From an optimization exercise on the open Yosys and OpenROAD flow, aimed at small area; shortcuts taken in it are not production practice.
At most, simulation tests tie the RTL to the original design; equivalence was not proved.
The series may have gaps, and a smaller design here may also do less where the tests do not look.
Only the layout flow was run in runs 2 and 3; the RTL was not checked for function there.

$ cat flow/design.v
module addsub8 (
   a,
   b,
   q,
   sub,
   cin,
   cout
);
input   [7:0] a; 
input   [7:0] b; 
output  [7:0] q; 
input   sub; 
input   cin; 
output  cout; 
wire    [7:0] q; 
wire    cout; 
wire    [8:0] A_i; 
wire    [8:0] B_i; 
wire    [8:0] Full_Carry; 
wire    [8:0] Res_i; 
assign B_i[8] = 1'b 0; 
assign B_i[7:0] = sub === 1'b 1 ? ~b : b; 
assign A_i[8] = 1'b 0; 
assign A_i[7:0] = a; 
assign Full_Carry[8:1] = 8'b 00000000; 
assign Full_Carry[0] = cin; 
assign Res_i = A_i + B_i + Full_Carry; 
assign cout = Res_i[8]; 
assign q = Res_i[7:0]; 
endmodule  
module mf8_alu (
   Inst,
   A,
   B,
   Q,
   SREG,
   Do_SUB,
   Z_Skip,
   Status_D,
   Status_Wr
);
input   [15:0] Inst;
input   [7:0] A;
input   [7:0] B;
output  [7:0] Q;
input   [1:0] SREG;
output  Do_SUB;
output  Z_Skip;
output  [1:0] Status_D;
output  Status_Wr;
wire Do_SUB    = Inst[15:10] == 6'b000110 | Inst[15:12] == 4'b0101 | Inst[15:10] == 6'b000010;
wire Do_ADD    = Inst[15:10] == 6'b000011 | Inst[15:10] == 6'b000111;
wire Use_Carry = Inst[15:10] == 6'b000010 | Inst[15:10] == 6'b000111;
wire Do_AND    = Inst[15:10] == 6'b001000 | Inst[15:12] == 4'b0111;
wire Do_XOR    = Inst[15:10] == 6'b001001;
wire Do_OR     = Inst[15:10] == 6'b001010 | Inst[15:12] == 4'b0110;
wire One_Op    = Inst[15:9] == 7'b1001010;
wire Do_SWAP   = One_Op & Inst[3:0] == 4'b0010;
wire Do_ASR    = One_Op & Inst[3:0] == 4'b0101;
wire Do_LSR    = One_Op & Inst[3:0] == 4'b0110;
wire Do_ROR    = One_Op & Inst[3:0] == 4'b0111;
wire Do_SBRC   = Inst[15:9] == 7'b1111110;
wire Do_SBRS   = Inst[15:9] == 7'b1111111;
wire [7:0] Q_v;
wire Carry_v;
wire Carry_in = Do_SUB ^ Use_Carry & SREG[0];
addsub8 addsub_inst (
	.a	(A),
	.b	(B),
	.q	(Q_v),
	.sub	(Do_SUB),
	.cin	(Carry_in),
	.cout	(Carry_v)
);
wire [7:0] Q_L = Do_AND ? A & B : Do_OR ? A | B : A ^ B;
wire [7:0] Q_S = {A[3:0], A[7:4]};
wire [7:0] Q_R = {A[7] & Do_ASR | SREG[0] & Do_ROR, A[7:1]};
assign Q = Do_ADD | Do_SUB ? Q_v : Do_AND | Do_OR | Do_XOR ? Q_L : Do_SWAP ? Q_S : Q_R;
assign Status_D[1] = Q == 8'b0 & (~Do_SUB | ~Use_Carry) | Q == 8'b0 & Do_SUB & Use_Carry & SREG[1];
assign Status_D[0] = (Carry_v ^ Do_SUB) & (Do_ADD | Do_SUB) | A[0] & (Do_ASR | Do_LSR | Do_ROR);
assign Status_Wr = Do_ASR | Do_LSR | Do_ROR | Do_SUB | Do_ADD | Do_AND | Do_XOR | Do_OR;
wire Bit_Test = A[Inst[2:0]];
assign Z_Skip = Bit_Test & Do_SBRS | ~Bit_Test & Do_SBRC;
endmodule
module mf8_pcs(Clk, Reset, Offs_In, Pause, RJmp, PC);
	input	Clk;
	input	Reset;
	input	[8:0]	Offs_In;
	input	Pause;
	input	RJmp;
	output	[8:0]	PC;
	reg 	[8:0]	PC_i;
	wire	[8:0]	real_offset;
	assign	PC	= PC_i;
	assign	real_offset	= (RJmp == 1'b0) ? {8'b0, ~Pause} : Offs_In;
	always @(posedge Clk) begin
		if (Reset == 1'b1) begin
			PC_i	<= 9'h1ff;
		end else begin
			PC_i	<= PC_i + real_offset;
		end
	end
endmodule
module mf8_reg(Clk, Wr, Rd_Addr, Rr_Addr, Data_In, Rd_Data, Rr_Data, Z);
	input Clk;
	input Wr;
	input [4:0] Rd_Addr;
	input [4:0] Rr_Addr;
	input [7:0] Data_In;
	output [7:0] Rd_Data;
	output [7:0] Rr_Data;
	output [15:0] Z;
	reg  [255:0] RF;
	wire [7:0] W [0:31];
	genvar i;
	generate
		for (i = 0; i < 32; i = i + 1) begin : g
			if (i < 2 || i >= 10) begin : u
				always @(posedge Clk)
					if (Wr && Rd_Addr == i) RF[8*i +: 8] <= Data_In;
				assign W[i] = RF[8*i +: 8];
			end else if (i >= 8) begin : a0
				assign W[i] = RF[8*(i-8) +: 8];
			end else begin : a1
				assign W[i] = RF[8*(i+8) +: 8];
			end
		end
	endgenerate
	assign Rd_Data = W[Rd_Addr];
	assign Rr_Data = W[Rr_Addr];
	assign Z = RF[255:240];
endmodule
module mf8_core (
   Clk,
   Reset,
   ROM_Addr,
   ROM_Data,
   ZZ,
   ram_datain,
   ram_write,
   ram_read_req,
   IO_Wr,
   IO_Addr,
   IO_RData,
   IO_WData);
input   Clk;
input   Reset;
output  [8:0] ROM_Addr;
input   [15:0] ROM_Data;
output  [15:0] ZZ;
input   [7:0] ram_datain;
output  ram_write;
output  ram_read_req;
output  IO_Wr;
output  [1:0] IO_Addr;
input   [7:0] IO_RData;
output  [7:0] IO_WData;
reg     Valid;
reg     Rst_r;
reg     DidPause;
reg     Reg_Wr_ID;
reg     RAM_Rd;
reg     [1:0] SREG_i;
wire    [8:0] PC;
wire    [15:0] Z;
wire    [7:0] Rd_Data;
wire    [7:0] Rr_Data;
wire    [7:0] Q;
wire    [1:0] Status_D;
wire    Status_Wr;
wire    Z_Skip;
wire    Do_SUB;
wire    [15:0] Inst = Valid ? ROM_Data : 16'h0000;
wire    Imm_Op  = Inst[15:12] == 4'b0011 | Inst[15:14] == 2'b01 | Inst[15:12] == 4'b1110;
wire    Pause   = Inst[15:10] == 6'b100000;
wire    Is_LD   = Pause & ~Inst[9];
wire    Is_ST   = Pause &  Inst[9];
wire    Is_IN   = Inst[15:11] == 5'b10110;
wire    Is_OUT  = Inst[15:11] == 5'b10111;
wire    Do_PASSB = Inst[15:10] == 6'b001011 | Inst[15:12] == 4'b1011 | Inst[15:12] == 4'b1110 | DidPause;
wire    CBranch = Inst[15:11] == 5'b11110;
wire    [1:0] Bit_Pattern = {Inst[2:0] == 3'b001, Inst[2:0] == 3'b000};
wire    Flag    = (SREG_i & Bit_Pattern) != 2'b00;
wire    RJmp    = Inst[15:12] == 4'b1100 | CBranch & (Flag ^ Inst[10]);
wire    Inst_Skip = Z_Skip | RJmp;
wire    PCPause = Rst_r | Pause & ~DidPause;
wire    [8:0] Offset = CBranch ? {{2{Inst[9]}}, Inst[9:3]} : Inst[8:0];
wire    Reg_Wr =
	Inst[15:12] == 4'b0010 |
	Inst[15:14] == 2'b01 |
	Inst[15:11] == 5'b00001 |
	Inst[15:11] == 5'b00011 |
	Inst[15:12] == 4'b1110 |
	Inst[15:9] == 7'b1001010 & Inst[3:1] != 3'b100 |
	Inst[15:11] == 5'b10110 |
	Reg_Wr_ID;
wire    [4:0] Rd_Addr = {Inst[8] | Imm_Op, Inst[7:4]};
wire    [4:0] Rr_Addr = {Inst[9], Inst[3:0]};
wire    [7:0] Imm = {Inst[11:8], Inst[3:0]};
wire    [7:0] Pass_Mux = Imm_Op ? Imm : RAM_Rd ? ram_datain : Is_IN ? IO_RData : Rr_Data;
wire    [7:0] Op_Mux   = Imm_Op ? Imm : Rr_Data;
wire    [7:0] Wr_Data  = Do_PASSB ? Pass_Mux : Q;
assign ROM_Addr = PC;
assign ZZ = {Z[15:2], Z[1:0] ^ ROM_Data[1:0]};
assign ram_write = Is_ST & ~DidPause;
assign ram_read_req = Is_LD & ~DidPause;
assign IO_Wr = Is_OUT;
assign IO_Addr = {Inst[9], Inst[3]};
assign IO_WData = Rd_Data;
always @(posedge Clk) begin
	Reg_Wr_ID <= ram_read_req;
	RAM_Rd <= ram_read_req;
	if (Status_Wr) SREG_i <= Status_D;
	if (Reset) begin
		Rst_r <= 1'b1;
		Valid <= 1'b0;
		DidPause <= 1'b0;
	end else begin
		Rst_r <= 1'b0;
		Valid <= ~(Inst_Skip | Rst_r);
		DidPause <= Pause & ~DidPause;
	end
end
mf8_alu alu (
	.Inst		(Inst),
	.A		(Rd_Data),
	.B		(Op_Mux),
	.Q		(Q),
	.SREG		(SREG_i),
	.Do_SUB		(Do_SUB),
	.Z_Skip		(Z_Skip),
	.Status_D	(Status_D),
	.Status_Wr	(Status_Wr)
);
mf8_pcs mf8_pc (
	.Clk		(Clk),
	.Reset		(Reset),
	.Offs_In	(Offset),
	.Pause		(PCPause),
	.RJmp		(RJmp),
	.PC		(PC)
);
mf8_reg pr (
	.Clk		(Clk),
	.Wr		(Reg_Wr),
	.Rd_Addr	(Rd_Addr),
	.Rr_Addr	(Rr_Addr),
	.Data_In	(Wr_Data),
	.Rd_Data	(Rd_Data),
	.Rr_Data	(Rr_Data),
	.Z		(Z)
);
endmodule
module MF8A18 (
   CLK,
   RST,
   rom_addr,
   rom_data,
   maddr,
   mwdata,
   ramdata,
   mwrite,
   mread_req,
   SPI_MISO,
   SPI_MOSI,
   SPI_SCK,
   SPI_CS,
   UART_TXD);
input   CLK;
input   RST;
output  [8:0] rom_addr;
input   [15:0] rom_data;
output  [15:0] maddr;
output  [7:0] mwdata;
input   [7:0] ramdata;
output  mwrite;
output  mread_req;
input   SPI_MISO;
output  SPI_MOSI;
output  SPI_SCK;
output  SPI_CS;
output  UART_TXD;
reg     SPI_MOSI;
reg     SPI_SCK;
reg     SPI_CS;
reg     UART_TXD;
reg     Reset_s;
wire    IO_Wr;
wire    [1:0] IO_Addr;
wire    [7:0] IO_WData;
always @(posedge CLK)
	Reset_s <= RST;
always @(posedge CLK) begin
	if (Reset_s) begin
		UART_TXD <= 1'b1;
		SPI_CS   <= 1'b1;
		SPI_SCK  <= 1'b1;
		SPI_MOSI <= 1'b1;
	end else if (IO_Wr) begin
		if (IO_Addr == 2'b00) UART_TXD <= IO_WData[0];
		if (IO_Addr == 2'b01) SPI_CS   <= IO_WData[7];
		if (IO_Addr == 2'b10) SPI_SCK  <= IO_WData[0];
		if (IO_Addr == 2'b11) SPI_MOSI <= IO_WData[7];
	end
end
assign mwdata = IO_WData;
mf8_core core (
	.Clk		(CLK),
	.Reset		(Reset_s),
	.ROM_Addr	(rom_addr),
	.ROM_Data	(rom_data),
	.ZZ		(maddr),
	.ram_datain	(ramdata),
	.ram_write	(mwrite),
	.ram_read_req	(mread_req),
	.IO_Wr		(IO_Wr),
	.IO_Addr	(IO_Addr),
	.IO_RData	({7'b0000000, SPI_MISO}),
	.IO_WData	(IO_WData)
);
endmodule
module ROM1K16 (addr, dout);
input [8:0] addr;
output [15:0] dout;
reg [15:0] mem [0:511];
initial $readmemh("rv32i.mem", mem);
assign dout = mem[addr];
endmodule
module engine_v (
	clk,
	reset,
	ram_addr,
	ram_wdata,
	ram_we,
	ram_re,
	ram_rdata,
	spi_cs,
	spi_sck,
	spi_mosi,
	spi_miso,
	uart_txd
	);
	input         clk;
	input         reset;
	output [14:0] ram_addr;
	output  [7:0] ram_wdata;
	output        ram_we;
	output        ram_re;
	input   [7:0] ram_rdata;
	output        spi_cs;
	output        spi_sck;
	output        spi_mosi;
	input         spi_miso;
	output        uart_txd;
	wire [8:0] rom_addr;
	wire [15:0] rom_data;
	wire [15:0] maddr;
	assign ram_addr = maddr[14:0];
	MF8A18 cpu (
		.CLK		(clk),
		.RST		(reset),
		.SPI_CS		(spi_cs),
		.SPI_MISO	(spi_miso),
		.SPI_MOSI	(spi_mosi),
		.SPI_SCK	(spi_sck),
		.UART_TXD	(uart_txd),
		.maddr		(maddr),
		.mread_req	(ram_re),
		.mwdata		(ram_wdata),
		.mwrite		(ram_we),
		.ramdata	(ram_rdata),
		.rom_addr	(rom_addr),
		.rom_data	(rom_data)
	);
	ROM1K16 rom (
		.addr		(rom_addr),
		.dout		(rom_data)
	);
endmodule
$ cat flow/run.sh
#!/bin/bash
# synth_recipe.tcl (not shown) runs the flow's synth.tcl, then flattens the netlist and writes it again
# the make line also repeats each setting of config.mk as NAME=value (left out here)
make -C /OpenROAD-flow-scripts/flow DESIGN_CONFIG=/design/flow/config.mk WORK_HOME=/design/flow/orfs CLKGATE_MAP_FILE= SYNTH_SCRIPT=/design/flow/synth_recipe.tcl finish
$ cat flow/constraint.sdc
create_clock -name core_clock -period 10.0 [get_ports {clk}]
set_input_delay 2.0000 -clock core_clock [delete_from_list [all_inputs] [get_ports {clk}]]
set_output_delay 2.0000 -clock core_clock [all_outputs]
set_load 0.01 [all_outputs]
$ cat flow/rv32i.mem
E0D0
2E0D
EFDF
2E1D
2D70
B818
BA00
B808
EA4B
E0D0
BB48
BA10
0F44
BA00
19D1
FFD3
CFF9
B818
E043
E052
B808
EFEC
EFFF
E0D0
B368
7061
0F77
2B76
BB48
BA10
0F55
1F44
BA00
19D1
FFD3
CFF4
8370
5FEF
09F1
FDF6
CFEE
FFF7
CFEC
B818
2CA0
2CB0
C027
E0D4
C001
E0D6
2CCA
2CDB
2EAE
2EBF
C014
E040
E050
E060
E070
2FE1
95E2
7FE0
FD07
60E8
23EE
F029
EFF1
8340
8351
8362
8373
2DDA
FFD1
C009
E0D0
EFF2
E3E0
82A0
82B1
E1E0
82C0
82D1
C0CF
E0D4
0EAD
1CB0
2CCA
2CDB
2DEA
2DFB
8100
8111
8122
8133
FD02
C172
2FE2
95E2
7FE0
FD17
60E8
EFF1
80C0
80D1
80E2
80F3
FD05
C097
EF7F
EF6F
2F42
9542
704F
9532
2F53
6F50
7F30
2B43
FD53
C003
705F
E060
E070
FF04
C054
FD16
C009
FD15
C043
FD14
C01B
0D4C
1D5D
1D6E
1D7F
CFB3
FD15
C007
FD14
C026
254C
255D
256E
257F
CFAA
FD14
C005
294C
295D
296E
297F
CFA3
214C
215D
216E
217F
CF9E
2F48
714F
F031
0CCC
1CDD
1CEE
1CFF
0D41
F7D1
2D4C
2D5D
2D6E
2D7F
CF90
FD15
CFE4
FF14
CFDD
2F48
2F53
9552
714F
F391
FF52
C007
94F5
94E7
94D7
94C7
0D41
F7D1
CFE9
94F6
94E7
94D7
94C7
0D41
F7D1
CFE2
FD14
C003
E8D0
0EFD
0F7D
1AC4
0AD5
0AE6
0AF7
F008
CF68
E041
CF67
FF06
C00F
0EC4
1ED5
E0D4
0EAD
1CB0
2D4A
2D5B
EFDE
22CD
2CAC
2CBD
E0D4
1AAD
08B0
CF57
2DEC
2DFD
0FE4
1FF5
8140
FD14
C014
FD15
C00A
FD16
CF4B
FF47
CF49
EF5F
FF57
CF47
EF6F
EF7F
CF46
FDE0
CF38
FDE1
CF36
8151
8162
8173
CF3E
FDE0
CF30
8151
FF16
CFEE
CF36
FF06
C04E
FD04
C005
FD03
C04A
FF02
C048
CF60
EFF2
E1E0
E0C0
2FD1
77D0
23DD
F4A9
FF34
C003
FD35
C00E
E8C0
82A0
82B1
E0D3
FF24
60D8
23CC
F009
E0D7
E2E3
83C0
E2E0
83D0
E5E0
80A0
80B1
CF2E
2FE2
7FE0
FF37
C001
60E4
8140
8151
8162
8173
FF16
C009
2EC2
E0DF
22CD
0CCC
FD17
18C1
24DD
24EE
24FF
FF15
C010
FD14
C005
2AC4
2AD5
2AE6
2AF7
C009
EFDF
26CD
26DD
26ED
26FD
22C4
22D5
22E6
22F7
82F3
82E2
82D1
82C0
CEE8
FD06
C012
FD04
C010
2F41
0F44
714E
FD07
6041
2FD3
95D2
7ED0
2B4D
2F53
9552
7057
FD37
6F58
0EC4
1ED5
2FE2
95E6
FD30
68E0
7FE8
EFF1
8180
8191
81A2
81B3
FF06
C02A
FD15
C003
E8D0
26FD
27BD
1AC8
0AD9
0AEA
0AFB
FF16
C016
FD14
C002
F010
CEC5
F0B8
0F11
711E
9532
2FD3
7ED0
2B1D
703F
FD33
6130
7137
FD07
6038
FD34
6E30
0EA1
1EB3
CEC2
28CD
28CE
28CF
FF14
C002
F749
CEAC
F339
CEAA
FF04
C011
2F48
2F59
2F6A
2F7B
FD16
CF06
FD15
CF1D
FD14
CEF4
FF36
CED8
1AC8
0AD9
0AEA
0AFB
CEF6
2DEC
2DFD
FD14
C013
FD15
C011
8380
FFF7
C00D
FDF5
C00B
E0CA
B800
E4DD
0DD1
F7F1
B980
9587
6880
0DC1
F7C1
CE81
CE80
FDE0
CE68
FD14
C004
FDE1
CE64
83B3
83A2
8380
8391
CE75
FD04
C01D
FF05
CE71
FF03
CE88
9532
7F37
FD24
6038
9522
702E
2EC3
EFD0
22CD
2AC2
2ED1
22DD
703F
2AD3
E0D4
0EAD
1CB0
2D4A
2D5B
0CAC
1CBD
E0D8
1AAD
08B0
CE48
2F73
2F62
2F51
7F50
E040
FD05
CE43
2D4A
0D5B
CE40
CE4B
0000
0000
0000
0000
$ cat flow/config.mk
export PLATFORM = sky130hd
export DESIGN_NAME = engine_v
export DESIGN_NICKNAME = engine_v
export VERILOG_FILES = /design/flow/design.v
export SDC_FILE = /design/flow/constraint.sdc
export NUM_CORES = 4
export LEC_CHECK = 0
export CAP_MARGIN = 20
export CORE_MARGIN = 2
export CORE_UTILIZATION = 30
export SLEW_MARGIN = 20
export SYNTH_MEMORY_MAX_BITS = 16384
Figure 1. Local utilization (run 1).
Bar = 100 um. 27 x 27 tiles, from dark purple (low) to yellow (high), 0 to 100% covered.
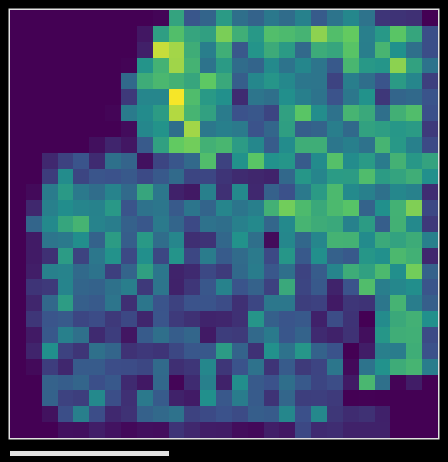
mean over tiles: 31%
nearly empty tiles: 15%
tiles over 75% full: 2.1%
emptiest ninth of the die: upper left

Figure 2. PDN straps and rails (run 1).
Bar = 100 um. Pins as bars on the die edge.
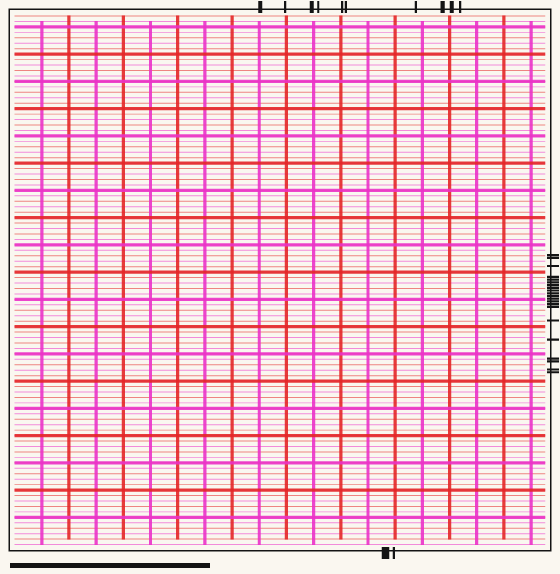
legend:
  VDD:
    color: red
  VSS:
    color: magenta
met5 straps: 19
met4 straps: 19

Figure 3. Track usage over the die (run 1).
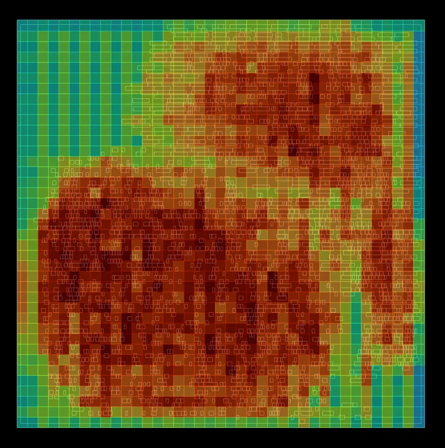
Total GRT Usage: 43.4%
grt met3 use: 23.8%

==> summary.md, run 1 <==
| Metric | Value |
|---|---|
| Outcome | no timing/DRC/antenna violations |
| Number of non-clock inverters in the layout | 43 |
| Synthesized-area fraction occupied by xor and xnor cells | ~1.1% |
| Final GP Congestion | 1.17 |
| Finished Cell Area | 23800 sq um |
| Footprint of the multi-input gates | 13500 sq um |
| Diode count | 13 |
| Post-synthesis compound-gate area fraction | ~34% |
| Biggest area consumer among cell classes | multi-input combinational cells |
| Aggregate negative setup slack | 0 ps |
| Final routed wire length divided by cell count | 46.0 um |
| Cell type group with the largest total delay on the critical path | simple AND/OR/NAND/NOR gates |
| Max-Slew Margin vs Limit | 12.7% |
| Endpoint arrival time on the critical path | 8830 ps |
| Cts bufs inserted | 26 |
| Count of synthesis-stage warnings from yosys | 5 |
| Worst stage delay on the critical path | 970 ps |
| Total length of routed wires | 166 mm |
| Clk root buf | clkbuf_16 |
| Insertion delay to the later sink of the worst-skew pair | 600 ps |
| Met1 track demand over resource | 53.7% |
| Actual slew at the worst max-slew pin | approximately 1300 ps |
| Final Critical Period | 8450 ps |
| Setup slack after placement | 2140 ps |
| CTS sink count | roughly 230 |
| Final Hold Violating Endpoints | 0 |
| Crit Path Category | register to register |
| Synthesized-area fraction occupied by and/or/nand/nor cells | 21.8% |
| Met2 wire length | 61.2 mm |
| Post-synth top area share | 27.5% |
| Critical path buffer and inverter count | 2 |
| Type of the most critical hold path | register to register |
| Clock buffer count | 30 |
| Number of buffers on the longest clock path | 3 |
| Dominant register cell in the synthesized netlist | edfxtp_1 |
| Share of the clock period used by the worst path after layout | a little over four fifths |
| Port Buf Inserts | 39 |
| Cell breakdown of the critical path | or2_2 > o21ai_0 > and3b_1 > o21a_1 > nor2_1 > nand3b_1 > o21ai_0 > ha_1 > inv_1 > fa_1 > buf_4 > nand2_1 > ha_1 > or3_1 > o211ai_1 > nor3_1 > a21oi_1 > a21oi_1 > o21ai_0 > nand3_1 > a32oi_1 |
| Proportion of final cell area spent on non-clock buffers | 6.47% |
[run 1: cell usage in the layout, fill, tap and decap left out, types with 42 or more instances in the layout]
cell	n
a31oi_1	59
a221oi_1	46
a21oi_1	193
a211oi_1	57
o211ai_1	45
buf_4	145
a22oi_1	96
nand4_1	42
ha_1	55
o21ai_0	177
nor3_1	96
edfxtp_1	194
nand2_1	272
nor2_1	254
nand3_1	111
[run 1: state kept, by name, indices dropped and copies added (netlist names), 2 cells and up]
name,cells
cpu.core.pr.RF,192
cpu.core.ROM_Data,16
cpu.core.SREG_i,2
cpu.core.mf8_pc.PC_i,9
[run 1: path summary, 6_finish.rpt]
kind | from | endpoint | slack, ps | depth (start not counted)
max | cpu.core.ROM_Data[1]$_DFF_P_ | cpu.core.ROM_Data[10]$_DFF_P_ | 1550 | 21
min reg2reg | cpu.UART_TXD$_SDFFE_PP1P_ | cpu.UART_TXD$_SDFFE_PP1P_ | 500 | 1
max reg2reg | cpu.core.ROM_Data[1]$_DFF_P_ | cpu.core.ROM_Data[10]$_DFF_P_ | 1550 | 21
min | cpu.UART_TXD$_SDFFE_PP1P_ | cpu.UART_TXD$_SDFFE_PP1P_ | 500 | 1
==> inputs of run 2 (changes only) <==
--- a/flow/design.v
+++ b/flow/design.v
@@ -111,23 +111,28 @@
 	output [7:0] Rr_Data;
 	output [15:0] Z;
 	reg  [255:0] RF;
-	wire [7:0] W [0:31];
+	reg  [7:0] rd, rr;
+	integer j;
 	genvar i;
 	generate
 		for (i = 0; i < 32; i = i + 1) begin : g
 			if (i < 2 || i >= 10) begin : u
 				always @(posedge Clk)
 					if (Wr && Rd_Addr == i) RF[8*i +: 8] <= Data_In;
-				assign W[i] = RF[8*i +: 8];
-			end else if (i >= 8) begin : a0
-				assign W[i] = RF[8*(i-8) +: 8];
-			end else begin : a1
-				assign W[i] = RF[8*(i+8) +: 8];
 			end
 		end
 	endgenerate
-	assign Rd_Data = W[Rd_Addr];
-	assign Rr_Data = W[Rr_Addr];
+	always @(*) begin
+		rd = 8'h00;
+		rr = 8'h00;
+		for (j = 0; j < 32; j = j + 1)
+			if (j < 2 || j >= 10) begin
+				rd = rd | (RF[8*j +: 8] & {8{Rd_Addr == j}});
+				rr = rr | (RF[8*j +: 8] & {8{Rr_Addr == j}});
+			end
+	end
+	assign Rd_Data = rd;
+	assign Rr_Data = rr;
 	assign Z = RF[255:240];
 endmodule
 module mf8_core (
==> flow/flow/run.sh (new file) <==
#!/bin/bash
# Layout flow: the standard synthesis, then the combinational logic between
# the registers is re-mapped for area with ABC (registers, their cells and
# names are kept as the standard synthesis made them), then the standard
# layout from floorplan to finish.  Each tool writes its own log here.
set -euo pipefail
W=$(pwd)
R=$W/orfs/results/sky130hd/engine_v/base
LIB=$FLOW_HOME/platforms/sky130hd/lib/sky130_fd_sc_hd__tt_025C_1v80.lib

# 1. standard synthesis
bash standard.sh synth > $W/std_synth.log 2>&1
cp $R/1_2_yosys.v $W/1_2_yosys_std.v

# 2. re-map the combinational cells for area
python3 flow/genmap.py $LIB > $W/cellmap.v 2> $W/genmap.log
DU=$(sed -n '/DONT_USE_CELLS += /,/^$/p' $FLOW_HOME/platforms/sky130hd/config.mk | grep -o 'sky130_fd_sc_hd__[a-z0-9_]*' | sed 's/^/-dont_use /' | tr '\n' ' ')
cat > $W/post_opt.ys <<EOS
read_liberty -lib $LIB
read_verilog $W/1_2_yosys_std.v
hierarchy -top engine_v
techmap -map $W/cellmap.v
techmap
opt -purge
abc -liberty $LIB $DU -script $W/flow/opt.script
opt_clean -purge
hilomap -singleton -hicell sky130_fd_sc_hd__conb_1 HI -locell sky130_fd_sc_hd__conb_1 LO
splitnets
opt_clean -purge
stat -liberty $LIB
write_verilog -noattr -nohex -nodec $W/1_2_yosys_opt.v
EOS
yosys -s $W/post_opt.ys > $W/post_opt.log 2>&1
cp $W/1_2_yosys_opt.v $R/1_2_yosys.v
rm -f $R/1_synth.odb $R/1_synth.sdc

# 3. standard layout from the re-mapped netlist
bash standard.sh finish > $W/std_layout.log 2>&1
==> flow/flow/genmap.py (new file) <==
# generate a yosys techmap file turning sky130hd combinational cells into generic logic
import re, sys
lib=open(sys.argv[1]).read()
out=[]
for m in re.finditer(r'\n\s*cell\s*\(\s*"?([\w]+)"?\s*\)\s*\{', lib):
    name=m.group(1)
    # extract cell body by brace matching
    i=m.end(); depth=1
    while depth:
        c=lib[i]
        if c=='{': depth+=1
        elif c=='}': depth-=1
        i+=1
    body=lib[m.end():i]
    if re.search(r'\b(ff|latch|statetable)\s*\(', body): continue
    if 'dont_use : true' in body: continue
    pins=[]
    for pm in re.finditer(r'\n\s*pin\s*\(\s*"?(\w+)"?\s*\)\s*\{', body):
        j=pm.end(); d=1
        while d:
            c=body[j]
            if c=='{': d+=1
            elif c=='}': d-=1
            j+=1
        pb=body[pm.end():j]
        dm=re.search(r'direction\s*:\s*"?(\w+)"?',pb)
        fm=re.search(r'\bfunction\s*:\s*"([^"]*)"',pb)
        pins.append((pm.group(1), dm.group(1) if dm else None, fm.group(1) if fm else None))
    outs=[p for p in pins if p[1]=='output']
    ins=[p for p in pins if p[1]=='input']
    if not outs or any(p[2] is None for p in outs): continue
    if any(p[1] not in ('input','output') for p in pins): continue
    def conv(f):
        f=f.replace('!','~').replace('+','|').replace('*','&')
        f=re.sub(r"(\w+)'", r"(~\1)", f)
        # implicit AND by whitespace between operands
        f=re.sub(r'([\w\)])\s+(?=[\w\(~])', r'\1 & ', f)
        return f
    ports=[p[0] for p in ins]+[p[0] for p in outs]
    s='module %s(%s);\n'%(name, ', '.join(ports))
    for p in ins: s+='  input %s;\n'%p[0]
    for p in outs: s+='  output %s;\n  assign %s = %s;\n'%(p[0],p[0],conv(p[2]))
    s+='endmodule\n'
    out.append((name,s))
print('\n'.join(s for n,s in out))
sys.stderr.write('%d cells\n'%len(out))
==> flow/flow/opt.script (new file) <==
strash
&get -n
&st
&dch
&nf -R 1000
&put
topo
==> flow/standard.sh (new file) <==
#!/bin/bash
# synth_recipe.tcl (not shown) runs the flow's synth.tcl, then flattens the netlist and writes it again
# the make line also repeats each setting of config.mk as NAME=value (left out here)
make -C /OpenROAD-flow-scripts/flow DESIGN_CONFIG=/design/flow/config.mk WORK_HOME=/design/flow/orfs CLKGATE_MAP_FILE= SYNTH_SCRIPT=/design/flow/synth_recipe.tcl "${@:-finish}"
--- a/flow/config.mk
+++ b/flow/config.mk
@@ -7,6 +7,7 @@
 export LEC_CHECK = 0
 export CAP_MARGIN = 20
 export CORE_MARGIN = 2
-export CORE_UTILIZATION = 30
+export CORE_UTILIZATION = 50
+export PLACE_DENSITY = 0.65
 export SLEW_MARGIN = 20
 export SYNTH_MEMORY_MAX_BITS = 16384
removed: flow/run.sh
==> run 2 against run 1 <==
The run now fails in global routing. Synthesized cell count down 16%. Area after synthesis down 17%.
==> summary.md, run 2 <==
| Metric | Value |
|---|---|
| Netlist area before placement | ~18000 sq um |
| Final GP Congestion | approximately 1.5 |
| Cts bufs inserted | 25 |
| Number of global-route vias before repair | 27.0k |
| DIE HEIGHT | 192 um |
| Number of I/O pins | 40 |
| First error in the log | [ERROR GRT-0116] Global routing finished with congestion. Check the congestion regions in the DRC Viewer. |
| Cells after Synth | 2228 |
| Failing step | global routing |
| Port Buf Inserts | 39 |
| Average instance area after synthesis | 7.91 sq um |
| Total GRT Usage | 75.9% |
| Count of synthesis-stage warnings from yosys | 5 |
| Number of H-tree levels | 1 |
| PostCTS Resize Cnt | 0 |
| Starting density of the core | 50.9% |
| Number of post-CTS setup repair buffers | 0 |
| Global route overflow | 8 |
| Maximum number of pins on one net before global-route repair | between 60 and 70 |
| Number of standard-cell rows in the floorplan | 68 |
| Post-placement cell count | 2831 |
| Global-route wire length before repair | 198 mm |
| Hold_buf cts | 0 |
| Clk root buf | clkbuf_16 |
| Die Width | between 150 and 200 um |
| Outcome | stopped before the end |
| Placed Area | ~20000 sq um |
| Post-Synthesis Net Count | 2239 |
| Final HPWL from detailed placement | roughly 86 mm |
| Number of buffers on the longest clock path | 3 |
==> run 2: worst max path at each step <==
stage | cells after the start | slack, ps | endpoint
2_1_floorplan | 21 | 100 | cpu.core.ROM_Data[6]$_DFF_P_
3_3_place_gp | 22 | 2550 | cpu.core.ROM_Data[12]$_DFF_P_
3_5_place_dp | 23 | 2730 | cpu.core.pr.RF[215]$_DFFE_PP_
4_1_cts | 23 | 2700 | cpu.core.pr.RF[223]$_DFFE_PP_
==> run 2: metal layers <==
| metal | track usage [%] | GRT overflow |
|---|---|---|
| met4 | 62.4 | 5 |
| met5 | 56.6 | 0 |
| met2 | 86.0 | 1 |
| met3 | 66.3 | 2 |
| met1 | 80.5 | 0 |
==> run 2: per-stage QoR <==
stage	util, %	worst slack [ps]
CTS	59.3	2700
detailed placement	56.7	2730
global placement	56.6	2550
floorplan	-	103
==> inputs of run 3 (changes only) <==
--- a/flow/config.mk
+++ b/flow/config.mk
@@ -7,7 +7,6 @@
 export LEC_CHECK = 0
 export CAP_MARGIN = 20
 export CORE_MARGIN = 2
-export CORE_UTILIZATION = 50
-export PLACE_DENSITY = 0.65
+export CORE_UTILIZATION = 40
 export SLEW_MARGIN = 20
 export SYNTH_MEMORY_MAX_BITS = 16384
==> run 3 against run 2 <==
The flow again stops in global routing. Synthesized cell count stayed put. Area after synthesis unchanged.
==> summary.md, run 3 <==
| Metric | Value |
|---|---|
| Average instance area after synthesis | 7.91 sq um |
| Number of buffers on the longest clock path | 3 |
| Netlist area before placement | 17600 sq um |
| Outcome | stopped before the end |
| Cts bufs inserted | 23 |
| Count of synthesis-stage warnings from yosys | 5 |
| Number of post-CTS setup repair buffers | 0 |
| Global-route wire length before repair | 225 mm |
| Maximum number of pins on one net before global-route repair | 125 |
| Failing step | global routing |
| DIE HEIGHT | between 200 and 250 um |
| Final HPWL from detailed placement | 101 mm |
| Number of I/O pins | 40 |
| Cells after Synth | about 2.2k |
| Port Buf Inserts | 39 |
| Number of H-tree levels | 1 |
| Starting density of the core | 40.7% |
| Number of global-route vias before repair | between 20k and 30k |
| Clk root buf | clkbuf_16 |
| Final GP Congestion | 1.32 |
| First error in the log | [ERROR GRT-0116] Global routing finished with congestion. Check the congestion regions in the DRC Viewer. |
| PostCTS Resize Cnt | 0 |
| Total GRT Usage | a little over two thirds |
| Hold_buf cts | 0 |
| Post-Synthesis Net Count | 2239 |
| Global route overflow | 163 |
| Die Width | approximately 210 um |
| Number of standard-cell rows in the floorplan | 76 |
==> run 3: worst max path at each step <==
stage	startpoint	to	slack, ps	depth (start not counted)
detailed placement	cpu.core.Valid$_SDFF_PP0_	cpu.core.ROM_Data[2]$_DFF_P_	2350	24
global placement	cpu.core.Valid$_SDFF_PP0_	cpu.core.ROM_Data[2]$_DFF_P_	2190	24
floorplan	cpu.core.Valid$_SDFF_PP0_	cpu.core.ROM_Data[6]$_DFF_P_	100	21
CTS	cpu.core.Valid$_SDFF_PP0_	cpu.core.ROM_Data[2]$_DFF_P_	2310	24
==> run 3: per-stage QoR <==
stage / worst slack, ps / cell area [sq um] / std cells / utilization (%) / hold WS (ps)
global placement: 2190 / 20100 / 2996 / 46.5 / 452
CTS: 2310 / 20900 / 3038 / 48.2 / 459
floorplan: 103 / 17600 / 2228 / - / 393
detailed placement: 2350 / 20100 / 2996 / 46.5 / 439
==> run 3: layer usage <==
| metal | track usage, % | GRT overflow |
|---|---|---|
| met5 | 18.4 | 0 |
| met1 | 72.6 | 0 |
| met3 | 54.9 | 4 |
| met2 | 85.9 | 65 |
| met4 | 65.5 | 94 |
--- run 4: outline of the changes from run 3 ---
flow/design.v: 384 -> 2627 lines; modules unchanged: 6
  mf8_reg: edited, 34 -> 38 lines
  ROM1K16: edited, 7 -> 2246 lines
==> module mf8_reg as of run 4 <==
module mf8_reg(Clk, Wr, Rd_Addr, Rr_Addr, Data_In, Rd_Data, Rr_Data, Z);
	input Clk;
	input Wr;
	input [4:0] Rd_Addr;
	input [4:0] Rr_Addr;
	input [7:0] Data_In;
	output [7:0] Rd_Data;
	output [7:0] Rr_Data;
	output [15:0] Z;
	function integer slot;
		input integer i;
		slot = (i == 24) ? 18 : (i == 28) ? 20 : (i >= 10) ? i : -1;
	endfunction
	reg  [255:0] RF;
	reg  [7:0] rd, rr;
	integer j;
	genvar i;
	generate
		for (i = 10; i < 32; i = i + 1) begin : g
			if (i != 24 && i != 28) begin : u
				always @(posedge Clk)
					if (Wr && (Rd_Addr == i || (i == 18 && Rd_Addr == 24) || (i == 20 && Rd_Addr == 28)))
						RF[8*i +: 8] <= Data_In;
			end
		end
	endgenerate
	always @(*) begin
		rd = {8{Rd_Addr == 5'd1}};
		rr = {8{Rr_Addr == 5'd1}};
		for (j = 10; j < 32; j = j + 1) begin
			rd = rd | (RF[8*slot(j) +: 8] & {8{Rd_Addr == j}});
			rr = rr | (RF[8*slot(j) +: 8] & {8{Rr_Addr == j}});
		end
	end
	assign Rd_Data = rd;
	assign Rr_Data = rr;
	assign Z = RF[255:240];
endmodule
==> flow/flow/opt.script (replaced) <==
strash
&get -n
&st
&deepsyn -T 120
&dch
&nf -R 1000
&put
topo
--- a/flow/config.mk
+++ b/flow/config.mk
@@ -7,6 +7,10 @@
 export LEC_CHECK = 0
 export CAP_MARGIN = 20
+export CELL_PAD_IN_SITES_DETAIL_PLACEMENT = 1
+export CELL_PAD_IN_SITES_GLOBAL_PLACEMENT = 1
 export CORE_MARGIN = 2
-export CORE_UTILIZATION = 40
+export CORE_UTILIZATION = 28
+export CTS_BUF_LIST = sky130_fd_sc_hd__clkbuf_4 sky130_fd_sc_hd__clkbuf_8
+export PLACE_DENSITY = 0.5
 export SLEW_MARGIN = 20
 export SYNTH_MEMORY_MAX_BITS = 16384
removed: flow/rv32i.mem
Figure 4. Local utilization (run 4).
Bar = 50 um. 23 x 23 tiles, from dark purple (low) to yellow (high), 0 to 100% covered.
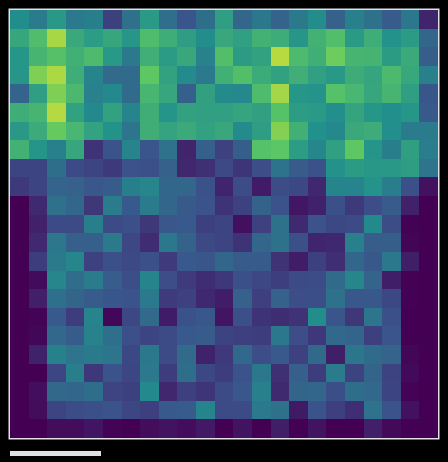
nearly empty tiles: 8.7%
fullest tile: 89%
tiles over 75% full: 1.9%
mean over tiles: 33%

Figure 5. Metal 1 (run 4).
Supply wires on this layer in gray. Cells faint in the background.
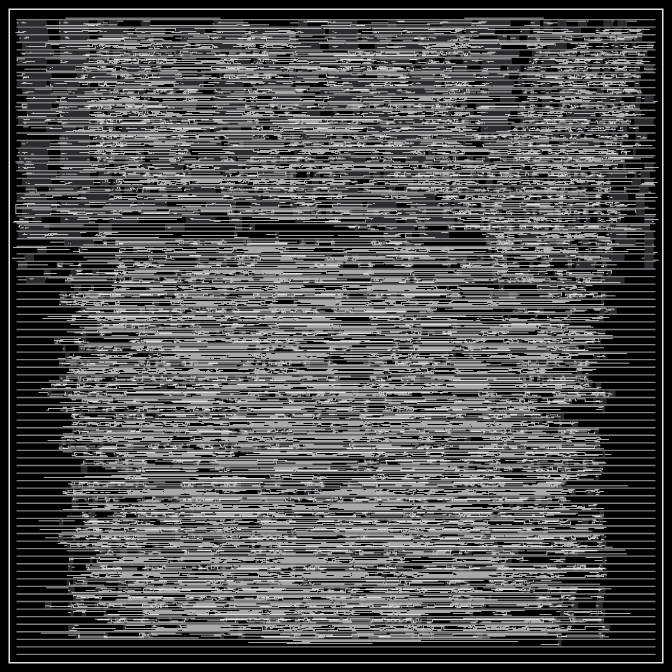
wire length on this layer: 53.7 mm
nets with wire on the layer: 2188
main direction: horizontal

==> run 4 against run 3 <==
The run now finishes clean. Synthesized cell count down 14%. Area after synthesis is 15% lower.
==> summary.md, run 4 <==
| Metric | Value |
|---|---|
| Die Width | roughly 230 um |
| Placed Area | between 15000 and 20000 sq um |
| Diode count | 18 |
| Clk root buf | clkbuf_8 |
| Outcome | no timing/DRC/antenna violations |
| Aggregate negative setup slack | 0 ps |
| Hold Startpoint | cpu.SPI_SCK$_SDFFE_PP1P_ |
| Cell type group with the largest total delay on the critical path | simple AND/OR/NAND/NOR gates |
| Highest-count cells in the layout ignoring fill and taps | nand2_1 (291), buf_4 (282), nor2_1 (249) |
| Final HPWL from detailed placement | between 100 and 150 mm |
| Proportion of final cell area spent on non-clock buffers | ~14% |
| Worst r2r src | cpu.core.mf8_pc.PC_i[3]$_SDFF_PP1_ |
| Max-Slew Margin vs Limit | 5.80% |
| Number of non-clock inverters in the layout | 30 |
| Global-route wire length before repair | 188 mm |
| Post-Synthesis Net Count | 1924 |
| Hold_buf cts | 0 |
| Maximum number of pins on one net before global-route repair | 48 |
| CTS sink count | 180 |
| Number of cells on the worst hold path | 2 |
| Final routed wire length divided by cell count | 47.5 um |
| DIE HEIGHT | 235 um |
| Worst stage delay on the critical path | 850 ps |
| Final Critical Period | 9650 ps |
| Port Buf Inserts | 39 |
| Count of synthesis-stage warnings from yosys | 4 |
| PostCTS Resize Cnt | 0 |
| Number of H-tree levels | 4 |
| Number of post-CTS setup repair buffers | 0 |
| Finished Cell Area | 19000 sq um |
| Cts bufs inserted | 17 |
| Commonest non-fill, non-tap cell in the layout | nand2_1 |
| Insertion delay to the later sink of the worst-skew pair | 520 ps |
## run 4: worst max-delay path by stage
| stage | startpoint | end | slack, ps | cells past startpoint |
|---|---|---|---|---|
| floorplan | cpu.core.mf8_pc.PC_i[5]$_SDFF_PP1_ | cpu.core.pr.RF[103]$_DFFE_PP_ | 120 | 29 |
| global placement | cpu.core.mf8_pc.PC_i[3]$_SDFF_PP1_ | cpu.core.SREG_i[0]$_DFFE_PP_ | 1030 | 30 |
| detailed placement | cpu.core.mf8_pc.PC_i[3]$_SDFF_PP1_ | cpu.core.SREG_i[0]$_DFFE_PP_ | 980 | 29 |
| CTS | cpu.core.mf8_pc.PC_i[3]$_SDFF_PP1_ | cpu.core.SREG_i[0]$_DFFE_PP_ | 960 | 29 |
| global route | cpu.core.mf8_pc.PC_i[0]$_SDFF_PP1_ | ram_wdata[1] | 360 | 20 |
| finish | cpu.core.mf8_pc.PC_i[0]$_SDFF_PP1_ | ram_wdata[1] | 350 | 23 |
## run 4: metal layers
layer	routed length, um	GRT usage, %	vias up
li1	-	-	8392
met3	27000	31.7	687
met1	53700	62.7	11300
met4	10200	26.4	14
met5	122	0.346	-
met2	50800	62.2	2654
==> inputs of run 5 (changes only) <==
==> flow/config.mk (replaced) <==
export PLATFORM = sky130hd
export DESIGN_NAME = engine_v
export DESIGN_NICKNAME = engine_v
export VERILOG_FILES = /design/flow/design.v
export SDC_FILE = /design/flow/constraint.sdc
export NUM_CORES = 4
export LEC_CHECK = 0
export CAP_MARGIN = 20
export CELL_PAD_IN_SITES_DETAIL_PLACEMENT = 1
export CELL_PAD_IN_SITES_GLOBAL_PLACEMENT = 2
export CORE_MARGIN = 2
export CORE_UTILIZATION = 25
export GPL_TIMING_DRIVEN = 0
export PLACE_DENSITY = 0.45
export SLEW_MARGIN = 20
export SYNTH_MEMORY_MAX_BITS = 16384
Figure 6. Local utilization (run 5).
Bar = 50 um. 25 x 25 tiles, from dark purple (low) to yellow (high), 0 to 100% covered.
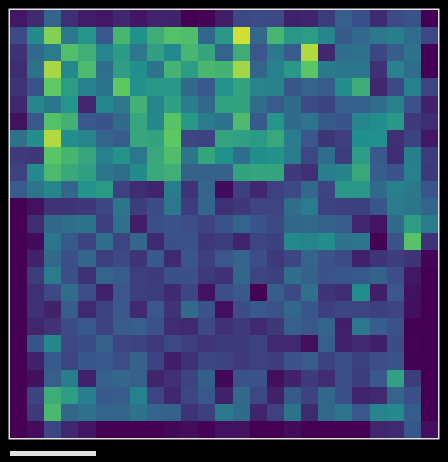
fullest tile: 94%
tiles over 75% full: 1.1%
densest ninth of the die: top center
nearly empty tiles: 7.4%
mean over tiles: 29%

Figure 7. Sequential cells grouped by signal name (run 5).
Other sequential cells in the stronger gray, the rest of the logic in the fainter gray.
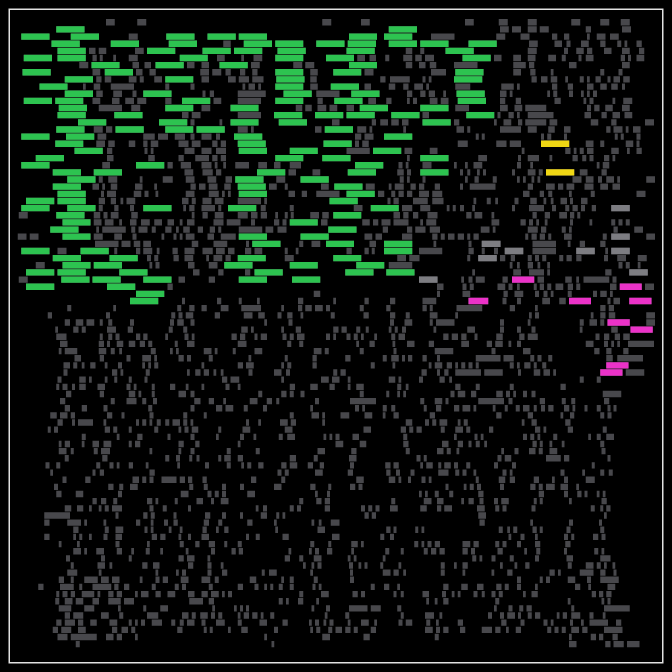
legend:
  `cpu.core.pr.RF`:
    color: green
    placed_flops: 160
  `cpu.core.mf8_pc.PC_i`:
    color: magenta
    placed_flops: 9
    where: middle right
  `cpu.core.SREG_i`:
    color: yellow
    placed_flops: 2
not colored: 9
core occupancy in the finished layout: 31.7%
proportion of cell area occupied by registers: 28.1%
register area: 5260 sq um

==> run 5 against run 4 <==
Now fails the layout checks on setup timing. Die area is 12% higher. Critical path depth decreased by 5. Sequential cell count unchanged. Maximum frequency decreased by 4.0%. Global-route usage decreased by 7.9 points. First-iteration DRC count decreased by 25%. Non-clock buffer count fell by 217.
==> summary.md, run 5 <==
| Metric | Value |
|---|---|
| Cell breakdown of the critical path | buf_16 > nor2_4 > nor2_2 > nand2_1 > nand2_1 > o311ai_2 > a21oi_1 > nor2_1 > a31oi_1 > o21ai_0 > or2_0 > a21oi_4 > a21oi_1 > buf_4 > o21ai_0 > nor2_1 > a21oi_2 > clkdlybuf4s50_1 |
| Worst stage delay on the critical path | 700 ps |
| Commonest non-fill, non-tap cell in the layout | nand2_1 |
| Port Buf Inserts | 39 |
| Hold Startpoint | cpu.SPI_SCK$_SDFFE_PP1P_ |
| Critical register-to-register path endpoint | cpu.core.pr.RF[239]$_DFFE_PP_ |
| Global route overflow | 0 |
| Timing startpoint of the critical path | cpu.core.mf8_pc.PC_i[2]$_SDFF_PP1_ |
| Final Critical Period | 10050 ps |
| End point of the critical path | ram_wdata[4] |
| Die Width | 248 um |
| Average instance area after synthesis | 7.79 sq um |
| Hold_buf cts | 0 |
| Finished Cell Area | 18700 sq um |
| End of the worst hold path | cpu.SPI_SCK$_SDFFE_PP1P_ |
| Count of synthesis-stage warnings from yosys | 4 |
| Footprint of the multi-input gates | 10300 sq um |
| Type of the most critical hold path | register to register |
| Total GRT Usage | approximately two fifths |
| Final-report setup violation count | 2 |
| Setup slack after placement | -1230 ps |
| Number of I/O pins | 40 |
| Final HPWL from detailed placement | 96.3 mm |
| Number of cells on the worst hold path | 2 |
| Aggregate negative setup slack | -85.9 ps |
| Max FFs per register | 160 |
| Worst path setup slack after routing | -46.6 ps |
| Actual slew at the worst max-slew pin | around 1200 ps |
| Clk root buf | clkbuf_16 |
| Outcome | failed layout checks |
| Final Hold Violating Endpoints | 0 |
| Fail Reasons | setup timing |
## run 5: cell type report
type | instances | share of cell area [%]
multi-input cells | 1703 | 55.0
repair buffers | 114 | 7.58
clock inverters | 15 | 1.08
inverters | 30 | 0.609
diodes | 10 | 0.134
flip-flops and latches | 180 | 28.1
clock buffers | 17 | 2.28
well taps | 773 | 5.17
## run 5: metal layers
| layer | GRT usage, % | part of all wire (%) | up-vias |
|---|---|---|---|
| met3 | 20.8 | 16 | 393 |
| li1 | - | - | 7953 |
| met4 | 17.3 | 5.0 | 4 |
| met1 | 56.6 | 41 | 10600 |
| met2 | 53.8 | 38 | 1866 |
| met5 | 1.35 | 0.10 | - |
## run 5: worst max-delay path: cells and delay by family, from the launching register on
kind	cells	cell delay, ps
AOI/OAI and AO/OA	8	3240
buffers and inverters	3	1270
DFF	1	520
and+or+nand+nor	7	2420
## run 5: repair_timing
action                     CTS  global route
pin swaps                    1             5
setup endpoints to repair  130            87
setup buffers                2            11
gates resized for setup     50            54
==> inputs of run 6 (changes only) <==
--- a/flow/config.mk
+++ b/flow/config.mk
@@ -12,5 +12,6 @@
 export CORE_UTILIZATION = 25
 export GPL_TIMING_DRIVEN = 0
 export PLACE_DENSITY = 0.45
+export SETUP_SLACK_MARGIN = 0.3
 export SLEW_MARGIN = 20
 export SYNTH_MEMORY_MAX_BITS = 16384
Figure 8. Sequential cells grouped by signal name (run 6).
Other sequential cells in the stronger gray, the rest of the logic in the fainter gray.
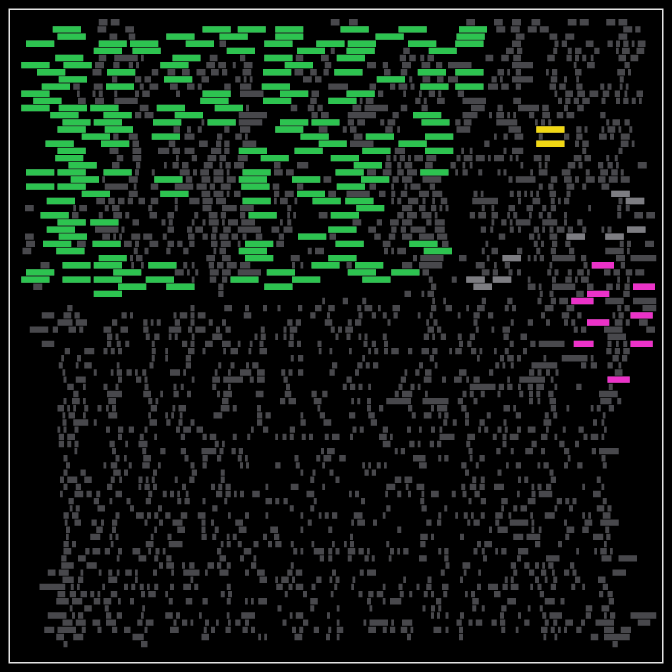
legend:
  `cpu.core.mf8_pc.PC_i`:
    color: magenta
    placed_flops: 9
    where: middle right
  `cpu.core.SREG_i`:
    color: yellow
    placed_flops: 2
  `cpu.core.pr.RF`:
    color: green
    placed_flops: 160
not colored: 9

Figure 9. Track usage over the die (run 6).
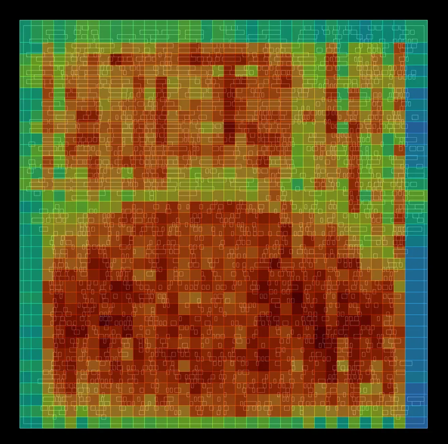
met1 track demand over resource: 58.3%
grt met3 use: 18.1%
Total GRT Usage: 41.8%
highest-utilization routing layer at the global route stage: met1

==> run 6 against run 5 <==
Now clean on timing, DRC and antenna. Clock skew decreased by 4.5 ps. Worst hold slack worse by 0.52 ps. Worst setup slack better by 410 ps. Synthesized cell count is the same. Critical path type unchanged. Final area increased by 2.8%. Cell count up 0.46%. Non-clock buffer count increased by 19. First-iteration DRC count down 6.2%. Die area unchanged.
==> summary.md, run 6 <==
| Metric | Value |
|---|---|
| Max-Slew Margin vs Limit | 15.0% |
| Critical path buffer and inverter count | 5 |
| Worst stage delay on the critical path | 1010 ps |
| Footprint of the multi-input gates | 10600 sq um |
| Number of H-tree levels | 4 |
| Actual slew at the worst max-slew pin | 1270 ps |
| Global route overflow | 0 |
| Crit Path Category | register to primary output |
| Highest-count cells in the layout ignoring fill and taps | nand2_1 (266), nor2_1 (179), o21ai_0 (169) |
| Setup slack after placement | -2440 ps |
| Final Hold Violating Endpoints | 0 |
| Largest register by flop count | cpu.core.pr.RF |
| Number of standard-cell rows in the floorplan | 89 |
| Worst path setup slack after routing | 365 ps |
| Outcome | no timing/DRC/antenna violations |
| Maximum number of pins on one net before global-route repair | between 60 and 70 |
| Commonest non-fill, non-tap cell in the layout | nand2_1 |
| Reg2Reg Setup Slack | 500 ps |
| Cts bufs inserted | 17 |
| Cell breakdown of the critical path | buf_16 > nor2b_4 > buf_12 > nor2_1 > nand2_1 > o21ai_0 > o211ai_1 > nand4_1 > o21ai_0 > nand2_2 > clkinv_1 > nor2_1 > clkinv_1 > o21ai_0 > nor2_1 > a21oi_2 > clkdlybuf4s50_1 |
| Timing startpoint of the critical path | cpu.core.mf8_pc.PC_i[3]$_SDFF_PP1_ |
| End point of the critical path | ram_wdata[4] |
| Final Critical Period | 9640 ps |
| Number of cells on the worst hold path | 2 |
| Share of the clock period used by the worst path after layout | a little over nine tenths |
| Stages on the worst setup path | 17 |
| Final-report setup violation count | 0 |
| R2R cell count | 32 |
| DIE HEIGHT | 248 um |
| Final HPWL from detailed placement | approximately 95 mm |
| Critical register-to-register path endpoint | cpu.core.pr.RF[175]$_DFFE_PP_ |
| Average instance area after synthesis | 7.79 sq um |
| Final GP Congestion | 1.07 |
-- run 6: area by class of cell --
type                            instances  share of cell area, %
Multi-Input combinational cell       1703                   55.3
Sequential cell                       180                   27.4
Timing Repair Buffer                  133                   8.32
Tap cell                              773                   5.04
Clock buffer                           18                   2.23
Clock inverter                         14                   1.06
Inverter                               30                  0.612
Antenna cell                            4                 0.0521
-- run 6: metal layers --
layer / track usage (%) / share of wire [%] / vias to the layer above
met3: 18.1 / 15 / 433
met5: 0 / 0.082 / -
met2: 54.8 / 37 / 1826
met1: 58.3 / 42 / 10700
li1: - / - / 7980
met4: 18.2 / 5.4 / 16
-- run 6: what timing repair did --
| action | in CTS | in global routing |
|---|---|---|
| setup buffers | 10 | 32 |
| pin swaps | 6 | 10 |
| gates resized for setup | 120 | 76 |
| setup endpoints to repair | 171 | 88 |
==> inputs of run 7 (changes only) <==
--- a/flow/design.v
+++ b/flow/design.v
@@ -82,24 +82,21 @@
 wire Bit_Test = A[Inst[2:0]];
 assign Z_Skip = Bit_Test & Do_SBRS | ~Bit_Test & Do_SBRC;
 endmodule
-module mf8_pcs(Clk, Reset, Offs_In, Pause, RJmp, PC);
+module mf8_pcs(Clk, Reset, Offs_In, Pause, RJmp, PC, NPC);
 	input	Clk;
 	input	Reset;
 	input	[8:0]	Offs_In;
 	input	Pause;
 	input	RJmp;
 	output	[8:0]	PC;
+	output	[8:0]	NPC;
 	reg 	[8:0]	PC_i;
 	wire	[8:0]	real_offset;
 	assign	PC	= PC_i;
 	assign	real_offset	= (RJmp == 1'b0) ? {8'b0, ~Pause} : Offs_In;
-	always @(posedge Clk) begin
-		if (Reset == 1'b1) begin
-			PC_i	<= 9'h1ff;
-		end else begin
-			PC_i	<= PC_i + real_offset;
-		end
-	end
+	assign	NPC	= Reset ? 9'h1ff : PC_i + real_offset;
+	always @(posedge Clk)
+		PC_i	<= NPC;
 endmodule
 module mf8_reg(Clk, Wr, Rd_Addr, Rr_Addr, Data_In, Rd_Data, Rr_Data, Z);
 	input Clk;
@@ -171,6 +168,7 @@
 reg     RAM_Rd;
 reg     [1:0] SREG_i;
 wire    [8:0] PC;
+wire    [8:0] NPC;
 wire    [15:0] Z;
 wire    [7:0] Rd_Data;
 wire    [7:0] Rr_Data;
@@ -179,7 +177,10 @@
 wire    Status_Wr;
 wire    Z_Skip;
 wire    Do_SUB;
-wire    [15:0] Inst = Valid ? ROM_Data : 16'h0000;
+reg     [15:0] IR;
+always @(posedge Clk)
+	IR <= ROM_Data;
+wire    [15:0] Inst = Valid ? IR : 16'h0000;
 wire    Imm_Op  = Inst[15:12] == 4'b0011 | Inst[15:14] == 2'b01 | Inst[15:12] == 4'b1110;
 wire    Pause   = Inst[15:10] == 6'b100000;
 wire    Is_LD   = Pause & ~Inst[9];
@@ -209,8 +210,8 @@
 wire    [7:0] Pass_Mux = Imm_Op ? Imm : RAM_Rd ? ram_datain : Is_IN ? IO_RData : Rr_Data;
 wire    [7:0] Op_Mux   = Imm_Op ? Imm : Rr_Data;
 wire    [7:0] Wr_Data  = Do_PASSB ? Pass_Mux : Q;
-assign ROM_Addr = PC;
-assign ZZ = {Z[15:2], Z[1:0] ^ ROM_Data[1:0]};
+assign ROM_Addr = NPC;
+assign ZZ = {Z[15:2], Z[1:0] ^ IR[1:0]};
 assign ram_write = Is_ST & ~DidPause;
 assign ram_read_req = Is_LD & ~DidPause;
 assign IO_Wr = Is_OUT;
@@ -247,7 +248,8 @@
 	.Offs_In	(Offset),
 	.Pause		(PCPause),
 	.RJmp		(RJmp),
-	.PC		(PC)
+	.PC		(PC),
+	.NPC		(NPC)
 );
 mf8_reg pr (
 	.Clk		(Clk),
--- a/flow/config.mk
+++ b/flow/config.mk
@@ -12,6 +12,6 @@
 export CORE_UTILIZATION = 25
 export GPL_TIMING_DRIVEN = 0
 export PLACE_DENSITY = 0.45
-export SETUP_SLACK_MARGIN = 0.3
+export SETUP_SLACK_MARGIN = 0.1
 export SLEW_MARGIN = 20
 export SYNTH_MEMORY_MAX_BITS = 16384
Figure 10. Metal 1 (run 7).
Supply wires on this layer in gray. Cells faint in the background.
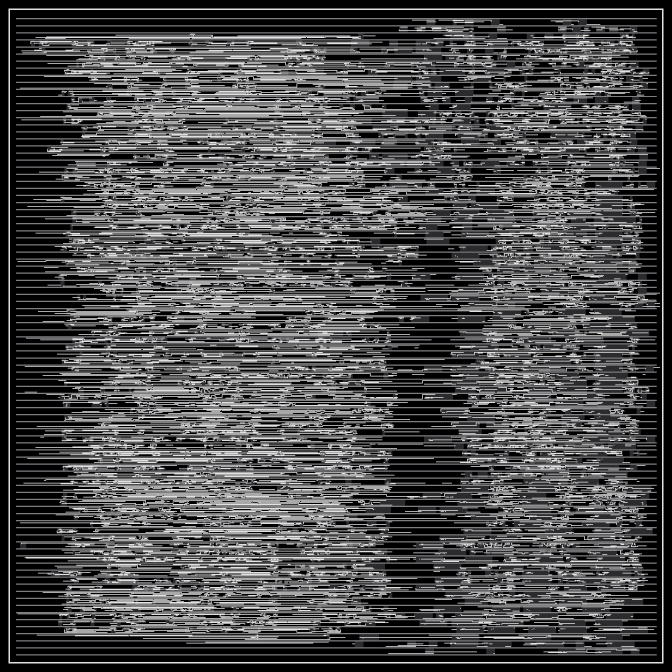
share of all routed wire: 34%
wire length on this layer: 51.7 mm
main direction: horizontal
nets with wire on the layer: 2040
longest straight run: 81.4 um

Figure 11. PDN straps and rails (run 7).
Bar = 100 um. Pins as bars on the die edge.
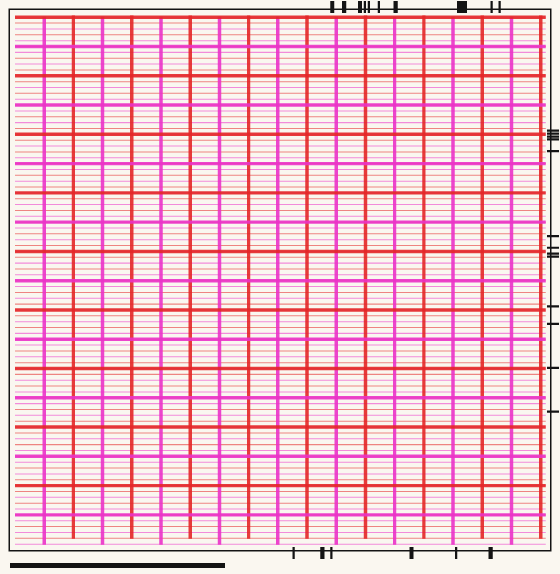
legend:
  VDD:
    color: red
  VSS:
    color: magenta
met5 straps: 18
met4 straps: 18
signal pins: 40
met1 rails: 91
rows: 90
DIE HEIGHT: 251 um
placeable core area: 60400 sq um
Die Width: 251 um

==> run 7 against run 6 <==
Worst setup slack better by 140 ps. Worst hold slack improved by 7.2 ps. Still clean. Critical path type is now register to register. Synthesized cell count up 2.5%. Register-to-register slack about the same. Count of clock-buffer cells in the layout decreased by 1.
==> summary.md, run 7 <==
| Metric | Value |
|---|---|
| Final HPWL from detailed placement | 115 mm |
| Placed Area | 18300 sq um |
| Count of synthesis-stage warnings from yosys | 4 |
| Clk root buf | clkbuf_16 |
| Number of H-tree levels | 4 |
| Final Hold Violating Endpoints | 0 |
| Largest register by flop count | cpu.core.pr.RF |
| Proportion of cell area occupied by registers | 29.2% |
| Met2 wire length | 64.5 mm |
| Actual slew at the worst max-slew pin | 1370 ps |
| Number of tap cells inserted | 782 |
| Number of non-clock inverters in the layout | 28 |
| Fraction of area in multi-input gates | between 50 and 60% |
| Proportion of final cell area spent on non-clock buffers | 8.42% |
| Clock network contribution to total cell area | 3.27% |
| Outcome | no timing/DRC/antenna violations |
| Post-Synthesis Net Count | 1972 |
| Sequential cell count | ~200 |
| Final routed wire length divided by cell count | 52.4 um |
| Highest-count cells in the layout ignoring fill and taps | nand2_1 (304), nor2_1 (240), edfxtp_1 (162) |
| Type of the most critical hold path | register to register |
| Global-route wire length before repair | 202 mm |
| Max-Slew Margin vs Limit | 8.34% |
| Cells after Synth | roughly 2k |
| Share of the clock period used by the worst path after layout | 94.9% |
| Global route overflow | 0 |
| Port Buf Inserts | 39 |
| Finished Cell Area | about 19000 sq um |
| Met3 routed wirelength | 18.3 mm |
| Register area | roughly 5500 sq um |
| Cts bufs inserted | 17 |
| CTS sink count | just under 200 |
| Final Critical Period | around 9500 ps |
| Average instance area after synthesis | 7.77 sq um |
| Worst stage delay on the critical path | 830 ps |
| Multi-input combinational gate total | ~1.7k |
| Highest layer used for signal routing | met5 |
| Diode count | 13 |
| Grt met3 use | 17.8% |
| Crit Path Category | register to register |
| Highest-utilization routing layer at the global route stage | met2 |
| Maximum number of pins on one net before global-route repair | 28 |
| Reg2Reg Setup Slack | 510 ps |
| Biggest area consumer among cell classes | multi-input combinational cells |
| Number of non-clock buffers | 126 |
| Number of global-route vias before repair | 21.3k |
| Final-report setup violation count | 0 |
| Post-placement cell count | between 2k and 3k |
| Number of buffers on the longest clock path | 2 |
| Starting density of the core | 25.2% |
| Number of I/O pins | 40 |
| Max FFs per register | 160 |
| Clock buffer count | 17 |
| Total length of routed wires | 153 mm |
| Netlist area before placement | 15200 sq um |
| Met2 routing resource usage after global routing | between 70% and 80% |
| Met1 track demand over resource | 52.1% |
[run 7: worst paths after layout]
| check | from | endpoint | cells after the start |
|---|---|---|---|
| min | cpu.SPI_SCK$_SDFFE_PP1P_ | cpu.SPI_SCK$_SDFFE_PP1P_ | 2 |
| min reg2reg | cpu.SPI_SCK$_SDFFE_PP1P_ | cpu.SPI_SCK$_SDFFE_PP1P_ | 2 |
| max reg2reg | cpu.core.IR[0]$_DFF_P_ | cpu.core.IR[13]$_DFF_P_ | 23 |
| max | cpu.core.IR[0]$_DFF_P_ | cpu.core.IR[13]$_DFF_P_ | 23 |
[run 7: worst min-delay path: stages (launching register included)]
cell and delay, ps:
dfxtp_1 320, o21ai_0 70, nand2_1 50
[run 7: repair_timing]
action                                  in CTS  in global routing
endpoints found under the hold margin        0                  0
pin swaps                                    0                  0
buffers inserted                             0                  0
resized for setup                            2                  3
endpoints found under the setup margin       3                 12
==> inputs of run 8 (changes only) <==
--- a/flow/config.mk
+++ b/flow/config.mk
@@ -10,6 +10,7 @@
 export CELL_PAD_IN_SITES_GLOBAL_PLACEMENT = 2
 export CORE_MARGIN = 2
 export CORE_UTILIZATION = 25
+export CTS_BUF_LIST = sky130_fd_sc_hd__clkbuf_8
 export GPL_TIMING_DRIVEN = 0
 export PLACE_DENSITY = 0.45
 export SETUP_SLACK_MARGIN = 0.1
Figure 12. Sequential cells grouped by signal name (run 8).
Other sequential cells in the stronger gray, the rest of the logic in the fainter gray.
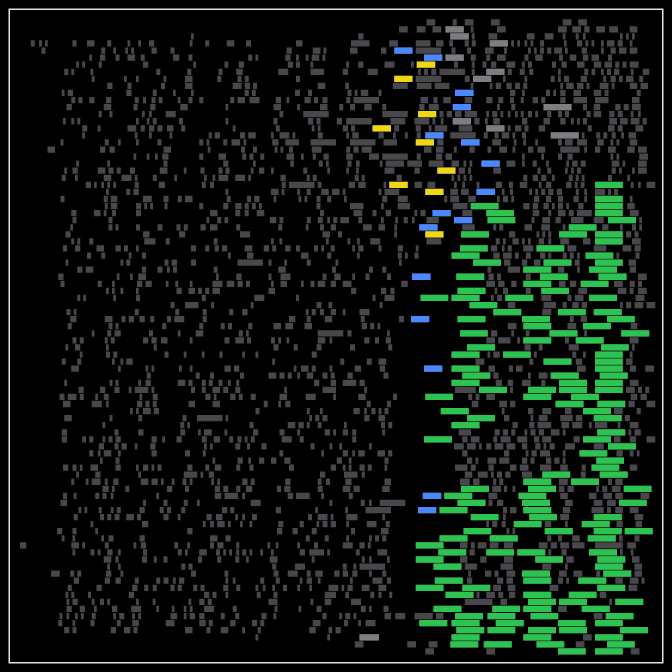
legend:
  `cpu.core.IR`:
    color: blue
    placed_flops: 16
  `cpu.core.mf8_pc.PC_i`:
    color: yellow
    placed_flops: 9
  `cpu.core.pr.RF`:
    color: green
    placed_flops: 160

Figure 13. Local utilization (run 8).
Bar = 100 um. 25 x 25 tiles, from dark purple (low) to yellow (high), 0 to 100% covered.
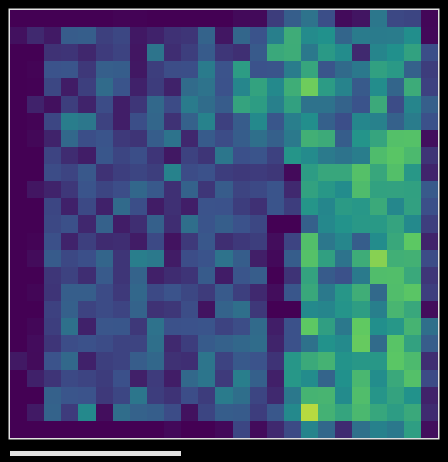
emptiest ninth of the die: upper left
nearly empty tiles: 10%
tiles over 75% full: 0.80%
fullest tile: 89%
starting density of the core: 25.2%
core occupancy in the finished layout: 31.2%

==> run 8 against run 7 <==
Cell count unchanged. Area after synthesis stayed put. Sequential cell count unchanged. Via count shrank 0.20%. Sequential share of layout area is 0.28 points higher. Non-clock buffer count unchanged. Maximum frequency grew 0.57%. Critical endpoint is now cpu.core.IR[8]$_DFF_P_. Highest routed layer unchanged.
==> summary.md, run 8 <==
| Metric | Value |
|---|---|
| Count of synthesis-stage warnings from yosys | 4 |
| Number of post-CTS setup repair buffers | 0 |
| Number of H-tree levels | 4 |
| Max-Slew Margin vs Limit | under 10% |
| Type of the most critical hold path | register to register |
| Port Buf Inserts | 39 |
| PostCTS Resize Cnt | 2 |
| Netlist area before placement | 15200 sq um |
| Clk root buf | clkbuf_8 |
| Maximum number of pins on one net before global-route repair | 28 |
| Number of global-route vias before repair | 21.3k |
| Post-placement cell count | 2865 |
| Final GP Congestion | 1.12 |
| Met3 routed wirelength | 17.9 mm |
| Met2 routing resource usage after global routing | 71.7% |
| Post-Synthesis Net Count | 1972 |
| Wire length on met1 | 52.0 mm |
| Total length of routed wires | approximately 150 mm |
| Outcome | no timing/DRC/antenna violations |
| Worst stage delay on the critical path | around 880 ps |
| Met2 wire length | 64.5 mm |
| Highest-count cells in the layout ignoring fill and taps | nand2_1 (304), nor2_1 (240), edfxtp_1 (162) |
| Global route overflow | 0 |
| Placeable core area | 60400 sq um |
| Final-report setup violation count | 0 |
| Highest layer used for signal routing | met5 |
| Critical path buffer and inverter count | 1 |
| Crit Path Category | register to register |
| Aggregate negative setup slack | 0 ps |
| Cells after Synth | 1961 |
| DIE HEIGHT | 251 um |
| Finished Cell Area | 18800 sq um |
| Share of the clock period used by the worst path after layout | a little over nine tenths |
| Placed Area | 18300 sq um |
| Global-route wire length before repair | 202 mm |
| Grt met3 use | 16.4% |
| Commonest non-fill, non-tap cell in the layout | nand2_1 |
| Final Critical Period | between 9000 and 10000 ps |
| Cts bufs inserted | 17 |
| CTS sink count | just under 200 |
| Final Hold Violating Endpoints | 0 |
| Die Width | ~250 um |
| Number of I/O pins | 40 |
| Number of standard-cell rows in the floorplan | 90 |
| Setup slack after placement | 11.8 ps |
==> run 8: cell types whose count changed in the layout (fill, tap and decap cells not counted) <==
cell       previous run  this run
clkbuf_16            17         0
xnor2_4               0         1
o311ai_0             13        14
xnor2_2               9         8
o311ai_1              1         0
o21ai_0             141       140
buf_6                42        41
o21ai_2               3         4
clkbuf_8              0        17
buf_4                12        13
==> run 8: area by class of cell <==
cell class	count	area, sq um
timing repair buffer	126	1600
sequential	196	5550
inverter	28	106
multi-input combinational	1737	10100
clock inverter	15	196
tap	782	978
clock buffer	17	234
antenna	13	32.5
fill	7214	41500
==> run 8: final timing paths <==
kind | start | endpoint | slack (ps) | depth (start not counted)
setup reg to reg | cpu.core.IR[0]$_DFF_P_ | cpu.core.IR[8]$_DFF_P_ | 560 | 25
setup / recovery | cpu.core.IR[0]$_DFF_P_ | cpu.core.IR[8]$_DFF_P_ | 560 | 25
hold reg to reg | cpu.SPI_SCK$_SDFFE_PP1P_ | cpu.SPI_SCK$_SDFFE_PP1P_ | 490 | 2
hold / removal | cpu.SPI_SCK$_SDFFE_PP1P_ | cpu.SPI_SCK$_SDFFE_PP1P_ | 490 | 2
==> inputs of run 9 (changes only) <==
--- a/flow/config.mk
+++ b/flow/config.mk
@@ -9,10 +9,10 @@
 export CELL_PAD_IN_SITES_DETAIL_PLACEMENT = 1
 export CELL_PAD_IN_SITES_GLOBAL_PLACEMENT = 2
 export CORE_MARGIN = 2
-export CORE_UTILIZATION = 25
+export CORE_UTILIZATION = 30
 export CTS_BUF_LIST = sky130_fd_sc_hd__clkbuf_8
 export GPL_TIMING_DRIVEN = 0
-export PLACE_DENSITY = 0.45
+export PLACE_DENSITY = 0.58
 export SETUP_SLACK_MARGIN = 0.1
 export SLEW_MARGIN = 20
 export SYNTH_MEMORY_MAX_BITS = 16384
Figure 14. Track usage over the die (run 9).
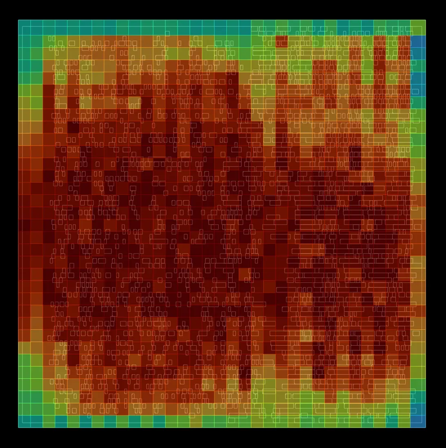
highest-utilization routing layer at the global route stage: met2
final routed wire length divided by cell count: 53.0 um
core occupancy in the finished layout: 37.0%

Figure 15. Metal 1 (run 9).
Supply wires on this layer in gray. Cells faint in the background.
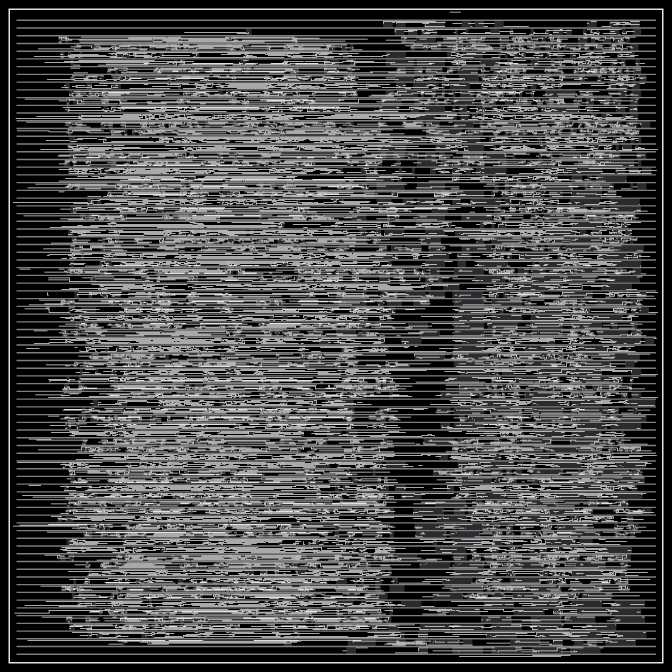
wire length on this layer: 46.4 mm
share of all routed wire: 31%
total length of routed wires: 149 mm
met1 track demand over resource: 56.9%

==> run 9 against run 8 <==
Still clean on timing, DRC and antenna. Register-to-register slack lost 290 ps. Area after synthesis is the same. Synthesized cell count unchanged. Critical path type unchanged. Highest routed layer unchanged.
==> summary.md, run 9 <==
| Metric | Value |
|---|---|
| Number of standard-cell rows in the floorplan | 82 |
| Critical register-to-register path endpoint | cpu.core.IR[5]$_DFF_P_ |
| Clock buffer count | 17 |
| Final GP Congestion | ~1.2 |
| Finished Cell Area | 18600 sq um |
| Starting density of the core | 30.4% |
| PostCTS Resize Cnt | 1 |
| Global route overflow | 0 |
| Final HPWL from detailed placement | 107 mm |
| Grt met3 use | 33.0% |
| Actual slew at the worst max-slew pin | between 1000 and 1500 ps |
| Number of post-CTS setup repair buffers | 0 |
| Fraction of area in multi-input gates | 54.4% |
| Diode count | 18 |
| Cts bufs inserted | 17 |
| Type of the most critical hold path | register to register |
| Global-route wire length before repair | 202 mm |
| Proportion of cell area occupied by registers | 29.9% |
| Number of non-clock buffers | 121 |
| Max FFs per register | 160 |
| Hold_buf cts | 0 |
| Commonest non-fill, non-tap cell in the layout | nand2_1 |
| Placed Area | 18000 sq um |
| Setup slack after placement | -116 ps |
| Final Critical Period | 9730 ps |
| Endpoint arrival time on the critical path | 10050 ps |
| Critical path buffer and inverter count | 1 |
| Post-Synthesis Net Count | 1972 |
| Count of synthesis-stage warnings from yosys | 4 |
| CTS sink count | between 150 and 200 |
| Number of buffers on the longest clock path | 2 |
| Sequential cell count | 196 |
| Outcome | no timing/DRC/antenna violations |
| Highest-count cells in the layout ignoring fill and taps | nand2_1 (306), nor2_1 (247), edfxtp_1 (162) |
run 9: how the worst max path moves through the flow:
stage	start	to	slack [ps]	cells past startpoint
after floorplan	cpu.core.IR[0]$_DFF_P_	cpu.core.IR[14]$_DFF_P_	1450	20
after global placement	cpu.core.IR[0]$_DFF_P_	cpu.core.IR[8]$_DFF_P_	-8410	21
after detailed placement	cpu.core.IR[0]$_DFF_P_	cpu.core.IR[8]$_DFF_P_	-120	25
after CTS	cpu.core.IR[0]$_DFF_P_	cpu.core.IR[8]$_DFF_P_	130	25
after global routing	cpu.core.IR[0]$_DFF_P_	cpu.core.IR[8]$_DFF_P_	280	22
final	cpu.core.IR[0]$_DFF_P_	cpu.core.IR[5]$_DFF_P_	270	25

==> layout pictures side by side <==
Track usage over the die.
(a)
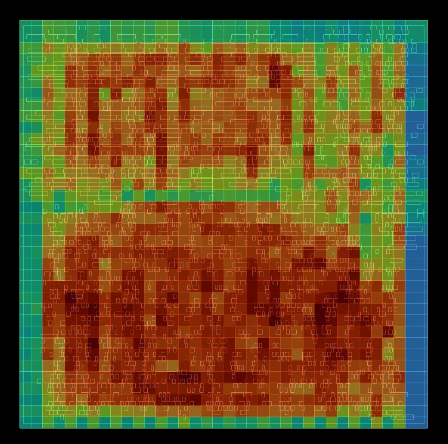
(b)
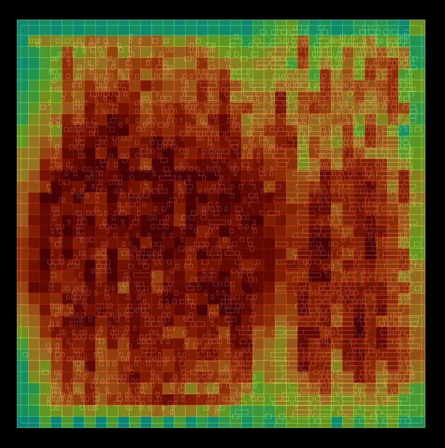
(c)
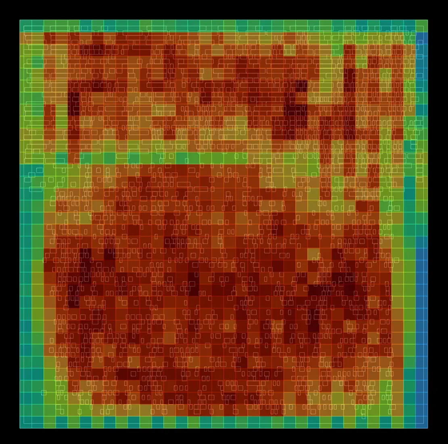
| picture | from |
|---|---|
| (b) | run 8 |
| (a) | run 5 |
| (c) | run 4 |
The one with the lowest track usage is (a).


## Gallery

Local utilization.
panel A
Bar = 50 um. 25 x 25 tiles, from dark purple (low) to yellow (high), 0 to 100% covered.
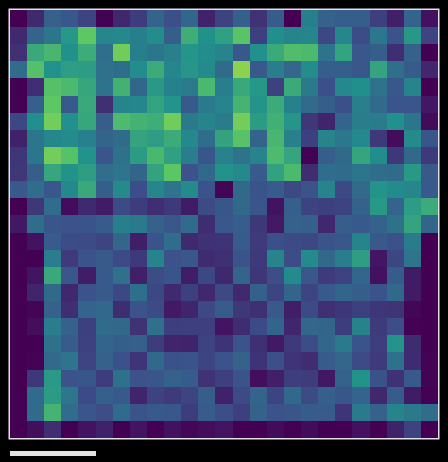
panel B
Bar = 50 um. 23 x 23 tiles, from dark purple (low) to yellow (high), 0 to 100% covered.
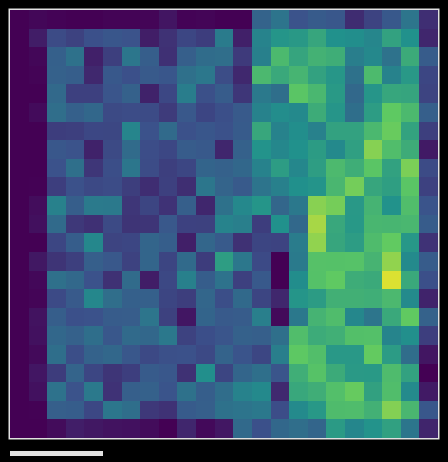
panel C
Bar = 100 um. 25 x 25 tiles, from dark purple (low) to yellow (high), 0 to 100% covered.
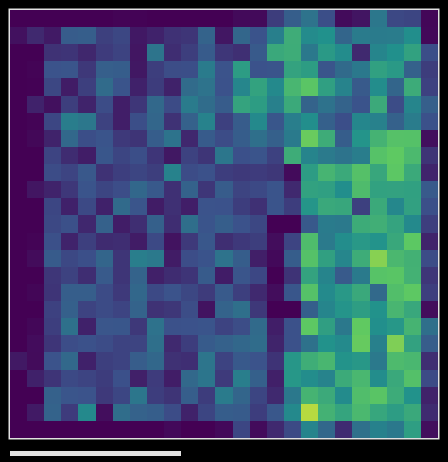
run 7: panel C
run 6: panel A
run 9: panel B
- smallest die: panel B

Key to panel A:
densest ninth of the die: top center
mean over tiles: 30%
nearly empty tiles: 7.8%
fullest tile: 82%
tiles over 75% full: 1.0%

[what the ideal ports hide]
Ports are ideal in the flow. The routed layouts listed here were re-timed in OpenROAD. Step 1 assumes that a clkbuf_16 drives the clock port and a buf_2 every other input. Step 2 times the ports against the registers' clock, not the clock port: input delays grow and output delays shrink by t, the midpoint of the rising clock arrivals with the driver on. Slacks: ideal / step 1 / step 2; pairs: ideal / step 1.
run	t, ns	slack for setup (ns)	worst setup path at the end	latest minus earliest clock arrival (ns)
run 1	0.636	1.553 / 1.553 / 1.553	register to register	0.030 / 0.030
run 4	0.554	0.352 / 0.308 / 0.516	register to register	0.019 / 0.019
run 5	0.512	-0.047 / -0.101 / 0.087	register to register	0.020 / 0.021
run 6	0.518	0.365 / 0.307 / 0.500	register to register	0.016 / 0.016
run 7	0.510	0.509 / 0.509 / 0.509	register to register	0.013 / 0.012
run 8	0.552	0.563 / 0.563 / 0.563	register to register	0.015 / 0.015
run 9	0.566	0.270 / 0.270 / 0.270	register to register	0.021 / 0.021
